This design comes from an exercise in tuning for small area on the open sky130 flow, not from production work. Function was checked by simulation only, so behaviour that the tests miss may differ from the original. The series may have gaps, and a smaller design here may also do less where the tests do not look. The flow treats the clock pin as an ideal source, which a real chip does not have.

Figure 1. Flops by top-level scope (run 1).
Bar = 50 um.
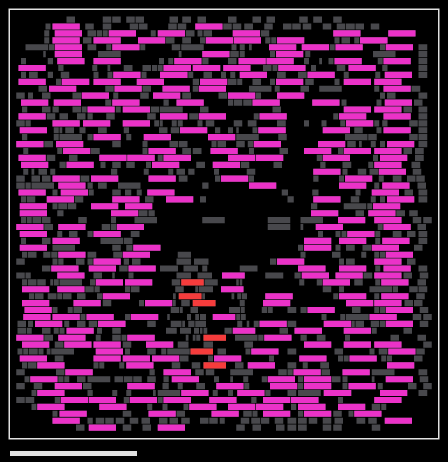
Figure 2. Local utilization (run 1).
The die is cut into 17 by 17 equal tiles; dark blue is low, red is high, 0 to 100% covered.
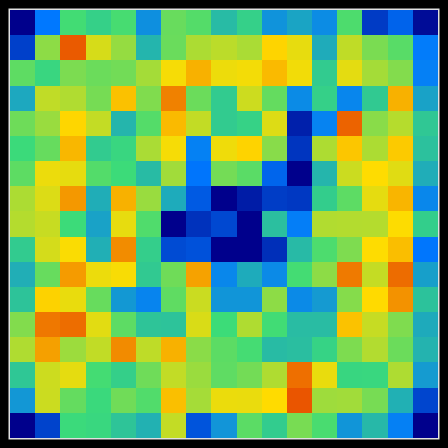
Figure 3. Metal 4 (run 1).
Supply wires on this layer in gray.
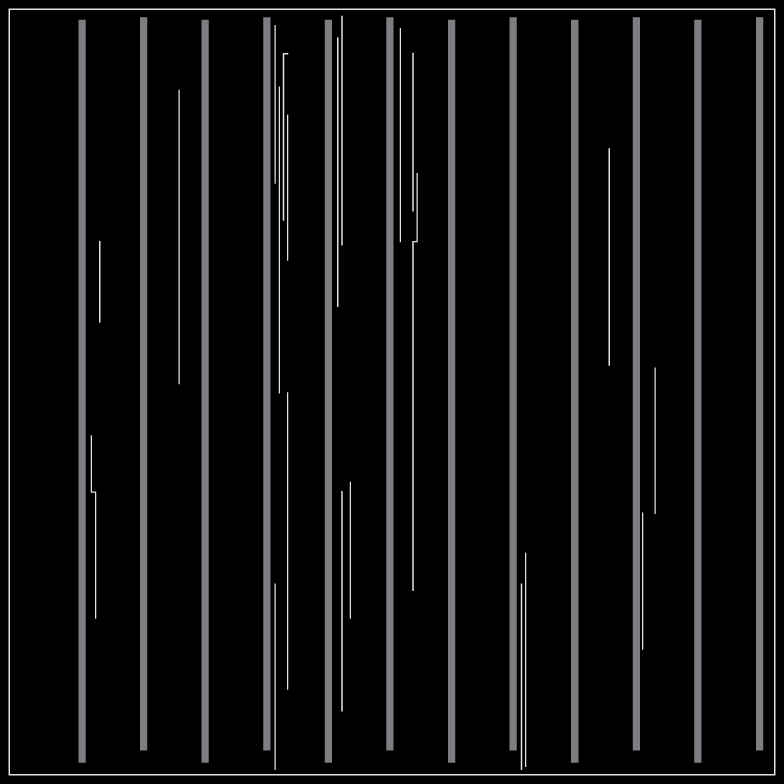
Figure 4. Signal wires by layer (run 1).
Bar = 50 um. Only two layers are drawn.
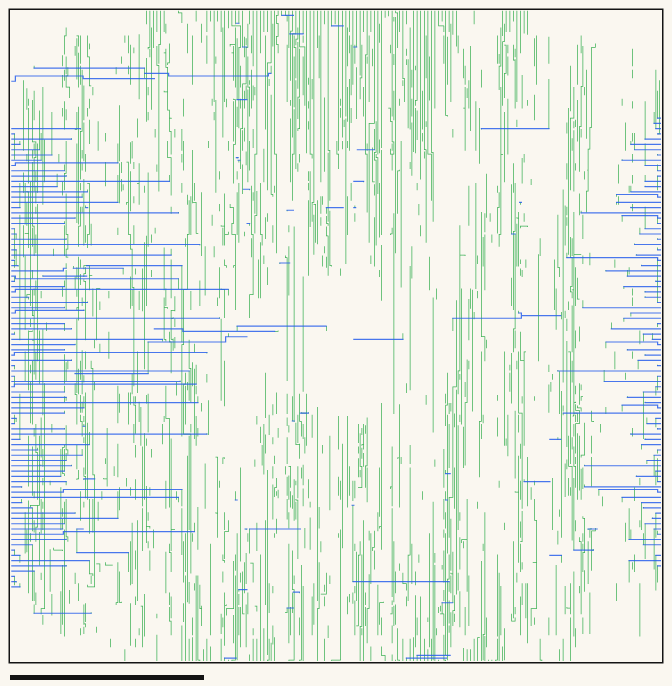
==> design.v <==
module apb_master (clk,rst,addr_in,wr_in,ready,sel,
        data_in,sel_port,en,wr_out,addr_out,data_out);
  input clk;
  input rst;
  input [11:0] addr_in;
  input wr_in;  
  input ready;
  input sel;
  input [31:0] data_in;
  output reg [2:0] sel_port;
  output reg en;
  output reg wr_out;
  output reg [11:0] addr_out;
  output reg [31:0] data_out;
  reg [1:0] state;
  localparam [1:0]  IDLE    = 2'b00,
                    SETUP   = 2'b01,
                    ACCESS  = 2'b10,
                    WAIT    = 2'b11;
  always @(posedge clk or negedge rst)
    begin
      if (rst == 0) 
        begin 
          state    <= IDLE;
          addr_out <= 12'b0;
          data_out <= 32'b0;
          sel_port <= 3'b0;
          en       <= 0;
          wr_out   <= 0;   
        end
    else
      begin
        case (state)
          IDLE: begin
            addr_out   <= 12'b0;
            data_out   <= 32'b0;
            sel_port   <= 3'b0;
            en         <= 0;
            wr_out     <= 0;
            if (sel == 1) begin
              state  <= SETUP;
              end
              else begin
                state <= IDLE;
              end
            end
            SETUP: begin           
              sel_port   <= {addr_in[10],addr_in[9],addr_in[8]};
              en         <= 1;
              if (sel == 1) begin
                 state  <= ACCESS;
                end
                  else begin
                  state <= SETUP;
                end
              end
            ACCESS: begin
              if (ready == 1)
                begin
                  wr_out <= wr_in;
                  addr_out <= addr_in;
                  data_out <= data_in;
                  state <= WAIT;
                end
                  else begin
                  state <= ACCESS;
                end
              end
            WAIT: begin
                 en <= 0;
                if (sel == 1)
                  begin
                    if (ready == 0)
                      begin
                      state <= SETUP;
                      addr_out   <= 12'b0;
                      data_out   <= 32'b0;
                      sel_port   <= 3'b0;
                      wr_out     <= 0;
                     end
                   else
                     begin
                     state <= WAIT;
                    end
                  end
                else 
                  begin                     
                    state <= IDLE;
                  end
                end
              default: begin
                state <= IDLE;
              end
            endcase
          end
        end
endmodule
module apb_slave (clk,rst,wr_in,en,sel_port,addr_in,data_in,ready,
  wr_out1,addr_out1,data_out1,wr_out2,addr_out2,data_out2,
  wr_out3,addr_out3,data_out3,wr_out4,addr_out4,data_out4,
  wr_out5,addr_out5,data_out5,wr_out6,addr_out6,data_out6,
  psel1,psel2,psel3,psel4,psel5,psel6);
  input clk;
  input rst;
  input wr_in;  
  input en;
  input [2:0] sel_port;
  input [11:0] addr_in;
  input [31:0] data_in;
  output reg ready;
  output reg wr_out1,wr_out2,wr_out3,wr_out4,wr_out5,wr_out6;
  output reg [11:0] addr_out1,addr_out2,addr_out3,addr_out4,addr_out5,addr_out6;
  output reg [31:0] data_out1,data_out2,data_out3,data_out4,data_out5,data_out6;
  output reg psel1,psel2,psel3,psel4,psel5,psel6 ;
  reg [2:0] port,state;
  localparam [2:0] INIT = 3'b000,
                   PORT1 = 3'b010,
                   PORT2 = 3'b011,
                   PORT3 = 3'b100,
                   PORT4 = 3'b101,
                   PORT5 = 3'b110,
                   PORT6 = 3'b111;
  localparam [2:0]  IDLE    = 3'b000,
                    SETUP   = 3'b001,
                    ACCESS  = 3'b010,
                    WAIT    = 3'b101;
  always @(posedge clk or negedge rst)
    begin
      if (rst == 0) 
        begin 
          state    <= IDLE;
          ready    <= 0;
          port     <= INIT;
        end
    else
      begin
        case (state)
          IDLE : begin      
            ready    <= 0;
            port <= INIT;
            if (en == 1)
              begin
                state <= SETUP;
              end
            else
              begin
                state <= IDLE;
              end
            end
            SETUP: begin
              ready <= 1;
              state <= ACCESS;
              end
             ACCESS: begin
               case (sel_port)
                PORT1: begin
                  wr_out1 <=  wr_in;
                  wr_out2 <= 0;
                  wr_out3 <= 0;
                  wr_out4 <= 0;
                  wr_out5 <= 0;
                  wr_out6 <= 0;
                  addr_out1 <= addr_in;
                  addr_out2 <= 12'b0;
                  addr_out3 <= 12'b0;
                  addr_out4 <= 12'b0;
                  addr_out5 <= 12'b0;
                  addr_out6 <= 12'b0;
                  data_out1 <= data_in;
                  data_out2 <= 32'b0;
                  data_out3 <= 32'b0;
                  data_out4 <= 32'b0;
                  data_out5 <= 32'b0;
                  data_out6 <= 32'b0;
                  psel1 <= 1;
                  psel2 <= 0;
                  psel3 <= 0;
                  psel4 <= 0; 
                  psel5 <= 0; 
                  psel6 <= 0;
                 end
                PORT2: begin
                     wr_out1 <= 0;
                     wr_out2 <= wr_in;
                     wr_out3 <= 0;
                     wr_out4 <= 0;
                     wr_out5 <= 0;
                     wr_out6 <= 0;
                    addr_out1 <= 12'b0;
                    addr_out2 <= addr_in;
                    addr_out3 <= 12'b0;
                    addr_out4 <= 12'b0;
                    addr_out5 <= 12'b0;
                    addr_out6 <= 12'b0;
                    data_out1 <= 32'b0;
                    data_out2 <= data_in;
                    data_out3 <= 32'b0;
                    data_out4 <= 32'b0; 
                    data_out5 <= 32'b0;
                    data_out6 <= 32'b0; 
                    psel1 <= 0;
                    psel2 <= 1;
                    psel3 <= 0;
                    psel4 <= 0; 
                    psel5 <= 0; 
                    psel6 <= 0;
                  end   
                PORT3: begin
                    wr_out1 <= 0;
                    wr_out2 <= 0;
                    wr_out3 <= wr_in;
                    wr_out4 <= 0;
                    wr_out5 <= 0;
                    wr_out6 <= 0;
                    addr_out1 <= 12'b0;
                    addr_out2 <= 12'b0;
                    addr_out3 <= addr_in;
                    addr_out4 <= 12'b0;
                    addr_out5 <= 12'b0;
                    addr_out6 <= 12'b0;
                    data_out1 <= 32'b0;
                    data_out2 <= 32'b0;
                    data_out3 <= data_in;
                    data_out4 <= 32'b0;
                    data_out5 <= 32'b0;
                    data_out6 <= 32'b0;
                    psel1 <= 0;
                    psel2 <= 0;
                    psel3 <= 1;
                    psel4 <= 0; 
                    psel5 <= 0; 
                    psel6 <= 0;
                  end
                PORT4: begin
                    wr_out1 <= 0;
                    wr_out2 <= 0;
                    wr_out3 <= 0;
                    wr_out4 <= wr_in;
                    wr_out5 <= 0;
                    wr_out6 <= 0;
                    addr_out1 <= 12'b0;
                    addr_out2 <= 12'b0;
                    addr_out3 <= 12'b0;
                    addr_out4 <= addr_in;
                    addr_out5 <= 12'b0;
                    addr_out6 <= 12'b0;
                    data_out1 <= 32'b0;
                    data_out2 <= 32'b0;
                    data_out3 <= 32'b0;
                    data_out4 <= data_in;
                    data_out5 <= 32'b0;
                    data_out6 <= 32'b0;
                    psel1 <= 0;
                    psel2 <= 0;
                    psel3 <= 0;
                    psel4 <= 1; 
                    psel5 <= 0; 
                    psel6 <= 0;
                  end
                PORT5: begin
                    wr_out1 <= 0;
                    wr_out2 <= 0;
                    wr_out3 <= 0;
                    wr_out4 <= 0;
                    wr_out5 <= wr_in;
                    wr_out6 <= 0;
                    addr_out1 <= 12'b0;
                    addr_out2 <= 12'b0;
                    addr_out3 <= 12'b0;
                    addr_out4 <= 12'b0;
                    addr_out5 <= addr_in;
                    addr_out6 <= 12'b0;
                    data_out1 <= 32'b0;
                    data_out2 <= 32'b0;
                    data_out3 <= 32'b0;
                    data_out4 <= 32'b0;
                    data_out5 <= data_in;
                    data_out6 <= 32'b0;
                    psel1 <= 0;
                    psel2 <= 0;
                    psel3 <= 0;
                    psel4 <= 0; 
                    psel5 <= 1; 
                    psel6 <= 0;
                  end
                PORT6: begin
                    wr_out1 <= 0;
                    wr_out2 <= 0;
                    wr_out3 <= 0;
                    wr_out4 <= 0;
                    wr_out5 <= 0;
                    wr_out6 <= wr_in;
                    addr_out1 <= 12'b0;
                    addr_out2 <= 12'b0;
                    addr_out3 <= 12'b0;
                    addr_out4 <= 12'b0;
                    addr_out5 <= 12'b0;
                    addr_out6 <= addr_in;
                    data_out1 <= 32'b0;
                    data_out2 <= 32'b0;
                    data_out3 <= 32'b0;
                    data_out4 <= 32'b0;
                    data_out5 <= 32'b0;
                    data_out6 <= data_in;
                    psel1 <= 0;
                    psel2 <= 0;
                    psel3 <= 0;
                    psel4 <= 0; 
                    psel5 <= 0; 
                    psel6 <= 1;
                  end
                default:begin
                    wr_out1 <= 0;
                    wr_out2 <= 0;
                    wr_out3 <= 0;
                    wr_out4 <= 0;
                    wr_out5 <= 0;
                    wr_out6 <= 0;
                    addr_out1 <= 12'b0;
                    addr_out2 <= 12'b0;
                    addr_out3 <= 12'b0;
                    addr_out4 <= 12'b0;
                    addr_out5 <= 12'b0;
                    addr_out6 <= 12'b0;
                    data_out1 <= 32'b0;
                    data_out2 <= 32'b0;
                    data_out3 <= 32'b0;
                    data_out4 <= 32'b0;
                    data_out5 <= 32'b0;
                    data_out6 <= 32'b0;
                    psel1 <= 0;
                    psel2 <= 0;
                    psel3 <= 0;
                    psel4 <= 0; 
                    psel5 <= 0; 
                    psel6 <= 0;
                  end 
              endcase
               state <= WAIT;
             end
             WAIT: begin
               ready <= 0;
               if (en == 0)
                 begin
                   state <= IDLE;
                 end
               else
                 begin
                   state <= WAIT;
                 end
               end
             endcase
           end
         end
endmodule   
module top (clk,rst,addr_in,wr_in,sel,data_in,
  wr_out1,addr_out1,data_out1,wr_out2,addr_out2,data_out2,
  wr_out3,addr_out3,data_out3,wr_out4,addr_out4,data_out4,
  wr_out5,addr_out5,data_out5,wr_out6,addr_out6,data_out6,
  psel1,psel2,psel3,psel4,psel5,psel6);
  input clk;
  input rst;
  input [11:0] addr_in;
  input wr_in;  
  input sel;
  input [31:0] data_in;
  output wr_out1,wr_out2,wr_out3,wr_out4,wr_out5,wr_out6;
  output [11:0] addr_out1,addr_out2,addr_out3,addr_out4,addr_out5,addr_out6;
  output [31:0] data_out1,data_out2,data_out3,data_out4,data_out5,data_out6;
  output psel1,psel2,psel3,psel4,psel5,psel6 ;
  wire [2:0] sel_port;
  wire en,wr_out,ready;
  wire [11:0] addr_out;
  wire [31:0] data_out;
 apb_master apb_m (clk,rst,addr_in,wr_in,ready,sel,
        data_in,sel_port,en,wr_out,addr_out,data_out);
 apb_slave apb_s (clk,rst,wr_in,en,sel_port,addr_in,data_in,ready,
        wr_out1,addr_out1,data_out1,wr_out2,addr_out2,data_out2,
        wr_out3,addr_out3,data_out3,wr_out4,addr_out4,data_out4,
        wr_out5,addr_out5,data_out5,wr_out6,addr_out6,data_out6,
        psel1,psel2,psel3,psel4,psel5,psel6);
endmodule
==> run.sh <==
#!/bin/bash
# synth_recipe.tcl (not shown) runs the flow's synth.tcl, then flattens the netlist and writes it again
# the make line also repeats each setting of config.mk as NAME=value (left out here)
make -C /OpenROAD-flow-scripts/flow DESIGN_CONFIG=/design/flow/config.mk WORK_HOME=/design/flow/orfs CLKGATE_MAP_FILE= SYNTH_SCRIPT=/design/flow/synth_recipe.tcl finish
==> config.mk <==
export PLATFORM = sky130hd
export DESIGN_NAME = top
export DESIGN_NICKNAME = top
export VERILOG_FILES = /design/flow/design.v
export SDC_FILE = /design/flow/constraint.sdc
export NUM_CORES = 4
export LEC_CHECK = 0
export CAP_MARGIN = 20
export CORE_MARGIN = 2
export CORE_UTILIZATION = 40
export SLEW_MARGIN = 20
==> constraint.sdc <==
create_clock -name core_clock -period 5.0 [get_ports {clk}]
set_input_delay 1.0000 -clock core_clock [delete_from_list [all_inputs] [get_ports {clk}]]
set_output_delay 1.0000 -clock core_clock [all_outputs]
set_load 0.01 [all_outputs]
==> summary.md, run 1 <==
| Metric | Value |
|---|---|
| Setup TNS | `0 ns` |
| CP top delay family | `buffers and inverters` |
| Dpl cells | `1275` |
| Final Hold Slack | `0.5476 ns` |
| Setup crit end kind | `flip-flop` |
| Initial antenna violation count | `0` |
| Worst Tran Pin Value | `1.066 ns` |
| Worst-path maximum fanout | `102` |
| Post-Syn Area | `10800 um^2` |
| Wire per inst | `19.22 um` |
| R2R Path Start | `apb_m.sel_port[0]` |
| Worst Setup Start Kind | `input pin` |
| Mean Syn Cell Area | `17.28 um^2` |
| TritonCTS buffer count | `30` |
| Gate count after technology mapping | `625` |
| Max Fclk | `351.5 MHz` |
| Worst min path class | `reg -> reg` |
| Final Setup Violations | `0` |
| Std cell rows | `60` |
| Crit path buf inv count | `2` |
| Crit path cell chain | `clkdlybuf4s50_1 > and3b_4 > buf_12` |
| Final setup skew | `0.01417 ns` |
| CTS tree | `built` |
| GR peak layer | `met2` |
| FF-to-FF setup slack | `2.73 ns` |
| Placement Cell Area | `14390 um^2` |
| WP depth | `3` |
| Clk buf depth | `3` |
| Reg clk slew, reported paths | `0.06 ns` |
| DP HPWL | `16.56 mm` |
| CTS resizes | `0` |
| Post-CTS Setup Repair Bufs | `0` |
| Crit-path max cell delay | `0.76 ns` |
| Root Buffer | `clkbuf_16` |
| Reg2reg end | `apb_s.data_out4[14]` |
| Slew headroom | `28.67%` |
| Pins Over Slew Limit | `0` |
| Arr. time, crit path | `3.02 ns` |
| Area Overhead vs Synth | `41.36%` |
| Post-layout min period | `2.845 ns` |
| Routed Antenna Nets | `0` |
| GR Util met2 | `28.34%` |
| DRC | `0` |
| Share of post-route cells with drive strength above 1 | `7.396%` |
| Non-Filler Instances | `1328` |
| # H-tree levels | `1` |
| DRT Pass-1 Iters | `4` |
| Crit path launch | `rst` |
| Worst setup path class | `in -> reg` |
| RSZ-0062 raised after global routing | `no` |
| Worst Setup EP | `apb_s.data_out5[30]` |
| Detailed Route Iter0 Violations | `481` |
| Hold Fails Final Rpt | `0` |
| Die area | `28340 um^2` |
| First-pass GRT wire length | `38.92 mm` |
| Syn Nets | `678` |
| Met3 usage | `7.522%` |
| Die height | `168.3 um` |
| Met1 global-route usage | `22.43%` |
| Gpl congestion | `0.7548` |
| Final period util | `56.90%` |
| Grt total ovfl | `0` |
| Number of max-cap violations | `0` |
| Seq/Total Area, Yosys | `79.05%` |
| Final Cell Area | `15270 um^2` |
| Register bit total from synthesis | `286` |
| Synth unique cells | `28` |
| Vias in the first global route | `6354` |
| I/O Pins | `324` |
| Critical Path RT | `5.17 ns` |
| Net count reported at finish | `1020` |
| Chip Width | `168.3 um` |
| Status | `timing/DRC/antenna clean` |
| Largest net degree at the start of global routing | `103` |
| Clock sink count | `286` |
| R2R depth | `4` |
| Clk Latency, worst-skew pair | `0.54 ns` |
| N_diodes | `0` |
| Hold_buf cts | `0` |
| Total GRT Usage | `17.99%` |
| Critical Path Slowest Stage Cell | `clkdlybuf4s50_1` |
| Port-buffer cells | `323` |
| Fillers | `2135` |
| DR vias/cell | `4.618` |
| Synth warnings | `2` |
-- Figure 1 (at the start) --
[`apb_m`] red | sequential cells: 6 | where: south
[`apb_s`] magenta | sequential cells: 280 | where: all over the die

-- Figure 2 (at the start) --
mean over tiles: 52%
nearly empty tiles: 3.1%
fullest tile: 90%
Core ar.: 26730 um^2
Starting Density: 40.42%

-- Figure 3 (at the start) --
main direction: vertical
wire length on this layer: 960 um
longest straight run: 76.8 um
nets with wire on the layer: 15
total number of vias: 6133
drt total wl: 25.53 mm

-- Figure 4 (at the start) --
[met2] green | wire length: 11800 um
[met3] blue | wire length: 2540 um

[run 1: worst min-delay path by stage]
stage / startpoint / to / slack (ns) / cells after the start
floorplan: apb_m.en / apb_s.state[2] / 0.48 / 1
global placement: apb_s.state[1] / apb_s.state[1] / 0.52 / 2
detailed placement: apb_s.state[1] / apb_s.state[1] / 0.54 / 2
CTS: apb_s.state[1] / apb_s.state[1] / 0.55 / 2
global route: apb_m.en / apb_s.state[2] / 0.60 / 1
finish: apb_m.en / apb_s.state[2] / 0.55 / 1
[run 1: state kept, by name, summed over array words and instances (netlist names), 2 cells and up]
register,cells
apb_s.state,3
apb_m.state,2
apb_s.data_out5,32
apb_s.addr_out6,12
apb_s.addr_out5,12
apb_s.data_out4,32
apb_s.data_out1,32
apb_s.addr_out3,12
apb_s.addr_out1,12
apb_s.addr_out2,12
apb_s.addr_out4,12
apb_m.sel_port,3
apb_s.data_out6,32
apb_s.data_out3,32
apb_s.data_out2,32
[run 1: synthesized netlist by cell type, drive strengths merged]
library cell	count	area share [%]
a21oi	3	0.14
nor3	7	0.95
a221oi	1	0.081
o22a	1	0.081
o21ai	3	0.14
nor2	2	0.070
nand2	5	0.17
dfrtp	10	2.3
or3	1	0.058
edfxtp	276	77
mux2	1	0.10
inv	6	0.23
a21o	1	0.070
and3b	1	0.081
buf	15	1.4
ha	5	0.58
and2	270	16
clkbuf	9	0.38
a211oi	1	0.070
mux2i	3	0.28
nor2b	2	0.12
nand2b	2	0.12
[run 1: cell families (layout without fill, tap and decap cells)]
| family | after synthesis | count (layout) | synth area share, % |
|---|---|---|---|
| muxes | 4 | 4 | 0.3823 |
| AOI/OAI and AO/OA | 10 | 10 | 0.5792 |
| and+or+nand+nor | 290 | 290 | 17.41 |
| adders and majority gates | 5 | 5 | 0.5792 |
| DFF | 286 | 286 | 79.05 |
| buffers and inverters | 30 | 392 | 2.004 |
[run 1: final cells by class]
type / count / area, um^2 / area share, %
flip-flops and latches: 286 / 8538 / 55.92
repair buffers: 334 / 3368 / 22.06
multi-input cells: 309 / 2051 / 13.43
clock buffers: 42 / 817.0 / 5.351
well taps: 341 / 426.7 / 2.794
clock inverters: 10 / 43.79 / 0.2868
inverters: 6 / 25.02 / 0.1639
[run 1: layout by cell type, fill, tap and decap left out, drive strengths merged]
cell and instances:
o22a 1, nand2b 2, a221oi 1, and2 270
ha 5, nor3 7, nor2b 2, clkinv 9
or3 1, dfrtp 10, nand2 5, inv 7
clkbuf 42, a21o 1, a21oi 3, nor2 2
buf 11, edfxtp 276, and3b 1, clkdlybuf4s50 323
mux2i 3, o21ai 3, a211oi 1, mux2 1
[run 1: metrics by stage]
step                      util [%]  setup slack [ns]
after CTS                    57.08             2.108
final                        57.13             2.155
after detailed placement     53.86             1.544
after floorplan                  -            0.1810
after global placement       53.80             1.586
after global routing         57.13             1.964
[run 1: metal layers]
metal	share of wire, %	up-vias
met4	3.8	0
met2	46	248
met5	0	-
met3	10	51
met1	40	2956
li1	-	2878
==> run 2, diff against run 1 <==
==> design.v (replaced) <==
module apb_master (clk, rst, sel, addr_in, latch, acc, sel_port);
  input clk;
  input rst;
  input sel;
  input [11:0] addr_in;
  output latch;
  output acc;
  output reg [2:0] sel_port;
  localparam [3:0] IDLE  = 4'd0,   
                   S0    = 4'd1,   
                   S1    = 4'd2,   
                   S2    = 4'd3,   
                   S3    = 4'd4,   
                   S4    = 4'd5,   
                   A0    = 4'd6,   
                   A1    = 4'd7,   
                   A2    = 4'd8,   
                   W     = 4'd9,   
                   DEAD  = 4'd10;  
  reg [3:0] state;
  always @(posedge clk or negedge rst)
    if (!rst)
      state <= IDLE;
    else
      case (state)
        IDLE:    state <= sel ? S0 : IDLE;
        S0:      state <= sel ? A0 : S1;
        S1:      state <= sel ? A1 : S2;
        S2:      state <= sel ? A2 : S3;
        S3:      state <= sel ? W  : S4;
        S4:      state <= sel ? DEAD : S4;
        A0:      state <= A1;
        A1:      state <= A2;
        A2:      state <= W;
        W:       state <= IDLE;
        default: state <= DEAD;
      endcase
  assign latch = (state == S0) | (state == S1) | (state == S2) |
                 (state == S3) | (state == S4);
  assign acc   = (state == S3) | (state == A2);
  always @(posedge clk)
    if (latch)
      sel_port <= addr_in[10:8];
endmodule
module apb_slave (clk, acc, sel_port, wr_in, addr_in, data_in,
  wr_out1,addr_out1,data_out1,wr_out2,addr_out2,data_out2,
  wr_out3,addr_out3,data_out3,wr_out4,addr_out4,data_out4,
  wr_out5,addr_out5,data_out5,wr_out6,addr_out6,data_out6,
  psel1,psel2,psel3,psel4,psel5,psel6);
  input clk;
  input acc;
  input [2:0] sel_port;
  input wr_in;
  input [11:0] addr_in;
  input [31:0] data_in;
  output wr_out1,wr_out2,wr_out3,wr_out4,wr_out5,wr_out6;
  output [11:0] addr_out1,addr_out2,addr_out3,addr_out4,addr_out5,addr_out6;
  output [31:0] data_out1,data_out2,data_out3,data_out4,data_out5,data_out6;
  output psel1,psel2,psel3,psel4,psel5,psel6;
  reg [2:0]  port;
  reg [44:0] xfer;    
  always @(posedge clk)
    if (acc) begin
      port <= sel_port;
      xfer <= {wr_in, addr_in, data_in};
    end
  assign psel1 = (port == 3'b010);
  assign psel2 = (port == 3'b011);
  assign psel3 = (port == 3'b100);
  assign psel4 = (port == 3'b101);
  assign psel5 = (port == 3'b110);
  assign psel6 = (port == 3'b111);
  assign {wr_out1, addr_out1, data_out1} = xfer & {45{psel1}};
  assign {wr_out2, addr_out2, data_out2} = xfer & {45{psel2}};
  assign {wr_out3, addr_out3, data_out3} = xfer & {45{psel3}};
  assign {wr_out4, addr_out4, data_out4} = xfer & {45{psel4}};
  assign {wr_out5, addr_out5, data_out5} = xfer & {45{psel5}};
  assign {wr_out6, addr_out6, data_out6} = xfer & {45{psel6}};
endmodule
module top (clk,rst,addr_in,wr_in,sel,data_in,
  wr_out1,addr_out1,data_out1,wr_out2,addr_out2,data_out2,
  wr_out3,addr_out3,data_out3,wr_out4,addr_out4,data_out4,
  wr_out5,addr_out5,data_out5,wr_out6,addr_out6,data_out6,
  psel1,psel2,psel3,psel4,psel5,psel6);
  input clk;
  input rst;
  input [11:0] addr_in;
  input wr_in;  
  input sel;
  input [31:0] data_in;
  output wr_out1,wr_out2,wr_out3,wr_out4,wr_out5,wr_out6;
  output [11:0] addr_out1,addr_out2,addr_out3,addr_out4,addr_out5,addr_out6;
  output [31:0] data_out1,data_out2,data_out3,data_out4,data_out5,data_out6;
  output psel1,psel2,psel3,psel4,psel5,psel6 ;
  wire latch, acc;
  wire [2:0] sel_port;
  apb_master apb_m (.clk(clk), .rst(rst), .sel(sel), .addr_in(addr_in),
                    .latch(latch), .acc(acc), .sel_port(sel_port));
  apb_slave apb_s (clk, acc, sel_port, wr_in, addr_in, data_in,
        wr_out1,addr_out1,data_out1,wr_out2,addr_out2,data_out2,
        wr_out3,addr_out3,data_out3,wr_out4,addr_out4,data_out4,
        wr_out5,addr_out5,data_out5,wr_out6,addr_out6,data_out6,
        psel1,psel2,psel3,psel4,psel5,psel6);
endmodule
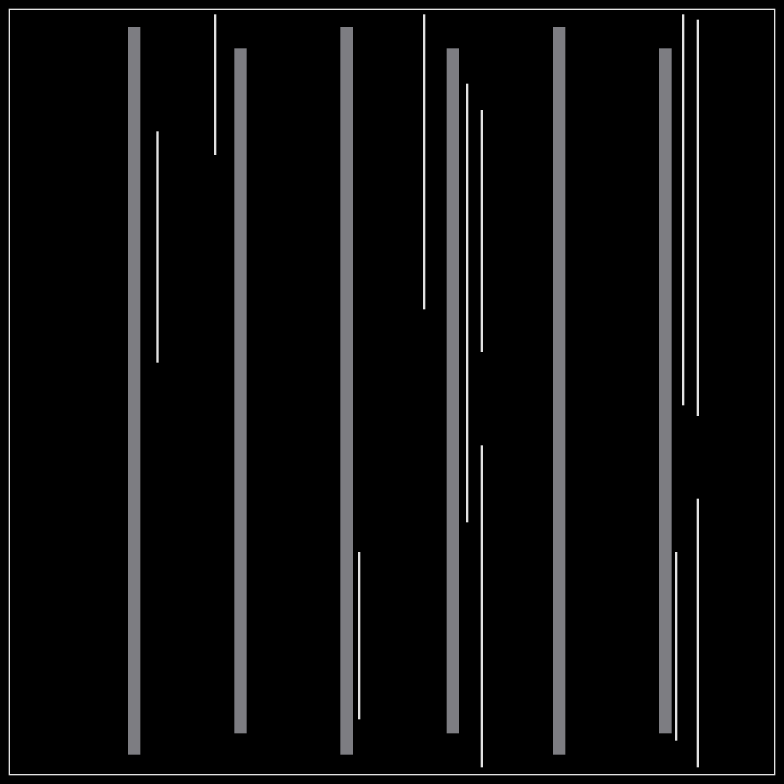
Figure 5: run 2, metal 4.
Supply wires on this layer in gray.
drt total wl: 16.11 mm
total number of vias: 4208

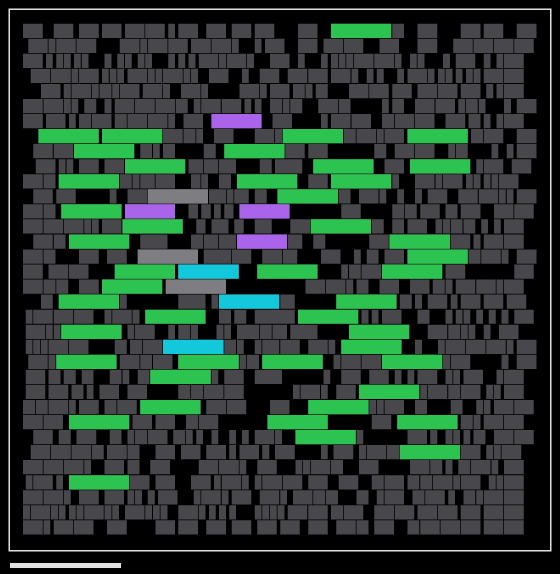
Figure 6: run 2, where the registers sit.
Bar = 20 um.
[`apb_m.state`] purple | sequential cells: 4
[`apb_s.port`] cyan | sequential cells: 3
[`apb_s.xfer`] green | sequential cells: 45

==> summary.md, run 2 <==
| Metric | Value |
|---|---|
| Most common library cells after synthesis | `184 x nor2_1, 90 x and2_1, 51 x edfxtp_1, 48 x nand2_1, 14 x buf_2` |
| Most frequent cells in the layout | `323 x clkdlybuf4s50_1, 184 x nor2_1, 90 x and2_1` |
| Hold_buf cts | `0` |
| CTS resizes | `0` |
| First-pass GRT wire length | `23.55 mm` |
| Clk buf depth | `2` |
| Worst min path class | `reg -> reg` |
| Clk Latency, worst-skew pair | `0.31 ns` |
| Routed Antenna Nets | `0` |
| Worst setup path class | `reg -> out` |
| Number of max-cap violations | `0` |
| Core ar. | `8593 um^2` |
| Ys async rst share | `7.273%` |
| Gate count after technology mapping | `442` |
| Chip Width | `97.61 um` |
| Register with the most flip-flops | `apb_s.xfer` |
| Reg clk slew, reported paths | `0.11 ns` |
| Count leader, synth | `nor2_1` |
| Crit-path max cell delay | `0.78 ns` |
| Share of post-route cells with drive strength above 1 | `2.830%` |
| Area Overhead vs Synth | `93.40%` |
| Worst-path maximum fanout | `34` |
| DR vias/cell | `4.951` |
| DRT Pass-1 Iters | `5` |
| GR Util met2 | `57.93%` |
| Final Hold Slack | `0.4144 ns` |
| Setup crit end kind | `primary output` |
| Crit path cell chain | `inv_2 > nor2_4 > and2_1 > clkdlybuf4s50_1` |
| Met1 global-route usage | `37.85%` |
| Post-layout min period | `3.771 ns` |
| Worst Setup Start Kind | `flip-flop` |
| Clock sink count | `55` |
| TritonCTS buffer count | `5` |
| Largest net degree at the start of global routing | `35` |
| Synth area leader | `edfxtp_1` |
| Top FF cell, synth | `edfxtp_1` |
| Post-CTS Setup Repair Bufs | `0` |
| Final period util | `75.41%` |
| Max Fclk | `265.2 MHz` |
| Hold Fails Final Rpt | `0` |
| Final setup skew | `0.01718 ns` |
| Root Buffer | `clkbuf_8` |
| I/O Pins | `324` |
| Seq/Total Area, Yosys | `46.55%` |
| Detailed Route Iter0 Violations | `199` |
| Post-synth top area share | `43.70%` |
| Die area | `9527 um^2` |
| Syn Nets | `490` |
| WP depth | `4` |
| N_diodes | `0` |
| Final Setup Violations | `0` |
| Area contributors post-synth | `edfxtp_1 44%, nor2_1 20%, and2_1 16%` |
| DRC | `0` |
| Worst Tran Pin Value | `0.7329 ns` |
| Critical Path RT | `4.00 ns` |
| Slew headroom | `51.03%` |
| Hold path depth | `0` |
| Dpl cells | `842` |
| Vias in the first global route | `3987` |
| Non-Filler Instances | `850` |
| Port-buffer cells | `323` |
| Std cell rows | `34` |
| Status | `timing/DRC/antenna clean` |
| CP top delay family | `simple AND/OR/NAND/NOR gates` |
| Post-Syn Area | `3505 um^2` |
| Initial antenna violation count | `0` |
| Crit path buf inv count | `2` |
| Top Registers | `apb_s.xfer: 45 flops, apb_m.state: 4 flops` |
| R2R depth | `2` |
| Net count reported at finish | `789` |
| Gpl congestion | `1.014` |
| Arr. time, crit path | `2.77 ns` |
| Register bit total from synthesis | `55` |
| Mean Syn Cell Area | `7.929 um^2` |
| Die height | `97.61 um` |
| Met3 usage | `6.906%` |
| Commonest non-fill, non-tap cell in the layout | `clkdlybuf4s50_1` |
| GR peak layer | `met2` |
| Setup TNS | `0 ns` |
| Synth unique cells | `30` |
| Grt total ovfl | `0` |
| Largest register FFs | `45` |
| EDFF count, synth | `51` |
| CTS tree | `built` |
| Synth warnings | `2` |
| Critical Path Slowest Stage Cell | `edfxtp_1` |
| RSZ-0062 raised after global routing | `no` |
| # H-tree levels | `2` |
| DP HPWL | `12.52 mm` |
| Pins Over Slew Limit | `0` |
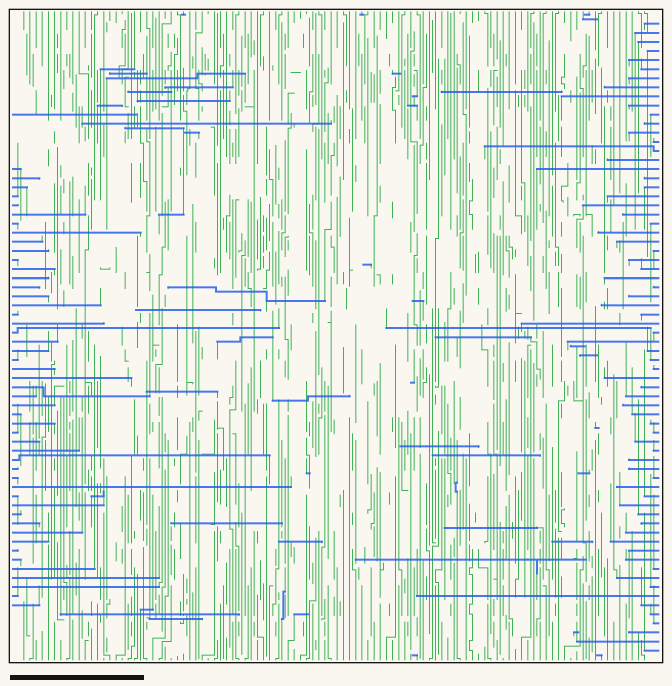
Figure 7: run 2, signal wires by layer.
Bar = 20 um. Only two layers are drawn.
wire per inst: 18.95 um
Total GRT Usage: 31.74%

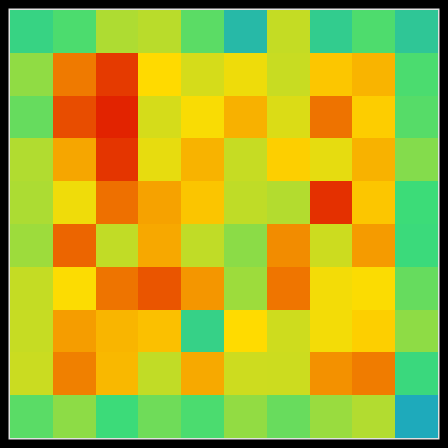
Figure 8: run 2, local utilization.
The die is cut into 10 by 10 equal tiles; dark blue is low, red is high, 0 to 100% covered.
tiles over 75% full: 38%
mean over tiles: 70%
fullest tile: 96%
Final Core Density: 78.87%
Starting Density: 40.78%

[run 2: cell count changes in the layout (fill, tap and decap cells not counted), sizes merged, moves of 5 or more]
cell    before  now
and2       270   90
buf         11    4
clkbuf      42    5
clkinv       9    2
dfrtp       10    4
edfxtp     276   51
ha           5    0
inv          7    2
nand2        5   48
nor2         2  188
nor3         7    2
[run 2: final cells by class]
| class | instances | area (um^2) |
|---|---|---|
| Tap cell | 108 | 135.1 |
| Sequential cell | 55 | 1632 |
| Clock buffer | 5 | 68.82 |
| Timing Repair Buffer | 327 | 3263 |
| Inverter | 2 | 7.507 |
| Multi-Input combinational cell | 350 | 1657 |
| Fill cell | 628 | 1815 |
| Clock inverter | 3 | 15.01 |
[run 2: logic make-up (layout without fill, tap and decap cells)]
logic type	after synthesis	count (layout)	share of synthesized area, %
xor+xnor	2	2	0.4999
compound gates	11	11	2.106
buf+inv	37	337	6.462
flops	55	55	46.55
simple gates	337	337	44.38
[run 2: worst paths after layout]
path                                    from                 to  slack, ns
min reg2reg                apb_m.sel_port[1]      apb_s.port[1]       0.41
max reg2reg                   apb_m.state[1]  apb_m.sel_port[1]       3.49
max in group asynchronous                rst     apb_m.state[0]       3.90
min in group asynchronous                rst     apb_m.state[3]       0.90
min                        apb_m.sel_port[1]      apb_s.port[1]       0.41
max                            apb_s.port[2]       data_out4[6]       1.23
[run 2: through the flow]
stage / setup slack (ns) / cell area [um^2] / utilization [%]
floorplan: 0.5608 / 3505 / -
CTS: 1.107 / 6773 / 78.81
global route: 1.083 / 6778 / 78.87
global placement: 1.581 / 6689 / 77.84
detailed placement: 1.458 / 6689 / 77.84
finish: 1.229 / 6778 / 78.87
[run 2: per-layer routing]
metal | wire [um] | part of all wire (%)
met5 | 0 | 0
met2 | 8431 | 52
met3 | 1235 | 7.7
met4 | 390 | 2.4
met1 | 6051 | 38
==> run 3, diff against run 2 <==
==> flow/run.sh (new file) <==
#!/bin/bash
set -o pipefail
export BUFFER_PORTS_ARGS="-buffer_cell sky130_fd_sc_hd__buf_1"
export CTS_ARGS="-sink_clustering_enable -repair_clock_nets -dont_use_dummy_load -buf_list {sky130_fd_sc_hd__clkbuf_4 sky130_fd_sc_hd__clkbuf_8} -sink_clustering_size 30"
bash standard.sh > standard.log 2>&1
==> standard.sh (new file) <==
#!/bin/bash
# synth_recipe.tcl (not shown) runs the flow's synth.tcl, then flattens the netlist and writes it again
# the make line also repeats each setting of config.mk as NAME=value (left out here)
make -C /OpenROAD-flow-scripts/flow DESIGN_CONFIG=/design/flow/config.mk WORK_HOME=/design/flow/orfs CLKGATE_MAP_FILE= SYNTH_SCRIPT=/design/flow/synth_recipe.tcl "${@:-finish}"
--- a/config.mk
+++ b/config.mk
@@ -5,7 +5,8 @@
 export SDC_FILE = /design/flow/constraint.sdc
 export NUM_CORES = 4
 export LEC_CHECK = 0
-export CAP_MARGIN = 20
+export ABC_AREA = 1
+export CAP_MARGIN = 0
 export CORE_MARGIN = 2
 export CORE_UTILIZATION = 40
-export SLEW_MARGIN = 20
+export SLEW_MARGIN = 0
removed: run.sh
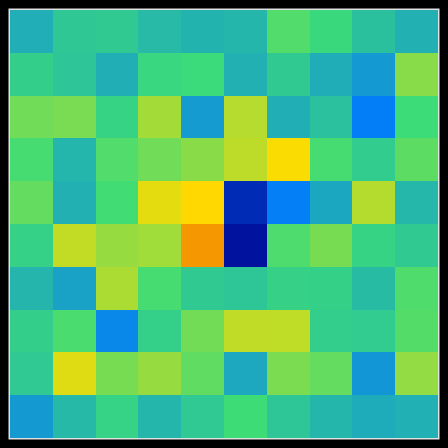
Figure 9: run 3, local utilization.
The die is cut into 10 by 10 equal tiles; dark blue is low, red is high, 0 to 100% covered.
tiles over 75% full: 2.0%
mean over tiles: 48%
fullest tile: 83%

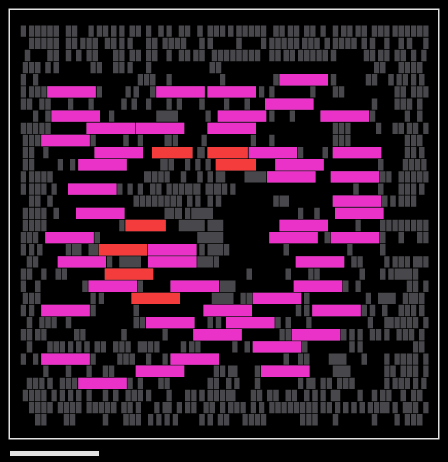
Figure 10: run 3, flops by top-level scope.
Bar = 20 um.
[`apb_s`] magenta | sequential cells: 48
[`apb_m`] red | sequential cells: 7
Final Core Density: 55.78%
die area: 9190 um^2

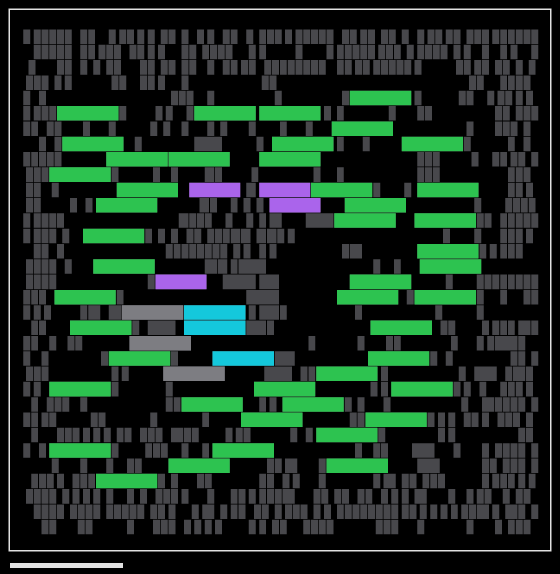
Figure 11: run 3, where the registers sit.
Bar = 20 um.
register area: 1632 um^2
sequential cell area share: 35.60%

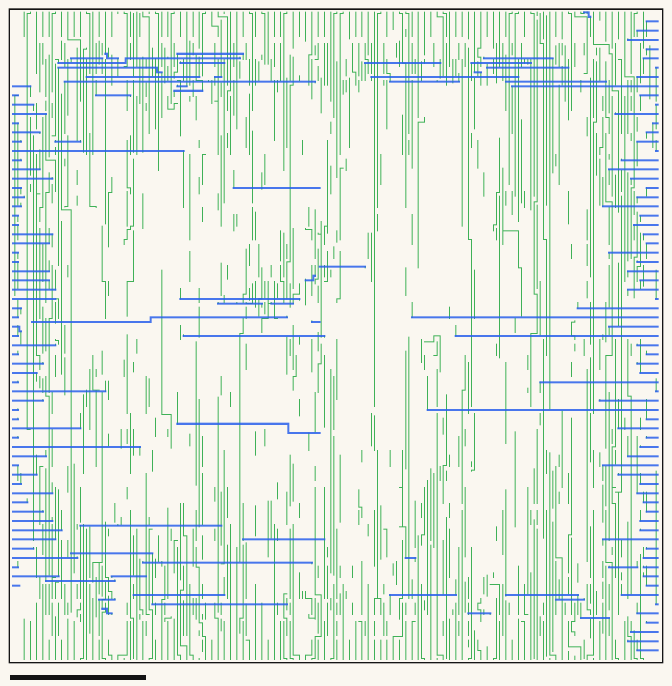
Figure 12: run 3, signal wires by layer.
Bar = 20 um. Only two layers are drawn.
Total GRT Usage: 25.43%
drt total wl: 13.10 mm
wire per inst: 15.18 um
total number of vias: 4049

==> summary.md, run 3 <==
| Metric | Value |
|---|---|
| CTS resizes | `0` |
| Synth area leader | `edfxtp_1` |
| Worst-path maximum fanout | `46` |
| Starting Density | `41.08%` |
| Top Registers | `apb_s.xfer: 45 flops, apb_m.state: 4 flops` |
| Multi-input logic area | `1297 um^2` |
| N_diodes | `0` |
| I/O Pins | `324` |
| Register with the most flip-flops | `apb_s.xfer` |
| Share of post-route cells with drive strength above 1 | `4.222%` |
| Worst Setup Start Kind | `flip-flop` |
| Clock sink count | `55` |
| Max Fclk | `293.8 MHz` |
| Root Buffer | `clkbuf_8` |
| Mean Syn Cell Area | `7.387 um^2` |
| Worst min path class | `reg -> reg` |
| # H-tree levels | `2` |
| Final period util | `68.08%` |
| RSZ-0062 raised after global routing | `no` |
| Initial antenna violation count | `0` |
| Synth warnings | `2` |
| Worst Tran Pin Value | `1.144 ns` |
| Final Setup Violations | `0` |
| EDFF count, synth | `51` |
| DRT Pass-1 Iters | `4` |
| Largest net degree at the start of global routing | `50` |
| DP HPWL | `9.498 mm` |
| Die height | `95.87 um` |
| Post-CTS Setup Repair Bufs | `0` |
| Final setup skew | `0.01823 ns` |
| TritonCTS buffer count | `5` |
| Area Overhead vs Synth | `35.77%` |
| Chip Width | `95.87 um` |
| Largest register FFs | `45` |
| Fillers | `865` |
| Status | `timing/DRC/antenna clean` |
| Synth unique cells | `17` |
| Register bit total from synthesis | `55` |
| Syn Nets | `505` |
| Worst setup path class | `reg -> out` |
| Number of max-cap violations | `0` |
| Post-synth top area share | `45.37%` |
| CTS tree | `built` |
| Core ar. | `8217 um^2` |
| Hold Fails Final Rpt | `0` |
| Std cell rows | `33` |
| Arr. time, crit path | `2.40 ns` |
| Seq/Total Area, Yosys | `48.33%` |
| Grt total ovfl | `0` |
| Most common library cells after synthesis | `265 x nor2_1, 59 x inv_1, 51 x edfxtp_1, 16 x buf_2, 15 x nand2_1` |
| Gate count after technology mapping | `457` |
| Critical Path RT | `4.00 ns` |
| Crit path launch | `apb_s.port[0]` |
| Setup crit end kind | `primary output` |
| Clk buf depth | `2` |
| Top FF cell, synth | `edfxtp_1` |
| Reg clk slew, reported paths | `0.08 ns` |
| DRC | `0` |
| Post-Syn Area | `3376 um^2` |
| Vias in the first global route | `3098` |
| Count leader, synth | `nor2_1` |
| Most frequent cells in the layout | `323 x buf_1, 265 x nor2_1, 59 x inv_1` |
| Area contributors post-synth | `edfxtp_1 45%, nor2_1 29%, inv_1 6.6%` |
| Setup TNS | `0 ns` |
| Slew headroom | `23.48%` |
| Commonest non-fill, non-tap cell in the layout | `buf_1` |
| Hold_buf cts | `0` |
| Routed Antenna Nets | `0` |
| Gpl congestion | `0.7993` |
| Clk Latency, worst-skew pair | `0.31 ns` |
| Ys async rst share | `7.273%` |
| Post-layout min period | `3.404 ns` |
| R2R Path Start | `apb_m.state[1]` |
| FF-to-FF setup slack | `2.89 ns` |
| DR vias/cell | `4.692` |
| Net count reported at finish | `808` |
| Port-buffer cells | `323` |
| Min-delay src | `apb_m.sel_port[1]` |
| First-pass GRT wire length | `17.20 mm` |
| Detailed Route Iter0 Violations | `255` |
| Pins Over Slew Limit | `0` |
[run 3: cell types whose count changed after synthesis, sizes merged, moves of 3 or more]
cell / delta
nor2: +93
and2: -90
inv: +61
nand2: -33
clkbuf: -11
nand3: +10
nand2b: -4
buf: +3
[run 3: final timing paths]
check                                 end  cells after the start
min in group asynchronous  apb_m.state[0]                      1
setup reg to reg           apb_s.xfer[28]                      3
max in group asynchronous  apb_m.state[2]                      1
hold / removal              apb_s.port[1]                      0
hold reg to reg             apb_s.port[1]                      0
setup / recovery            data_out6[10]                      3
[run 3: critical path: stages, from the launching register on]
cell      delay [ns]
edfxtp_1        0.56
nand3_2         0.86
nor2_1          0.42
buf_1           0.25
[run 3: logic make-up (layout without fill, tap and decap cells)]
kind of cell	after synthesis	in the layout	synth area share, %
DFF	55	55	48.33
buffers and inverters	90	391	13.31
and+or+nand+nor	309	309	37.92
AOI/OAI and AO/OA	3	3	0.4446
[run 3: per-layer routing]
layer	wire length, um	vias to the layer above	share of wire [%]	GRT usage [%]
li1	-	1957	-	-
met1	5313	1858	41	33.50
met2	6619	228	51	43.94
met3	1089	6	8.3	4.229
met4	76	0	0.58	5.833
met5	0	-	0	0
[run 3: through the flow]
stage | cell area, um^2 | setup WS [ns] | std cells | hold slack, ns | util, %
floorplan | 3376 | 2.812 | 457 | 0.4003 | -
global placement | 4514 | 1.934 | 858 | 0.4033 | 54.94
detailed placement | 4514 | 1.937 | 858 | 0.4045 | 54.94
CTS | 4583 | 1.597 | 863 | 0.4254 | 55.78
global route | 4583 | 1.431 | 863 | 0.4332 | 55.78
finish | 4583 | 1.596 | 863 | 0.4240 | 55.78
[run 3: cell type report]
type	instances	share of cell area [%]
sequential	55	35.60
multi-input combinational	312	28.31
timing repair buffer	323	26.45
inverter	63	5.269
tap	105	2.867
clock buffer	5	1.502
==> run 4, diff against run 3 <==
--- a/design.v
+++ b/design.v
@@ -6,38 +6,20 @@
   output latch;
   output acc;
   output reg [2:0] sel_port;
-  localparam [3:0] IDLE  = 4'd0,   
-                   S0    = 4'd1,   
-                   S1    = 4'd2,   
-                   S2    = 4'd3,   
-                   S3    = 4'd4,   
-                   S4    = 4'd5,   
-                   A0    = 4'd6,   
-                   A1    = 4'd7,   
-                   A2    = 4'd8,   
-                   W     = 4'd9,   
-                   DEAD  = 4'd10;  
-  reg [3:0] state;
+  reg [2:0] t;
+  reg m;
+  wire hold = (~t[2] & ~t[0] & ~sel) | (t[2] & ~t[1] & ~m);
   always @(posedge clk or negedge rst)
-    if (!rst)
-      state <= IDLE;
-    else
-      case (state)
-        IDLE:    state <= sel ? S0 : IDLE;
-        S0:      state <= sel ? A0 : S1;
-        S1:      state <= sel ? A1 : S2;
-        S2:      state <= sel ? A2 : S3;
-        S3:      state <= sel ? W  : S4;
-        S4:      state <= sel ? DEAD : S4;
-        A0:      state <= A1;
-        A1:      state <= A2;
-        A2:      state <= W;
-        W:       state <= IDLE;
-        default: state <= DEAD;
-      endcase
-  assign latch = (state == S0) | (state == S1) | (state == S2) |
-                 (state == S3) | (state == S4);
-  assign acc   = (state == S3) | (state == A2);
+    if (!rst) begin
+      t <= 3'b000;
+      m <= 1'b0;
+    end else begin
+      if (!hold)
+        t <= {t[1], t[0], ~t[2]};
+      m <= (t[1] | t[0]) & (m | sel);
+    end
+  assign latch = ~m;
+  assign acc   = t[1] & ~t[0];
   always @(posedge clk)
     if (latch)
       sel_port <= addr_in[10:8];
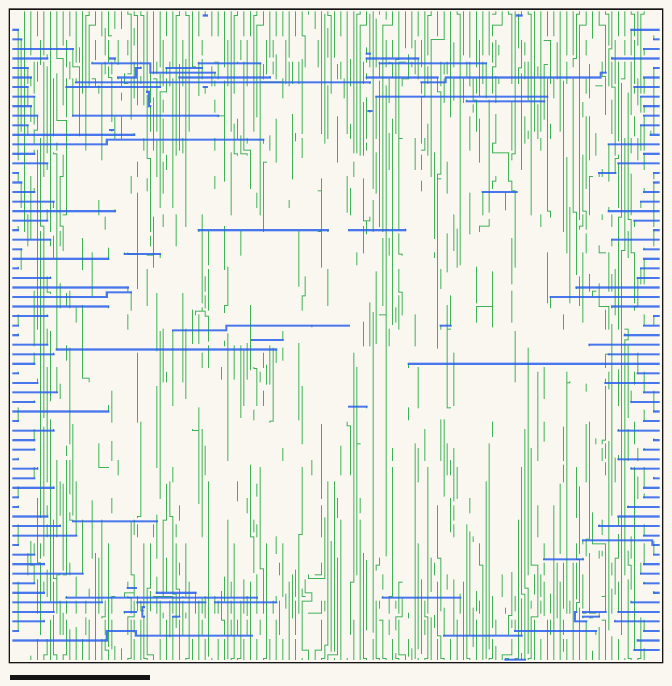
Figure 13: run 4, signal wires by layer.
Bar = 20 um. Only two layers are drawn.
wire per inst: 14.48 um
Total GRT Usage: 26.29%
total number of vias: 3862
drt total wl: 12.09 mm

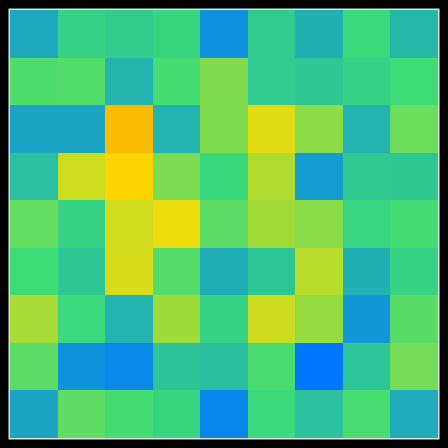
Figure 14: run 4, local utilization.
The die is cut into 9 by 9 equal tiles; dark blue is low, red is high, 0 to 100% covered.
Final Core Density: 57.41%
Core ar.: 7687 um^2
Starting Density: 41.15%

==> summary.md, run 4 <==
| Metric | Value |
|---|---|
| Status | `timing/DRC/antenna clean` |
| Clk Latency, worst-skew pair | `0.30 ns` |
| Gpl congestion | `0.8019` |
| R2R Path Start | `apb_m.t[0]` |
| Seq/Total Area, Yosys | `51.58%` |
| Post-synth top area share | `48.42%` |
| Post-CTS Setup Repair Bufs | `0` |
| Max Fclk | `298.6 MHz` |
| Post-Syn Area | `3163 um^2` |
| Hold_buf cts | `0` |
| DP HPWL | `8.850 mm` |
| GR Util met2 | `44.02%` |
| Vias in the first global route | `3228` |
| Grt total ovfl | `0` |
| Largest register FFs | `45` |
| Non-Filler Instances | `835` |
| Worst-path maximum fanout | `46` |
| Worst min path class | `reg -> reg` |
| N_diodes | `0` |
| Most frequent cells in the layout | `323 x buf_1, 272 x nor2_1, 58 x inv_1` |
| Post-layout min period | `3.349 ns` |
| Crit-path max cell delay | `0.78 ns` |
| DR vias/cell | `4.625` |
| EDFF count, synth | `51` |
| Arr. time, crit path | `2.35 ns` |
| Worst hold endpoint | `apb_s.port[2]` |
| I/O Pins | `324` |
| CTS resizes | `0` |
| Die height | `92.93 um` |
| Final Setup Violations | `0` |
| Final Hold Slack | `0.4204 ns` |
| Min-delay src | `apb_m.sel_port[2]` |
| Gate count after technology mapping | `430` |
| Ys async rst share | `7.273%` |
| Slew headroom | `31.44%` |
| Most common library cells after synthesis | `273 x nor2_1, 58 x inv_1, 51 x edfxtp_1, 16 x buf_2, 7 x nand2_1` |
| Final setup skew | `0.01151 ns` |
| Hold Fails Final Rpt | `0` |
| Register with the most flip-flops | `apb_s.xfer` |
| DRT Pass-1 Iters | `5` |
| Area contributors post-synth | `edfxtp_1 48%, nor2_1 32%, inv_1 6.9%` |
| Critical Path RT | `4.00 ns` |
| Reg2reg end | `apb_s.xfer[42]` |
| Worst Tran Pin Value | `1.027 ns` |
| Mean Syn Cell Area | `7.356 um^2` |
| Synth unique cells | `13` |
| Initial antenna violation count | `0` |
| Share of post-route cells with drive strength above 1 | `1.774%` |
| Crit path cell chain | `inv_1 > nand3_2 > nor2_1 > buf_1` |
| R2R depth | `2` |
| Clk buf depth | `2` |
| DRC | `0` |
| Chip Width | `92.93 um` |
| Setup TNS | `0 ns` |
| Register bit total from synthesis | `55` |
| Detailed Route Iter0 Violations | `215` |
| Port-buffer cells | `323` |
| Met3 usage | `5.777%` |
| Clock sink count | `55` |
| GR peak layer | `met2` |
| Number of max-cap violations | `0` |
| Crit path buf inv count | `2` |
| Root Buffer | `clkbuf_8` |
| CP top delay family | `simple AND/OR/NAND/NOR gates` |
| Worst setup path class | `reg -> out` |
| Std cell rows | `32` |
| Critical Path Slowest Stage Cell | `nand3_2` |
| Fillers | `793` |
| Area Overhead vs Synth | `39.52%` |
| Reg clk slew, reported paths | `0.09 ns` |
| Routed Antenna Nets | `0` |
| Synth area leader | `edfxtp_1` |
| Syn Nets | `478` |
| # H-tree levels | `2` |
| FF-to-FF setup slack | `3.23 ns` |
| Net count reported at finish | `783` |
| Commonest non-fill, non-tap cell in the layout | `buf_1` |
| Die area | `8635 um^2` |
| Met1 global-route usage | `35.20%` |
| Final period util | `66.97%` |
| Count leader, synth | `nor2_1` |
| Pins Over Slew Limit | `0` |
| CTS tree | `built` |
| TritonCTS buffer count | `5` |
| Hold path depth | `0` |
| RSZ-0062 raised after global routing | `no` |
| Largest net degree at the start of global routing | `47` |
| Worst Setup Start Kind | `flip-flop` |
| Setup crit end kind | `primary output` |
| Top FF cell, synth | `edfxtp_1` |
| Synth warnings | `2` |
| Dpl cells | `830` |
| First-pass GRT wire length | `17.44 mm` |
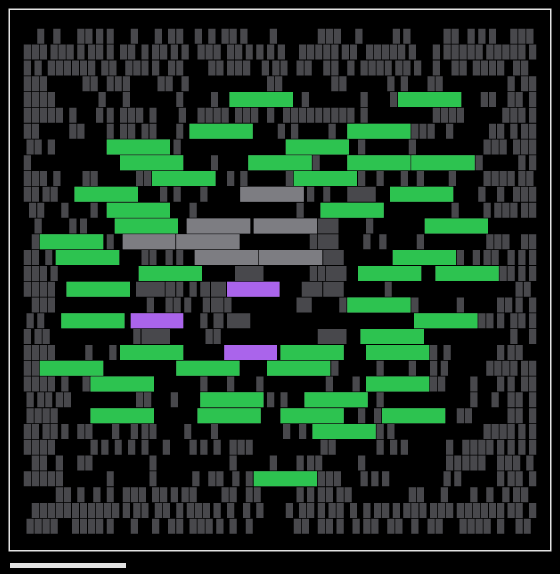
Figure 15: run 4, where the registers sit.
Bar = 20 um.
[`apb_s.xfer`] green | sequential cells: 45
[`apb_m.t`] purple | sequential cells: 3

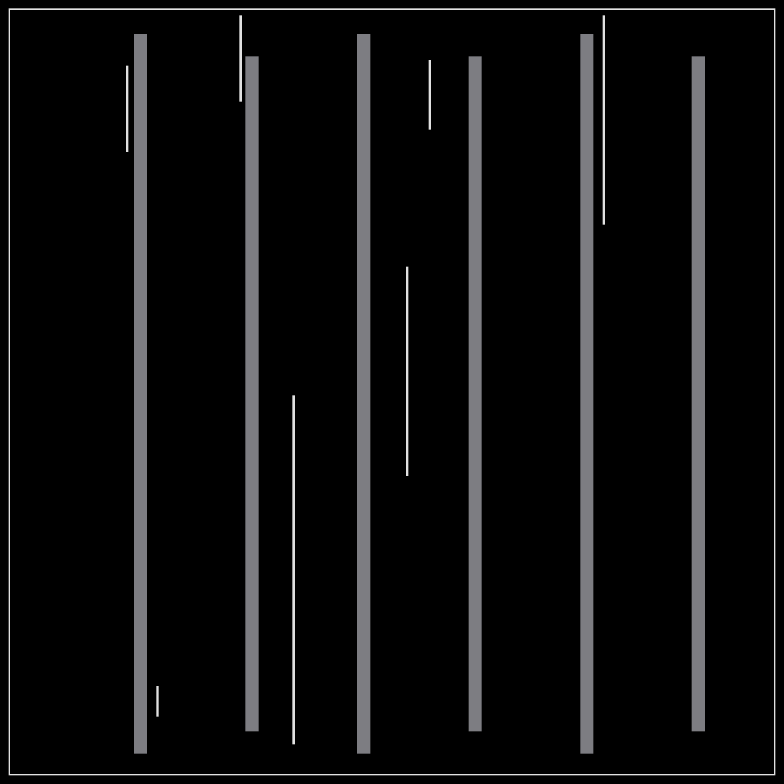
Figure 16: run 4, metal 4.
Supply wires on this layer in gray.

==> run 4: cell types whose count changed after synthesis, moves of 5 or more <==
cell,previous run,this run
buf_4,0,5
nand2_1,15,7
nor2_2,12,0
buf_6,10,5
nor2_1,265,273
==> run 4: logic make-up (layout without fill, tap and decap cells) <==
kind of cell    count (synthesis)  count (layout)  synth area share [%]
flops                          55              55                 51.58
buf+inv                        84             387                 12.38
simple gates                  289             289                 35.64
compound gates                  2               2                0.3955
==> run 4: final cells by class <==
cell class,count,area (um^2),share of cell area [%]
Inverter,58,217.7,4.933
Tap cell,102,127.6,2.892
Multi-Input combinational cell,291,1147,26.00
Timing Repair Buffer,324,1220,27.64
Sequential cell,55,1632,36.97
Clock buffer,5,68.82,1.559
==> run 4: per-layer routing <==
metal / up-vias / part of all wire, %
met5: - / 0
met4: 0 / 1.0
met3: 15 / 9.1
met2: 221 / 49
met1: 1751 / 41
li1: 1875 / -
==> run 4: through the flow <==
stage | setup WS, ns | area, um^2
floorplan | 2.106 | 3163
global placement | 2.113 | 4344
detailed placement | 2.050 | 4344
CTS | 1.703 | 4413
global route | 1.457 | 4413
finish | 1.651 | 4413
==> run 4: how the worst max path moves through the flow <==
stage / from / end / slack [ns] / cells past startpoint
after floorplan: apb_m.t[0] / apb_s.port[0] / 2.11 / 1
after global placement: apb_s.port[1] / data_out6[24] / 2.11 / 3
after detailed placement: apb_s.port[2] / data_out2[3] / 2.05 / 4
after CTS: apb_s.port[2] / data_out2[3] / 1.70 / 4
after global routing: apb_s.port[2] / data_out6[16] / 1.46 / 3
final: apb_s.port[2] / data_out2[3] / 1.65 / 4
==> run 5, diff against run 4 <==
--- a/design.v
+++ b/design.v
@@ -8,18 +8,19 @@
   output reg [2:0] sel_port;
   reg [2:0] t;
   reg m;
-  wire hold = (~t[2] & ~t[0] & ~sel) | (t[2] & ~t[1] & ~m);
+  wire idle_hold = ~t[2] & ~t[1] & ~t[0] & ~sel;
+  wire stuck     = t[2] & t[1] & ~t[0] & ~m & ~sel;    
   always @(posedge clk or negedge rst)
     if (!rst) begin
       t <= 3'b000;
       m <= 1'b0;
     end else begin
-      if (!hold)
-        t <= {t[1], t[0], ~t[2]};
+      if (!idle_hold)
+        t <= {t[1] & ~stuck, t[0] | stuck, ~t[2]};
       m <= (t[1] | t[0]) & (m | sel);
     end
   assign latch = ~m;
-  assign acc   = t[1] & ~t[0];
+  assign acc   = t[2] & t[1] & ~t[0];
   always @(posedge clk)
     if (latch)
       sel_port <= addr_in[10:8];
==> flow/run.sh (replaced) <==
#!/bin/bash
# The standard layout (standard.sh: unchanged synthesis and ORFS steps),
# with these changes, made through ORFS's own variables and step hooks:
#  - port buffers are the smallest buffer cell (buf_1), not the cell
#    buffer_ports picks by default;
#  - before repair_design, combinational cells are set to their smallest
#    drive strength (downsize.tcl), and repair_design sizes up what it needs;
#  - the clock tree is built by clocktree.tcl (two clock buffers fed by the
#    clock port); TritonCTS is then pointed at the clock port's net, which
#    only feeds those buffers, so it adds nothing. The rest of the CTS step
#    (legalisation, timing repair) runs as usual.
set -o pipefail
here=$(cd "$(dirname "$0")" && pwd)
export BUFFER_PORTS_ARGS="-buffer_cell sky130_fd_sc_hd__buf_1"
export PRE_RESIZE_TCL=$here/downsize.tcl
export PRE_CTS_TCL=$here/clocktree.tcl
export CLK_LEAF_CELL=sky130_fd_sc_hd__clkbuf_16
export CLK_NLEAF=2
export CTS_ARGS="-dont_use_dummy_load -clk_nets clk"
bash standard.sh > standard.log 2>&1
==> flow/clocktree.tcl (new file) <==
set block [ord::get_db_block]
set db [ord::get_db]
set clknet [$block findNet clk]
set leafcell $::env(CLK_LEAF_CELL)
set nleaf $::env(CLK_NLEAF)
set sinks {}
foreach it [$clknet getITerms] {
  set bb [[$it getInst] getBBox]
  lappend sinks [list $it [expr {([$bb xMin]+[$bb xMax])/2.0}] [expr {([$bb yMin]+[$bb yMax])/2.0}]]
}
set n [llength $sinks]
set sorted [lsort -real -index 1 $sinks]
set cx {}; set cy {}
for {set k 0} {$k < $nleaf} {incr k} {
  set s [lindex $sorted [expr {int(($k + 0.5) * $n / $nleaf)}]]
  lappend cx [lindex $s 1]; lappend cy [lindex $s 2]
}
for {set iter 0} {$iter < 50} {incr iter} {
  set assign {}
  foreach s $sinks {
    set best 0; set bd 1e30
    for {set k 0} {$k < $nleaf} {incr k} {
      set d [expr {abs([lindex $s 1]-[lindex $cx $k]) + abs([lindex $s 2]-[lindex $cy $k])}]
      if {$d < $bd} {set bd $d; set best $k}
    }
    lappend assign $best
  }
  set nx {}; set ny {}
  for {set k 0} {$k < $nleaf} {incr k} {
    set sx 0; set sy 0; set c 0
    foreach s $sinks a $assign {
      if {$a == $k} { set sx [expr {$sx+[lindex $s 1]}]; set sy [expr {$sy+[lindex $s 2]}]; incr c }
    }
    if {$c > 0} { lappend nx [expr {$sx/$c}]; lappend ny [expr {$sy/$c}] } else { lappend nx [lindex $cx $k]; lappend ny [lindex $cy $k] }
  }
  set cx $nx; set cy $ny
}
for {set k 0} {$k < $nleaf} {incr k} {
  set leaf [odb::dbInst_create $block [$db findMaster $leafcell] clkbuf_leaf_$k]
  set net [odb::dbNet_create $block clknet_leaf_$k]
  $net setSigType CLOCK
  [$leaf findITerm A] connect $clknet
  [$leaf findITerm X] connect $net
  set c 0
  foreach s $sinks a $assign {
    if {$a == $k} { set it [lindex $s 0]; $it disconnect; $it connect $net; incr c }
  }
  $leaf setLocation [expr {int([lindex $cx $k])}] [expr {int([lindex $cy $k])}]
  $leaf setPlacementStatus PLACED
  puts "clock tree: leaf $k, $leafcell, $c registers"
}
set_propagated_clock [all_clocks]
==> flow/downsize.tcl (new file) <==
# Before repair_design: give every combinational cell its smallest drive
# strength (same function and pins), so that only the nets that need it
# are sized up or buffered again by repair_design.
set n 0
set saved 0.0
foreach inst [get_cells *] {
  set lc [get_lib_cells -of_objects $inst]
  set name [get_name $lc]
  if {![regexp {^(sky130_fd_sc_hd__[a-z0-9]+)_([0-9]+)$} $name -> base drive]} { continue }
  if {[regexp {df|edf|sdf|dl|tap|fill|decap|conb|clkbuf|clkinv} $base]} { continue }
  set best $name
  set barea [get_property $lc area]
  foreach d {0 1 2} {
    set cand [get_lib_cells -quiet */${base}_$d]
    if {$cand eq "" || [get_property $cand dont_use]} { continue }
    set a [get_property $cand area]
    if {$a < $barea} { set best [get_name $cand]; set barea $a }
  }
  if {$best ne $name} {
    set saved [expr {$saved + [get_property $lc area] - $barea}]
    replace_cell $inst [get_lib_cells */$best]
    incr n
  }
}
puts "downsize: $n cells to a smaller drive, [format %.1f $saved] um2"
==> summary.md, run 5 <==
| Metric | Value |
|---|---|
| Status | `did not finish` |
| Stop stage | `3_4_place_resized` |
| Stop err | `[ERROR STA-2204] get_property NULL is not an object.` |
| Main combinational cell family by area after synthesis | `simple AND/OR/NAND/NOR gates` |
| Count leader, synth | `nor2_1` |
| Port-buffer cells | `323` |
| Post-Syn Area | `3141 um^2` |
| Starting Density | `41.07%` |
| Post-synth top area share | `48.76%` |
| Synth area leader | `edfxtp_1` |
| Mux cell area share after synthesis | `0%` |
| I/O Pins | `324` |
| Post-Synth Adder-Cell Area | `0%` |
| Register bit total from synthesis | `55` |
| Std cell rows | `32` |
| Seq/Total Area, Yosys | `51.95%` |
| Synth unique cells | `11` |
| Gate count after technology mapping | `425` |
| Most common library cells after synthesis | `275 x nor2_1, 58 x inv_1, 51 x edfxtp_1, 16 x buf_2, 6 x nand3_2` |
| Area contributors post-synth | `edfxtp_1 49%, nor2_1 33%, inv_1 6.9%` |
| Synth warnings | `2` |
| Syn Nets | `473` |
| Ys async rst share | `7.273%` |
| XOR/XNOR Fraction of Synth Area | `0%` |
| Simple-Gate Fraction of Synth Area | `35.02%` |
| Top FF cell, synth | `edfxtp_1` |
| Mean Syn Cell Area | `7.389 um^2` |
| Die height | `92.61 um` |
| EDFF count, synth | `51` |
| Chip Width | `92.61 um` |
| Synth Area in Compound Gates | `0.5578%` |
| Gpl congestion | `0.8245` |
run 5: changes by cell type after synthesis:
cell and delta:
a21oi_1 +1, nand3_1 -2, nand2_1 -5, nand4_1 -1
nor2_1 +2
run 5: how the worst max path moves through the flow:
stage                startpoint             to  slack [ns]  depth (start not counted)
floorplan            apb_m.t[1]  apb_s.port[0]        2.11                          2
global placement  apb_s.port[2]   data_out1[4]        2.18                          4
run 5: logic make-up after synthesis:
logic type / after synthesis
AO/OA/AOI/OAI: 3
buffers and inverters: 84
flip-flops: 55
AND/OR/NAND/NOR: 283
run 5: per-stage QoR:
step	hold WS, ns	worst slack, ns
floorplan	0.4003	2.112
global placement	0.4026	2.176
==> run 6, diff against run 5 <==
--- a/flow/downsize.tcl
+++ b/flow/downsize.tcl
@@ -3,11 +3,11 @@
 # are sized up or buffered again by repair_design.
 set n 0
 set saved 0.0
-foreach inst [get_cells *] {
-  set lc [get_lib_cells -of_objects $inst]
-  set name [get_name $lc]
+foreach dbinst [[ord::get_db_block] getInsts] {
+  set name [[$dbinst getMaster] getName]
   if {![regexp {^(sky130_fd_sc_hd__[a-z0-9]+)_([0-9]+)$} $name -> base drive]} { continue }
   if {[regexp {df|edf|sdf|dl|tap|fill|decap|conb|clkbuf|clkinv} $base]} { continue }
+  set lc [get_lib_cells */$name]
   set best $name
   set barea [get_property $lc area]
   foreach d {0 1 2} {
@@ -17,8 +17,9 @@
     if {$a < $barea} { set best [get_name $cand]; set barea $a }
   }
   if {$best ne $name} {
+    puts "downsize: [$dbinst getName] $name -> $best"
     set saved [expr {$saved + [get_property $lc area] - $barea}]
-    replace_cell $inst [get_lib_cells */$best]
+    replace_cell [get_cells [$dbinst getName]] [get_lib_cells */$best]
     incr n
   }
 }
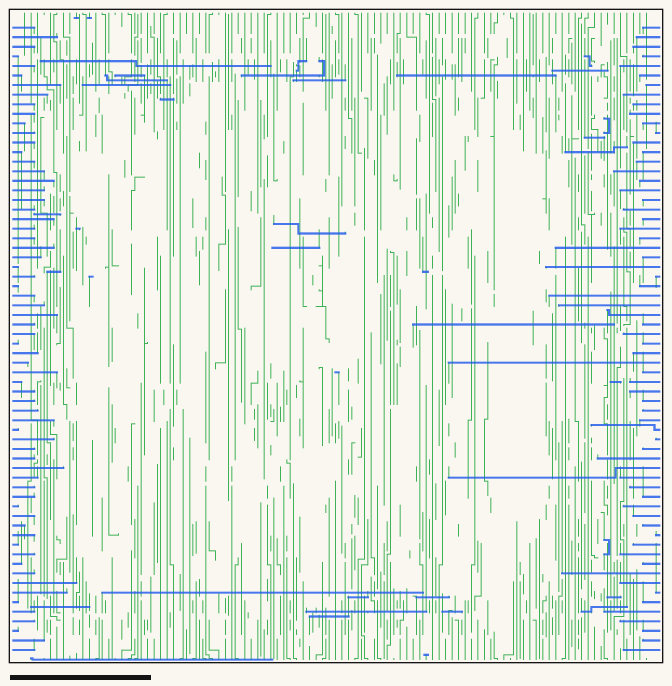
Figure 17: run 6, signal wires by layer.
Bar = 20 um. Only two layers are drawn.
drt total wl: 12.39 mm
wire per inst: 14.84 um
total number of vias: 3824

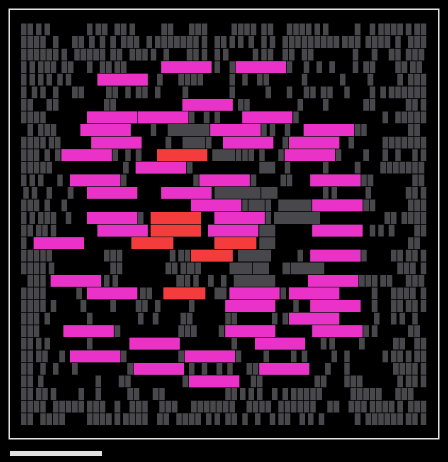
Figure 18: run 6, flops by top-level scope.
Bar = 20 um.
[`apb_m`] red | sequential cells: 7 | where: center
[`apb_s`] magenta | sequential cells: 48
Non-Filler Instances: 835
die area: 8576 um^2
Final Core Density: 59.08%

==> summary.md, run 6 <==
| Metric | Value |
|---|---|
| Status | `timing/DRC/antenna clean` |
| Post-CTS Setup Repair Bufs | `0` |
| TritonCTS buffer count | `3` |
| Worst setup path class | `reg -> out` |
| Critical Path Slowest Stage Cell | `nand3_2` |
| Chip Width | `92.61 um` |
| Setup TNS | `0 ns` |
| Final Setup Violations | `0` |
| RSZ-0062 raised after global routing | `no` |
| EDFF count, synth | `51` |
| Count leader, synth | `nor2_1` |
| Routed Antenna Nets | `0` |
| Area contributors post-synth | `edfxtp_1 49%, nor2_1 33%, inv_1 6.9%` |
| CTS tree | `built` |
| WL met2 | `6.575 mm` |
| DRT Pass-1 Iters | `5` |
| Detailed Route Iter0 Violations | `196` |
| Pins Over Slew Limit | `0` |
| Post-Syn Area | `3141 um^2` |
| Reg clk slew, reported paths | `0.11 ns` |
| CTS resizes | `0` |
| Gpl congestion | `0.8245` |
| Number of max-cap violations | `0` |
| Crit-path max cell delay | `0.75 ns` |
| Worst Tran Pin Value | `1.287 ns` |
| DP HPWL | `9.574 mm` |
| Fillers | `752` |
| CP top delay family | `simple AND/OR/NAND/NOR gates` |
| Port-buffer cells | `323` |
| Max Fclk | `296.7 MHz` |
| Std cell rows | `32` |
| Syn Nets | `473` |
| Register with the most flip-flops | `apb_s.xfer` |
| Grt total ovfl | `0` |
| Gate count after technology mapping | `425` |
| Final Hold Slack | `0.4147 ns` |
| Hold_buf cts | `0` |
| Total GRT Usage | `26.86%` |
| Core ar. | `7647 um^2` |
| First-pass GRT wire length | `17.76 mm` |
| Mean Syn Cell Area | `7.389 um^2` |
| Synth warnings | `2` |
| Post-synth top area share | `48.76%` |
| N_diodes | `0` |
| Starting Density | `41.07%` |
| Share of post-route cells with drive strength above 1 | `2.319%` |
| M1 wire length | `4.730 mm` |
| I/O Pins | `324` |
| Most frequent cells in the layout | `323 x buf_1, 275 x nor2_1, 58 x inv_1` |
| Worst Setup Start Kind | `flip-flop` |
| Initial antenna violation count | `0` |
| Crit path cell chain | `inv_1 > nand3_2 > nor2_1 > buf_1` |
| Final period util | `67.40%` |
| Worst-path maximum fanout | `46` |
| Die height | `92.61 um` |
| Largest net degree at the start of global routing | `47` |
| Commonest non-fill, non-tap cell in the layout | `buf_1` |
| Ys async rst share | `7.273%` |
| Most common library cells after synthesis | `275 x nor2_1, 58 x inv_1, 51 x edfxtp_1, 16 x buf_2, 6 x nand3_2` |
| Largest register FFs | `45` |
| Setup WS post-layout | `1.630 ns` |
| Final setup skew | `0.01255 ns` |
| Setup crit end kind | `primary output` |
| Area Overhead vs Synth | `43.86%` |
| Post-layout min period | `3.370 ns` |
| Net count reported at finish | `783` |
| Critical Path RT | `4.00 ns` |
| Seq/Total Area, Yosys | `51.95%` |
| Highest Signal Layer | `met4` |
| Met3 Wirelength | `887 um` |
| Post-Place Worst Slack | `2.096 ns` |
| Arr. time, crit path | `2.37 ns` |
| Clk Latency, worst-skew pair | `0.40 ns` |
| Top FF cell, synth | `edfxtp_1` |
| Register bit total from synthesis | `55` |
| Vias in the first global route | `3245` |
| Synth area leader | `edfxtp_1` |
| Worst min path class | `in -> async` |
| DR vias/cell | `4.580` |
| Hold Fails Final Rpt | `0` |
| Crit path buf inv count | `2` |
| Slew headroom | `13.89%` |
| Synth unique cells | `11` |
| DRC | `0` |
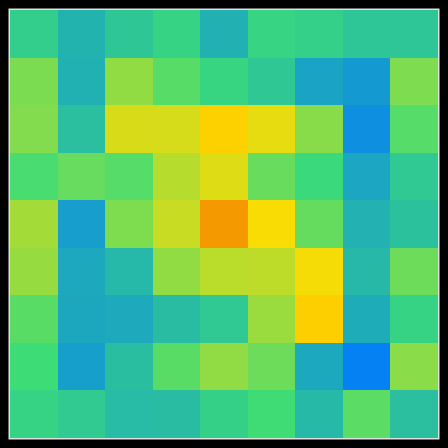
Figure 19: run 6, local utilization.
The die is cut into 9 by 9 equal tiles; dark blue is low, red is high, 0 to 100% covered.
densest ninth of the die: center
tiles over 75% full: 3.7%
mean over tiles: 51%

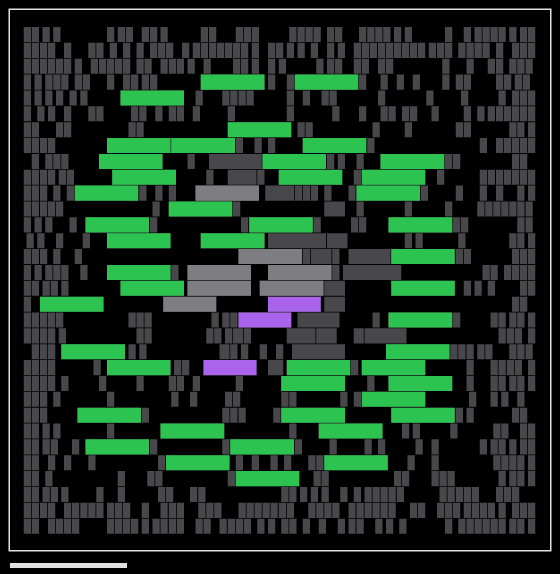
Figure 20: run 6, where the registers sit.
Bar = 20 um.
[`apb_m.t`] purple | sequential cells: 3
[`apb_s.xfer`] green | sequential cells: 45
not colored: 7

-- run 6: layer usage --
metal,GRT usage (%),up-vias
li1,-,1871
met1,32.65,1735
met2,50.00,208
met3,3.255,10
met4,7.214,0
met5,0,-
-- run 6: logic make-up after synthesis --
family                 after synthesis  synth area share, %
AND/OR/NAND/NOR                    283                35.02
AO/OA/AOI/OAI                        3               0.5579
buffers and inverters               84                12.47
flip-flops                          55                51.95
-- run 6: path summary, 6_finish.rpt --
kind	start	end	slack, ns	cells after the start
worst max-delay path	apb_s.port[1]	data_out3[22]	1.63	4
worst min-delay path	rst	apb_m.m	0.41	1
worst max register to register	apb_m.t[1]	apb_s.xfer[42]	2.43	3
worst min register to register	apb_m.sel_port[1]	apb_s.port[1]	0.44	0
max in group asynchronous	rst	apb_m.t[1]	4.37	1
min in group core_clock	apb_m.sel_port[1]	apb_s.port[1]	0.44	0
-- run 6: final cells by class, without the clock buffers --
cell class | count | area, um^2 | area share (%)
Buffer | 2 | 50.05 | 1.108
Multi-Input combinational cell | 286 | 1117 | 24.73
Tap cell | 102 | 127.6 | 2.825
Sequential cell | 55 | 1632 | 36.11
Inverter | 58 | 217.7 | 4.819
Timing Repair Buffer | 329 | 1333 | 29.49
-- run 6: per-stage QoR --
stage               cells  instance area [um^2]
floorplan             425                  3141
global placement      825                  4322
detailed placement    830                  4427
CTS                   835                  4518
global route          835                  4518
finish                835                  4518
==> run 7, diff against run 6 <==
==> flow/run.sh (replaced) <==
#!/bin/bash
# The standard layout (standard.sh: unchanged synthesis and ORFS steps),
# with these changes, made through ORFS's own variables and step hooks:
#  - port buffers are the smallest buffer cell (buf_1), not the cell
#    buffer_ports picks by default;
#  - the clock tree is built by clocktree.tcl (the clock port feeds one clock
#    buffer, which feeds every register); TritonCTS is then pointed at the
#    clock port's net, which only feeds that buffer, so it adds nothing. The rest of the CTS step
#    (legalisation, timing repair) runs as usual.
set -o pipefail
here=$(cd "$(dirname "$0")" && pwd)
export BUFFER_PORTS_ARGS="-buffer_cell sky130_fd_sc_hd__buf_1"
export PRE_CTS_TCL=$here/clocktree.tcl
export CLK_LEAF_CELL=sky130_fd_sc_hd__clkbuf_16
export CLK_NLEAF=1
export CLK_ROOT_CELL=
export CTS_ARGS="-dont_use_dummy_load -clk_nets clk"
bash standard.sh > standard.log 2>&1
--- a/flow/clocktree.tcl
+++ b/flow/clocktree.tcl
@@ -1,3 +1,8 @@
+# Clock tree by hand, in place of TritonCTS's: the clock port drives one
+# small root buffer (or, when CLK_ROOT_CELL is empty, the leaves directly),
+# which drives NLEAF leaf clock buffers; the registers are split among the
+# leaves by position (k-means on their locations), each leaf placed at its
+# cluster's centre and the root at the leaves' centre.
 set block [ord::get_db_block]
 set db [ord::get_db]
 set clknet [$block findNet clk]
@@ -35,11 +40,21 @@
   }
   set cx $nx; set cy $ny
 }
+if {$::env(CLK_ROOT_CELL) ne ""} {
+  set root [odb::dbInst_create $block [$db findMaster $::env(CLK_ROOT_CELL)] clkbuf_root]
+  set rootnet [odb::dbNet_create $block clknet_root]
+  $rootnet setSigType CLOCK
+  [$root findITerm A] connect $clknet
+  [$root findITerm X] connect $rootnet
+} else {
+  set rootnet $clknet
+}
+set rx 0; set ry 0
 for {set k 0} {$k < $nleaf} {incr k} {
   set leaf [odb::dbInst_create $block [$db findMaster $leafcell] clkbuf_leaf_$k]
   set net [odb::dbNet_create $block clknet_leaf_$k]
   $net setSigType CLOCK
-  [$leaf findITerm A] connect $clknet
+  [$leaf findITerm A] connect $rootnet
   [$leaf findITerm X] connect $net
   set c 0
   foreach s $sinks a $assign {
@@ -47,6 +62,11 @@
   }
   $leaf setLocation [expr {int([lindex $cx $k])}] [expr {int([lindex $cy $k])}]
   $leaf setPlacementStatus PLACED
+  set rx [expr {$rx + [lindex $cx $k]}]; set ry [expr {$ry + [lindex $cy $k]}]
   puts "clock tree: leaf $k, $leafcell, $c registers"
 }
+if {$::env(CLK_ROOT_CELL) ne ""} {
+  $root setLocation [expr {int($rx/$nleaf)}] [expr {int($ry/$nleaf)}]
+  $root setPlacementStatus PLACED
+}
 set_propagated_clock [all_clocks]
--- a/config.mk
+++ b/config.mk
@@ -8,5 +8,5 @@
 export ABC_AREA = 1
 export CAP_MARGIN = 0
 export CORE_MARGIN = 2
-export CORE_UTILIZATION = 40
+export CORE_UTILIZATION = 70
 export SLEW_MARGIN = 0
removed: flow/downsize.tcl
==> summary.md, run 7 <==
| Metric | Value |
|---|---|
| Stop stage | `3_2_place_iop` |
| Syn Nets | `473` |
| Seq/Total Area, Yosys | `51.95%` |
| Synth warnings | `2` |
| Area contributors post-synth | `edfxtp_1 49%, nor2_1 33%, inv_1 6.9%` |
| Top FF cell, synth | `edfxtp_1` |
| Register bit total from synthesis | `55` |
| Starting Density | `72.63%` |
| Mean Syn Cell Area | `7.389 um^2` |
| Die height | `70.98 um` |
| Chip Width | `70.98 um` |
| Status | `did not finish` |
| EDFF count, synth | `51` |
| Stop err | `[ERROR PPL-0024] Number of IO pins (324) exceeds maximum number of available positions (246). Increase the die perimeter from 283.92um to 440.64um.` |
| Std cell rows | `24` |
| Gate count after technology mapping | `425` |
| Count leader, synth | `nor2_1` |
| Synth area leader | `edfxtp_1` |
| Synth unique cells | `11` |
| Post-synth top area share | `48.76%` |
| Ys async rst share | `7.273%` |
| Most common library cells after synthesis | `275 x nor2_1, 58 x inv_1, 51 x edfxtp_1, 16 x buf_2, 6 x nand3_2` |
| Post-Syn Area | `3141 um^2` |
[run 7: cell families after synthesis]
logic type	after synthesis	synth area share (%)
simple gates	283	35.02
buf+inv	84	12.47
flops	55	51.95
compound gates	3	0.5579
==> run 8, diff against run 7 <==
==> flow/run.sh (replaced) <==
#!/bin/bash
# The standard layout (standard.sh: unchanged synthesis and ORFS steps),
# with these changes, made through ORFS's own variables and step hooks:
#  - port buffers are the smallest buffer cell (buf_1), not the cell
#    buffer_ports picks by default;
#  - the clock tree is built by clocktree.tcl (a small root buffer on the
#    clock port feeding two leaf clock buffers); TritonCTS is then pointed at the clock port's net, which
#    only feeds those buffers, so it adds nothing. The rest of the CTS step
#    (legalisation, timing repair) runs as usual.
set -o pipefail
here=$(cd "$(dirname "$0")" && pwd)
export BUFFER_PORTS_ARGS="-buffer_cell sky130_fd_sc_hd__buf_1"
export PRE_CTS_TCL=$here/clocktree.tcl
export CLK_LEAF_CELL=sky130_fd_sc_hd__clkbuf_16
export CLK_NLEAF=2
export CLK_ROOT_CELL=sky130_fd_sc_hd__clkbuf_1
export CTS_ARGS="-dont_use_dummy_load -clk_nets clk"
bash standard.sh > standard.log 2>&1
--- a/flow/clocktree.tcl
+++ b/flow/clocktree.tcl
@@ -1,8 +1,7 @@
 # Clock tree by hand, in place of TritonCTS's: the clock port drives one
-# small root buffer (or, when CLK_ROOT_CELL is empty, the leaves directly),
-# which drives NLEAF leaf clock buffers; the registers are split among the
-# leaves by position (k-means on their locations), each leaf placed at its
-# cluster's centre and the root at the leaves' centre.
+# small root buffer, which drives NLEAF leaf clock buffers; the registers
+# are split among the leaves by position (k-means on their locations), each
+# leaf placed at its cluster's centre and the root at the leaves' centre.
 set block [ord::get_db_block]
 set db [ord::get_db]
 set clknet [$block findNet clk]
@@ -40,15 +39,11 @@
   }
   set cx $nx; set cy $ny
 }
-if {$::env(CLK_ROOT_CELL) ne ""} {
-  set root [odb::dbInst_create $block [$db findMaster $::env(CLK_ROOT_CELL)] clkbuf_root]
-  set rootnet [odb::dbNet_create $block clknet_root]
-  $rootnet setSigType CLOCK
-  [$root findITerm A] connect $clknet
-  [$root findITerm X] connect $rootnet
-} else {
-  set rootnet $clknet
-}
+set root [odb::dbInst_create $block [$db findMaster $::env(CLK_ROOT_CELL)] clkbuf_root]
+set rootnet [odb::dbNet_create $block clknet_root]
+$rootnet setSigType CLOCK
+[$root findITerm A] connect $clknet
+[$root findITerm X] connect $rootnet
 set rx 0; set ry 0
 for {set k 0} {$k < $nleaf} {incr k} {
   set leaf [odb::dbInst_create $block [$db findMaster $leafcell] clkbuf_leaf_$k]
@@ -65,8 +60,6 @@
   set rx [expr {$rx + [lindex $cx $k]}]; set ry [expr {$ry + [lindex $cy $k]}]
   puts "clock tree: leaf $k, $leafcell, $c registers"
 }
-if {$::env(CLK_ROOT_CELL) ne ""} {
-  $root setLocation [expr {int($rx/$nleaf)}] [expr {int($ry/$nleaf)}]
-  $root setPlacementStatus PLACED
-}
+$root setLocation [expr {int($rx/$nleaf)}] [expr {int($ry/$nleaf)}]
+$root setPlacementStatus PLACED
 set_propagated_clock [all_clocks]
--- a/config.mk
+++ b/config.mk
@@ -8,5 +8,5 @@
 export ABC_AREA = 1
 export CAP_MARGIN = 0
 export CORE_MARGIN = 2
-export CORE_UTILIZATION = 70
+export CORE_UTILIZATION = 40
 export SLEW_MARGIN = 0
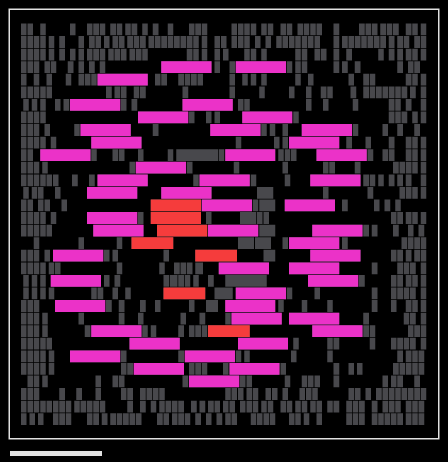
Figure 21: run 8, flops by top-level scope.
Bar = 20 um.
Final Core Density: 57.22%
Non-Filler Instances: 828

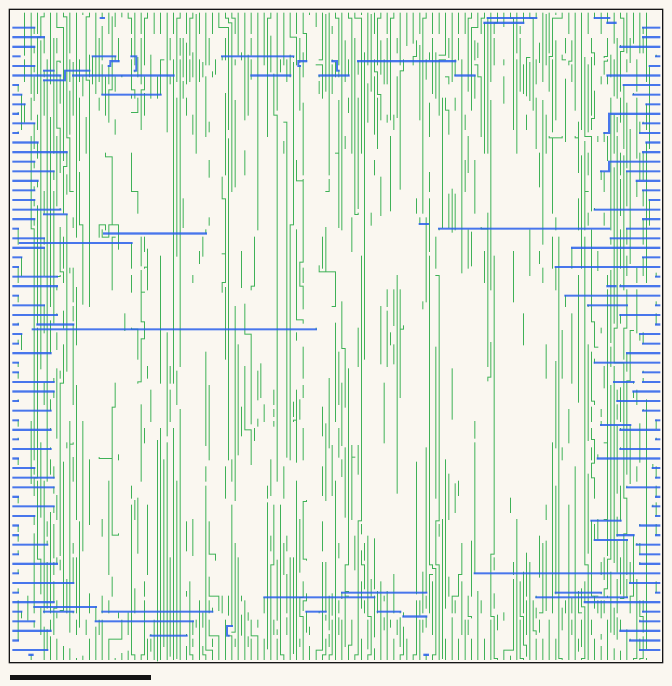
Figure 22: run 8, signal wires by layer.
Bar = 20 um. Only two layers are drawn.
[met2] green | wire length: 6440 um
[met3] blue | wire length: 823 um
drt total wl: 12.29 mm
Total GRT Usage: 25.83%

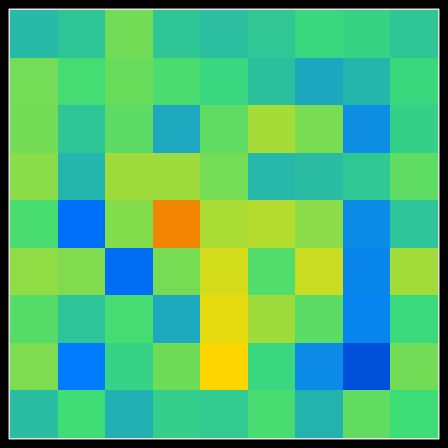
Figure 23: run 8, local utilization.
The die is cut into 9 by 9 equal tiles; dark blue is low, red is high, 0 to 100% covered.
tiles over 75% full: 2.5%
fullest tile: 85%
densest ninth of the die: center
mean over tiles: 50%

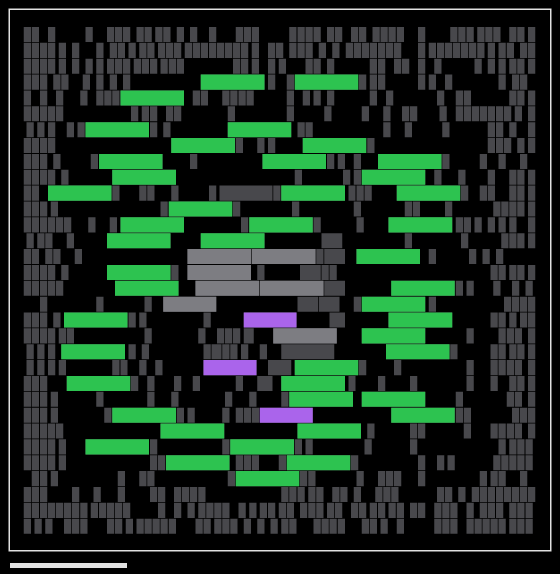
Figure 24: run 8, where the registers sit.
Bar = 20 um.
[`apb_s.xfer`] green | sequential cells: 45
[`apb_m.t`] purple | sequential cells: 3
not colored: 7
sequential cell area share: 37.29%

==> summary.md, run 8 <==
| Metric | Value |
|---|---|
| Top FF cell, synth | `edfxtp_1` |
| Grt total ovfl | `0` |
| Hold_buf cts | `0` |
| Largest net degree at the start of global routing | `47` |
| Worst Tran Pin Value | `1.032 ns` |
| First-pass GRT wire length | `17.42 mm` |
| I/O Pins | `324` |
| Most frequent cells in the layout | `323 x buf_1, 274 x nor2_1, 58 x inv_1` |
| Worst-path maximum fanout | `46` |
| Placement Cell Area | `4322 um^2` |
| Vias in the first global route | `3130` |
| DR vias/cell | `4.579` |
| Critical Path RT | `4.00 ns` |
| Port-buffer cells | `323` |
| Core ar. | `7647 um^2` |
| Reg clk slew, reported paths | `0.11 ns` |
| Share of post-route cells with drive strength above 1 | `1.377%` |
| Gate count after technology mapping | `425` |
| CP top delay family | `simple AND/OR/NAND/NOR gates` |
| Chip Width | `92.61 um` |
| DRT Pass-1 Iters | `6` |
| EDFF count, synth | `51` |
| Dpl cells | `825` |
| Ys async rst share | `7.273%` |
| Final period util | `69.23%` |
| Crit path buf inv count | `2` |
| Syn Nets | `473` |
| Post-Syn Area | `3141 um^2` |
| Worst setup path class | `reg -> out` |
| N_diodes | `0` |
| Setup TNS | `0 ns` |
| Most common library cells after synthesis | `275 x nor2_1, 58 x inv_1, 51 x edfxtp_1, 16 x buf_2, 6 x nand3_2` |
| Final Setup Violations | `0` |
| Std cell rows | `32` |
| Pins Over Slew Limit | `0` |
| Commonest non-fill, non-tap cell in the layout | `buf_1` |
| Count leader, synth | `nor2_1` |
| Critical Path Slowest Stage Cell | `nand3_2` |
| Final setup skew | `0.01150 ns` |
| Worst min path class | `in -> async` |
| Detailed Route Iter0 Violations | `271` |
| Post-CTS Setup Repair Bufs | `0` |
| Seq/Total Area, Yosys | `51.95%` |
| Crit-path max cell delay | `0.80 ns` |
| Fillers | `758` |
| Status | `timing/DRC/antenna clean` |
| CTS resizes | `0` |
| Number of max-cap violations | `0` |
| Synth warnings | `2` |
| Die height | `92.61 um` |
| Net count reported at finish | `776` |
| Slew headroom | `31.12%` |
| Mean Syn Cell Area | `7.389 um^2` |
| Die area | `8576 um^2` |
| Arr. time, crit path | `2.46 ns` |
| Gpl congestion | `0.8245` |
| Total number of vias | `3791` |
| RSZ-0062 raised after global routing | `no` |
| DRC | `0` |
| Largest register FFs | `45` |
| Final Cell Area | `4375 um^2` |
| DP HPWL | `9.042 mm` |
| Initial antenna violation count | `0` |
| Synth area leader | `edfxtp_1` |
| Clk Latency, worst-skew pair | `0.46 ns` |
| Setup crit end kind | `primary output` |
| Routed Antenna Nets | `0` |
| Worst Setup Start Kind | `flip-flop` |
| Synth unique cells | `11` |
| Post-layout min period | `3.461 ns` |
| Register with the most flip-flops | `apb_s.xfer` |
| Post-synth top area share | `48.76%` |
| Max Fclk | `288.9 MHz` |
| Hold Fails Final Rpt | `0` |
| Area Overhead vs Synth | `39.32%` |
==> run 8: kinds of logic (layout without fill, tap and decap cells) <==
family,count (synthesis),in the layout,share of synthesized area [%]
buf+inv,84,385,12.47
flops,55,55,51.95
simple gates,283,283,35.02
compound gates,3,3,0.5579
==> run 8: metrics by stage <==
stage	setup slack (ns)	hold WS [ns]	util [%]
2_1_floorplan	2.112	0.4003	-
5_1_grt	1.269	0.3360	57.22
6_report	1.539	0.3669	57.22
3_3_place_gp	2.176	0.4026	56.51
3_5_place_dp	2.073	0.4045	56.51
4_1_cts	1.551	0.3379	57.22
==> run 8: layout make-up <==
cell class                 count  area (um^2)  area share (%)
tap                          102        127.6           2.917
inverter                      58        217.7           4.976
buffer                         3        53.80           1.230
sequential                    55         1632           37.29
multi-input combinational    286         1125           25.71
timing repair buffer         324         1220           27.88
==> run 8: path summary, 6_finish.rpt <==
check / from / to / slack, ns / cells past startpoint
min: rst / apb_m.m / 0.37 / 1
min in group core_clock: apb_m.sel_port[1] / apb_s.port[1] / 0.43 / 0
min reg2reg: apb_m.sel_port[1] / apb_s.port[1] / 0.43 / 0
max in group asynchronous: rst / apb_m.t[0] / 4.42 / 1
max: apb_s.port[0] / data_out5[29] / 1.54 / 4
max reg2reg: apb_m.t[1] / apb_s.xfer[41] / 3.29 / 3
==> run 8: metal layers <==
layer	global-route usage [%]	routed length, um	vias up
met5	0	0	-
met4	4.478	231	0
met3	2.360	823	12
met2	49.03	6442	220
met1	32.12	4792	1702
li1	-	-	1857
==> run 9, diff against run 8 <==
==> flow/run.sh (replaced) <==
#!/bin/bash
# The standard layout (standard.sh: unchanged synthesis and ORFS steps),
# with these changes, made through ORFS's own variables and step hooks:
#  - port buffers are the smallest buffer cell (buf_1), not the cell
#    buffer_ports picks by default;
#  - the clock tree is built by clocktree.tcl (a small root buffer on the
#    clock port feeding three leaf buffers); TritonCTS is then pointed at the clock port's net, which
#    only feeds those buffers, so it adds nothing. The rest of the CTS step
#    (legalisation, timing repair) runs as usual.
set -o pipefail
here=$(cd "$(dirname "$0")" && pwd)
export BUFFER_PORTS_ARGS="-buffer_cell sky130_fd_sc_hd__buf_1"
export PRE_CTS_TCL=$here/clocktree.tcl
export CLK_LEAF_CELL=sky130_fd_sc_hd__buf_8
export CLK_NLEAF=3
export CLK_ROOT_CELL=sky130_fd_sc_hd__clkbuf_1
export CTS_ARGS="-dont_use_dummy_load -clk_nets clk"
bash standard.sh > standard.log 2>&1
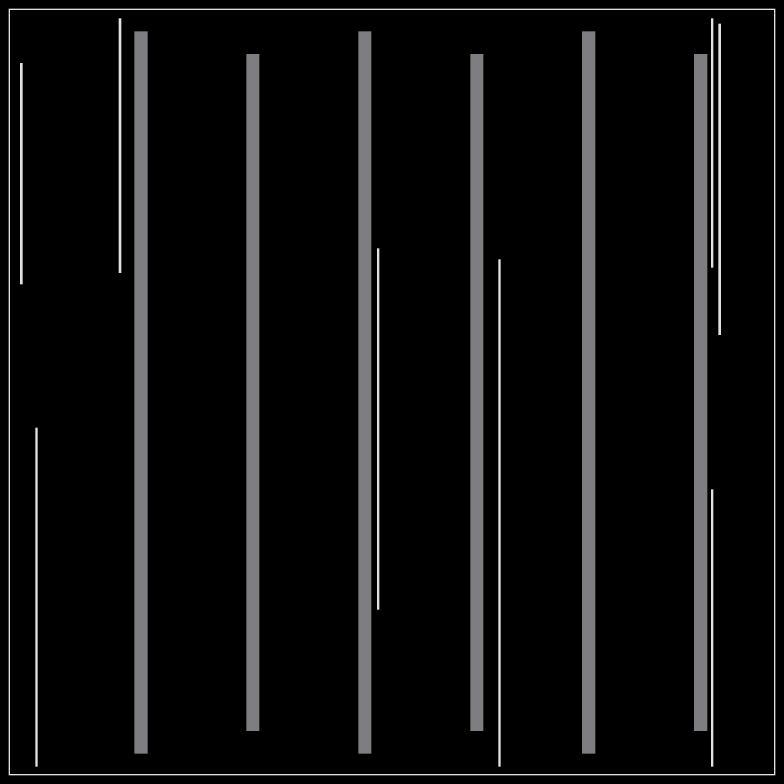
Figure 25: run 9, metal 4.
Supply wires on this layer in gray.
share of all routed wire: 2.5%
main direction: vertical
nets with wire on the layer: 8

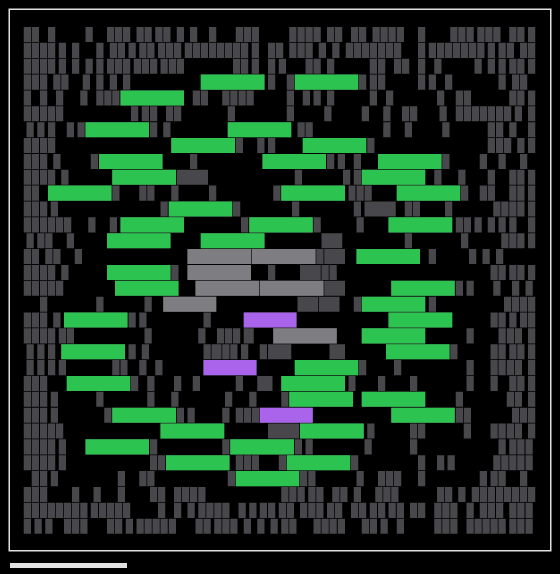
Figure 26: run 9, where the registers sit.
Bar = 20 um.
Final Core Density: 57.15%
sequential cell area share: 37.33%

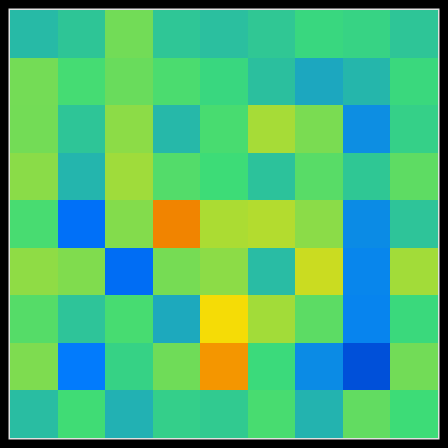
Figure 27: run 9, local utilization.
The die is cut into 9 by 9 equal tiles; dark blue is low, red is high, 0 to 100% covered.
fullest tile: 85%
mean over tiles: 50%
tiles over 75% full: 2.5%
Core ar.: 7647 um^2
Starting Density: 41.07%

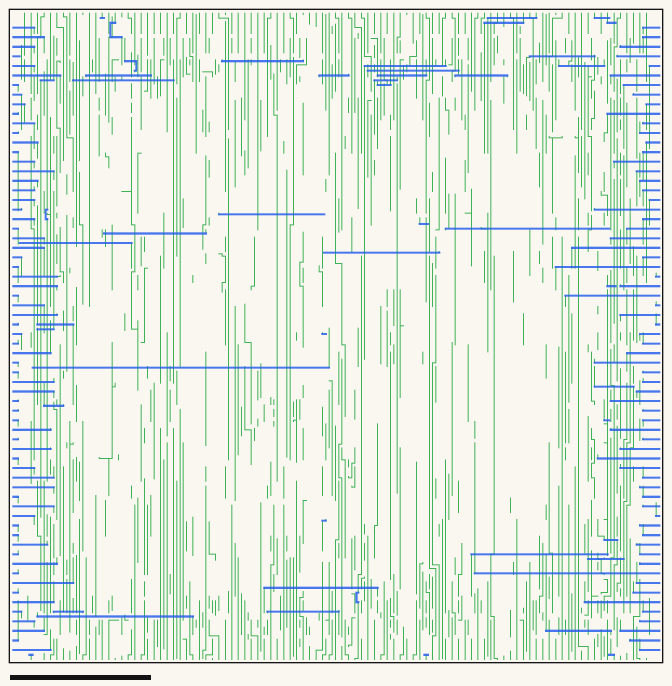
Figure 28: run 9, signal wires by layer.
Bar = 20 um. Only two layers are drawn.
[met3] blue | wire length: 851 um
[met2] green | wire length: 6420 um
Total GRT Usage: 26.00%
drt total wl: 12.27 mm
total number of vias: 3785
wire per inst: 14.80 um

==> summary.md, run 9 <==
| Metric | Value |
|---|---|
| Std cell rows | `32` |
| Ys async rst share | `7.273%` |
| RSZ-0062 raised after global routing | `no` |
| Arr. time, crit path | `2.54 ns` |
| Most common library cells after synthesis | `275 x nor2_1, 58 x inv_1, 51 x edfxtp_1, 16 x buf_2, 6 x nand3_2` |
| Area contributors post-synth | `edfxtp_1 49%, nor2_1 33%, inv_1 6.9%` |
| Reg clk slew, reported paths | `0.10 ns` |
| Max Fclk | `282.5 MHz` |
| Commonest non-fill, non-tap cell in the layout | `buf_1` |
| Largest net degree at the start of global routing | `47` |
| Die height | `92.61 um` |
| Routed Antenna Nets | `0` |
| R2R depth | `3` |
| Count leader, synth | `nor2_1` |
| Mean Syn Cell Area | `7.389 um^2` |
| DR vias/cell | `4.566` |
| Port-buffer cells | `323` |
| Register with the most flip-flops | `apb_s.xfer` |
| Placement Cell Area | `4322 um^2` |
| Final Setup Violations | `0` |
| Post-Syn Area | `3141 um^2` |
| DP HPWL | `9.042 mm` |
| Multi-input logic area | `1125 um^2` |
| Clk Latency, worst-skew pair | `0.53 ns` |
| Syn Nets | `473` |
| N_diodes | `0` |
| Hold Fails Final Rpt | `0` |
| Post-layout min period | `3.540 ns` |
| Top FF cell, synth | `edfxtp_1` |
| Worst setup path class | `reg -> out` |
| Most frequent cells in the layout | `323 x buf_1, 274 x nor2_1, 58 x inv_1` |
| Synth area leader | `edfxtp_1` |
| Grt total ovfl | `0` |
| Largest register FFs | `45` |
| Post-synth top area share | `48.76%` |
| Register bit total from synthesis | `55` |
| Pins Over Slew Limit | `0` |
| Setup TNS | `0 ns` |
| Area Overhead vs Synth | `39.16%` |
| Net count reported at finish | `777` |
| Gpl congestion | `0.8245` |
| Post-CTS Setup Repair Bufs | `0` |
| Share of post-route cells with drive strength above 1 | `1.513%` |
| Synth unique cells | `11` |
| Setup crit end kind | `primary output` |
| Die area | `8576 um^2` |
| Synth warnings | `2` |
| Worst-path maximum fanout | `46` |
| Seq/Total Area, Yosys | `51.95%` |
| Fillers | `761` |
| Initial antenna violation count | `0` |
| Number of max-cap violations | `0` |
| Final Cell Area | `4370 um^2` |
| First-pass GRT wire length | `17.52 mm` |
| Worst min path class | `in -> async` |
| EDFF count, synth | `51` |
| Status | `timing/DRC/antenna clean` |
| I/O Pins | `324` |
| CTS resizes | `0` |
| Worst Tran Pin Value | `1.026 ns` |
| Slew headroom | `31.52%` |
| Detailed Route Iter0 Violations | `298` |
| Critical Path RT | `4.00 ns` |
| Register area | `1632 um^2` |
| Vias in the first global route | `3137` |
| DRC | `0` |
| DRT Pass-1 Iters | `6` |
| Chip Width | `92.61 um` |
| Worst Setup Start Kind | `flip-flop` |
| Final period util | `70.80%` |
| Hold_buf cts | `0` |
| Gate count after technology mapping | `425` |
| Final setup skew | `0.009162 ns` |
[run 9: worst max-delay path, stage by stage (launching register included)]
cell and delay, ns:
edfxtp_1 0.50, inv_1 0.14, nand3_2 0.75, nor2_1 0.37, buf_1 0.21
[run 9: layout make-up]
class,instances,share of cell area (%)
Sequential cell,55,37.33
Timing Repair Buffer,324,27.91
Multi-Input combinational cell,286,25.74
Inverter,58,4.981
Tap cell,102,2.920
Buffer,4,1.117
[run 9: metrics by stage]
step	setup slack [ns]	instances	hold slack, ns
after floorplan	2.112	425	0.4003
after global placement	2.176	825	0.4026
after detailed placement	2.073	825	0.4045
after CTS	1.474	829	0.2597
after global routing	1.204	829	0.2627
final	1.460	829	0.2932
[run 9: cell families (layout without fill, tap and decap cells)]
logic type	count (synthesis)	after routing	synth area share, %
simple gates	283	283	35.02
compound gates	3	3	0.5579
flops	55	55	51.95
buf+inv	84	386	12.47
[run 9: path summary, 6_finish.rpt]
check	start	endpoint	slack, ns
worst max-delay path	apb_s.port[2]	data_out1[4]	1.46
worst min-delay path	rst	apb_m.m	0.29
worst max register to register	apb_m.t[1]	apb_s.xfer[16]	3.30
worst min register to register	apb_m.sel_port[1]	apb_s.port[1]	0.44
max in group asynchronous	rst	apb_m.t[1]	4.49
min in group core_clock	apb_m.sel_port[1]	apb_s.port[1]	0.44
[run 9: metal layers]
metal / track usage (%) / up-vias / part of all wire, %
li1: - / 1856 / -
met1: 32.06 / 1694 / 38
met2: 49.33 / 217 / 52
met3: 2.604 / 18 / 6.9
met4: 4.851 / 0 / 2.5
met5: 0 / - / 0
==> run 10, diff against run 9 <==
==> flow/run.sh (replaced) <==
#!/bin/bash
# The standard layout (standard.sh: unchanged synthesis and ORFS steps),
# with these changes, made through ORFS's own variables and step hooks:
#  - port buffers are the smallest buffer cell (buf_1), not the cell
#    buffer_ports picks by default;
#  - the clock tree is built by clocktree.tcl (a small root buffer on the
#    clock port feeding two leaf buffers); TritonCTS is then pointed at the clock port's net, which
#    only feeds those buffers, so it adds nothing. The rest of the CTS step
#    (legalisation, timing repair) runs as usual.
set -o pipefail
here=$(cd "$(dirname "$0")" && pwd)
export BUFFER_PORTS_ARGS="-buffer_cell sky130_fd_sc_hd__buf_1"
export PRE_CTS_TCL=$here/clocktree.tcl
export CLK_LEAF_CELL=sky130_fd_sc_hd__buf_12
export CLK_NLEAF=2
export CLK_ROOT_CELL=sky130_fd_sc_hd__clkbuf_1
export CTS_ARGS="-dont_use_dummy_load -clk_nets clk"
bash standard.sh > standard.log 2>&1
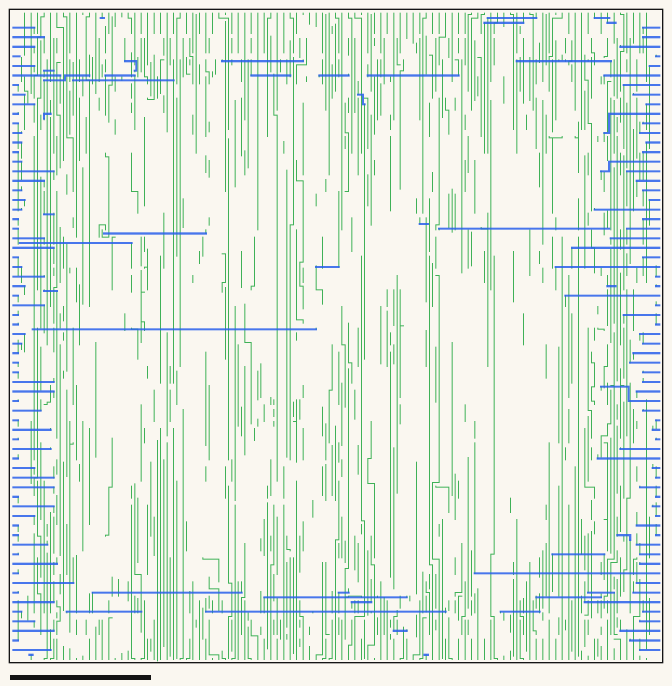
Figure 29: run 10, signal wires by layer.
Bar = 20 um. Only two layers are drawn.
[met3] blue | wire length: 766 um
[met2] green | wire length: 6420 um

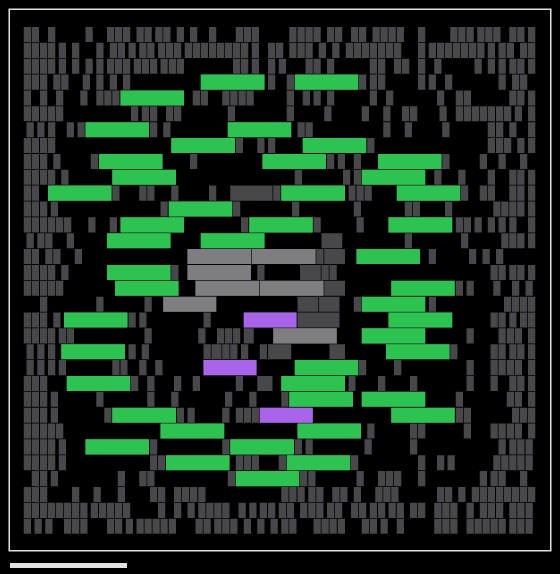
Figure 30: run 10, where the registers sit.
Bar = 20 um.
Final Core Density: 57.08%
sequential cell area share: 37.37%

==> summary.md, run 10 <==
| Metric | Value |
|---|---|
| Seq/Total Area, Yosys | `51.95%` |
| Worst-path maximum fanout | `46` |
| Fillers | `759` |
| Status | `timing/DRC/antenna clean` |
| Detailed Route Iter0 Violations | `296` |
| Worst setup path class | `reg -> out` |
| Synth Area in Compound Gates | `0.5578%` |
| Post-Place Worst Slack | `2.073 ns` |
| Grt total ovfl | `0` |
| Max Fclk | `290.7 MHz` |
| Synth area leader | `edfxtp_1` |
| Arr. time, crit path | `2.44 ns` |
| Starting Density | `41.07%` |
| Hold Fails Final Rpt | `0` |
| Std cell rows | `32` |
| Final setup skew | `0.009431 ns` |
| Setup TNS | `0 ns` |
| Final Cell Area | `4365 um^2` |
| Chip Width | `92.61 um` |
| Reg clk slew, reported paths | `0.11 ns` |
| Setup crit end kind | `primary output` |
| Post-CTS Setup Repair Bufs | `0` |
| Met3 Wirelength | `766 um` |
| Largest net degree at the start of global routing | `47` |
| Gate count after technology mapping | `425` |
| Total number of vias | `3790` |
| Placement Cell Area | `4322 um^2` |
| Routed Antenna Nets | `0` |
| Drt total wl | `12.27 mm` |
| Syn Nets | `473` |
| Wire per inst | `14.82 um` |
| M1 wire length | `4.847 mm` |
| Worst Setup Start Kind | `flip-flop` |
| WL met2 | `6.424 mm` |
| DRT Pass-1 Iters | `5` |
| Post-Synth Adder-Cell Area | `0%` |
| Register area | `1632 um^2` |
| First-pass GRT wire length | `17.44 mm` |
| Worst Tran Pin Value | `1.015 ns` |
| Hold_buf cts | `0` |
| Worst min path class | `in -> async` |
| Net count reported at finish | `776` |
| DP HPWL | `9.042 mm` |
| Largest register FFs | `45` |
| FF-to-FF setup slack | `3.31 ns` |
| Post-Syn Area | `3141 um^2` |
| Total GRT Usage | `25.84%` |
| Mean Syn Cell Area | `7.389 um^2` |
| Most common library cells after synthesis | `275 x nor2_1, 58 x inv_1, 51 x edfxtp_1, 16 x buf_2, 6 x nand3_2` |
| CTS resizes | `0` |
| Simple-Gate Fraction of Synth Area | `35.02%` |
| DR vias/cell | `4.577` |
| Slew headroom | `32.25%` |
| Most frequent cells in the layout | `323 x buf_1, 274 x nor2_1, 58 x inv_1` |
| Count leader, synth | `nor2_1` |
| Synth unique cells | `11` |
| I/O Pins | `324` |
| Crit-path max cell delay | `0.75 ns` |
| Multi-input logic area | `1125 um^2` |
| Critical Path Slowest Stage Cell | `nand3_2` |
| Area contributors post-synth | `edfxtp_1 49%, nor2_1 33%, inv_1 6.9%` |
| Register with the most flip-flops | `apb_s.xfer` |
| N_diodes | `0` |
| Gpl congestion | `0.8245` |
| Commonest non-fill, non-tap cell in the layout | `buf_1` |
| Top FF cell, synth | `edfxtp_1` |
| Highest Signal Layer | `met4` |
| EDFF count, synth | `51` |
| Ys async rst share | `7.273%` |
| Main combinational cell family by area after synthesis | `simple AND/OR/NAND/NOR gates` |
| Die height | `92.61 um` |
| Core ar. | `7647 um^2` |
| R2R depth | `3` |
| RSZ-0062 raised after global routing | `no` |
| Synth warnings | `2` |
| Share of post-route cells with drive strength above 1 | `1.377%` |
| XOR/XNOR Fraction of Synth Area | `0%` |
| Die area | `8576 um^2` |
| DRC | `0` |
| Critical Path RT | `4.00 ns` |
| Post-layout min period | `3.441 ns` |
| Crit path cell chain | `inv_1 > nand3_2 > nor2_1 > buf_1` |
| Reg2reg end | `apb_s.xfer[37]` |
| Final Hold Slack | `0.3823 ns` |
| Clk Latency, worst-skew pair | `0.44 ns` |
| Port-buffer cells | `323` |
| Post-synth top area share | `48.76%` |
| Pins Over Slew Limit | `0` |
| Final period util | `68.81%` |
| Register bit total from synthesis | `55` |
| R2R Path Start | `apb_m.t[1]` |
| Initial antenna violation count | `0` |
| Setup WS post-layout | `1.559 ns` |
| Mux cell area share after synthesis | `0%` |
| Vias in the first global route | `3129` |
| Number of max-cap violations | `0` |
| Final Setup Violations | `0` |
| Area Overhead vs Synth | `39.00%` |
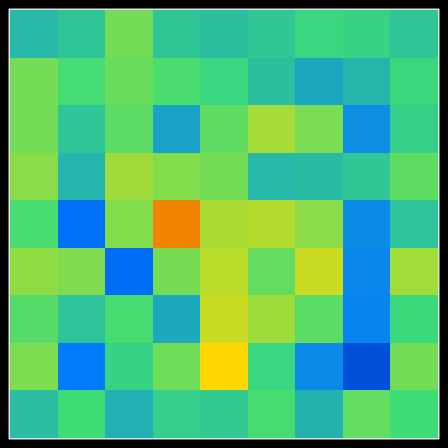
Figure 31: run 10, local utilization.
The die is cut into 9 by 9 equal tiles; dark blue is low, red is high, 0 to 100% covered.
fullest tile: 85%
mean over tiles: 49%
densest ninth of the die: center
tiles over 75% full: 2.5%

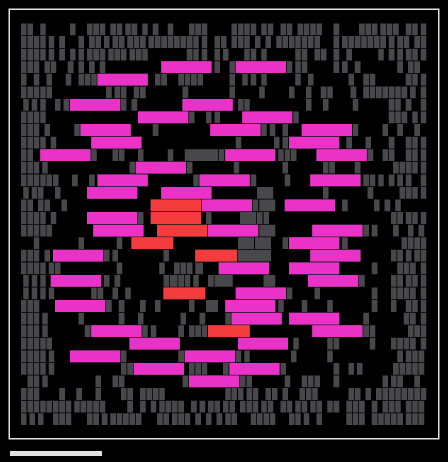
Figure 32: run 10, flops by top-level scope.
Bar = 20 um.
[`apb_s`] magenta | sequential cells: 48
[`apb_m`] red | sequential cells: 7 | where: center

[run 10: worst max-delay path: cells and delay by family (launching register included)]
family | cells | cell delay, ns
and+or+nand+nor | 2 | 1.11
DFF | 1 | 0.50
buffers and inverters | 2 | 0.35
[run 10: stage by stage]
stage,cells
2_1_floorplan,425
3_3_place_gp,825
3_5_place_dp,825
4_1_cts,828
5_1_grt,828
6_report,828
[run 10: final cells by class]
cell class              count  share of cell area [%]
flip-flops and latches     55                   37.37
repair buffers            324                   27.94
multi-input cells         286                   25.77
inverters                  58                   4.987
well taps                 102                   2.923
plain buffers               3                   1.003
[run 10: how the worst max path moves through the flow]
| stage | start | to | cells after the start |
|---|---|---|---|
| 2_1_floorplan | apb_m.t[1] | apb_s.port[0] | 2 |
| 3_3_place_gp | apb_s.port[2] | data_out1[4] | 4 |
| 3_5_place_dp | apb_s.port[2] | data_out1[12] | 4 |
| 4_1_cts | apb_s.port[2] | data_out1[12] | 4 |
| 5_1_grt | apb_s.port[0] | data_out5[18] | 4 |
| 6_report | apb_s.port[2] | data_out1[4] | 4 |
[run 10: cells by family after synthesis]
family | Yosys count
AND/OR/NAND/NOR | 283
AO/OA/AOI/OAI | 3
flip-flops | 55
buffers and inverters | 84
[run 10: metal layers]
| layer | global-route usage [%] | vias to the layer above |
|---|---|---|
| met5 | 0 | - |
| met4 | 4.353 | 0 |
| met3 | 2.441 | 12 |
| met2 | 49.21 | 210 |
| met1 | 32.01 | 1711 |
| li1 | - | 1857 |

-- port drivers added, routing unchanged --
The results above use ideal ports. As a check the final layouts listed here were re-extracted and re-timed, cells and wires unchanged. Step 1 assumes that a clkbuf_16 drives the clock port and a buf_2 every other input. Step 2 adds t to the input delays and takes it off the output delays; t is the mean of the earliest and latest rising clock arrival at the registers after step 1. Input paths then give back, and output paths get back, about the clock's delay inside the block. a / b / c = ideal / step 1 / step 2; a / b = the first two.
run | t, ns | slack for setup (ns) | latest minus earliest clock arrival (ns) | worst slew at a driven data input, ns | pins driven straight from the clock port
run 1 | 0.580 | 2.155 / 2.161 / 1.581 | 0.014 / 0.014 | 0.07 | 1
run 2 | 0.331 | 1.229 / 1.200 / 1.530 | 0.018 / 0.017 | 0.07 | 1
run 3 | 0.331 | 1.596 / 1.564 / 1.894 | 0.018 / 0.019 | 0.06 | 1
run 4 | 0.325 | 1.651 / 1.619 / 1.944 | 0.015 / 0.015 | 0.06 | 1
run 6 | 0.429 | 1.630 / 1.595 / 2.024 | 0.014 / 0.014 | 0.07 | 1
run 8 | 0.480 | 1.539 / 1.507 / 1.987 | 0.013 / 0.012 | 0.08 | 1
run 9 | 0.558 | 1.460 / 1.429 / 1.987 | 0.011 / 0.011 | 0.08 | 1
run 10 | 0.465 | 1.559 / 1.528 / 1.993 | 0.011 / 0.010 | 0.08 | 1
After both steps setup and hold are still met in every run listed. The setup slack of run 1, which loses most, moves by +0.006 ns with the drivers and by -0.574 ns with both steps.
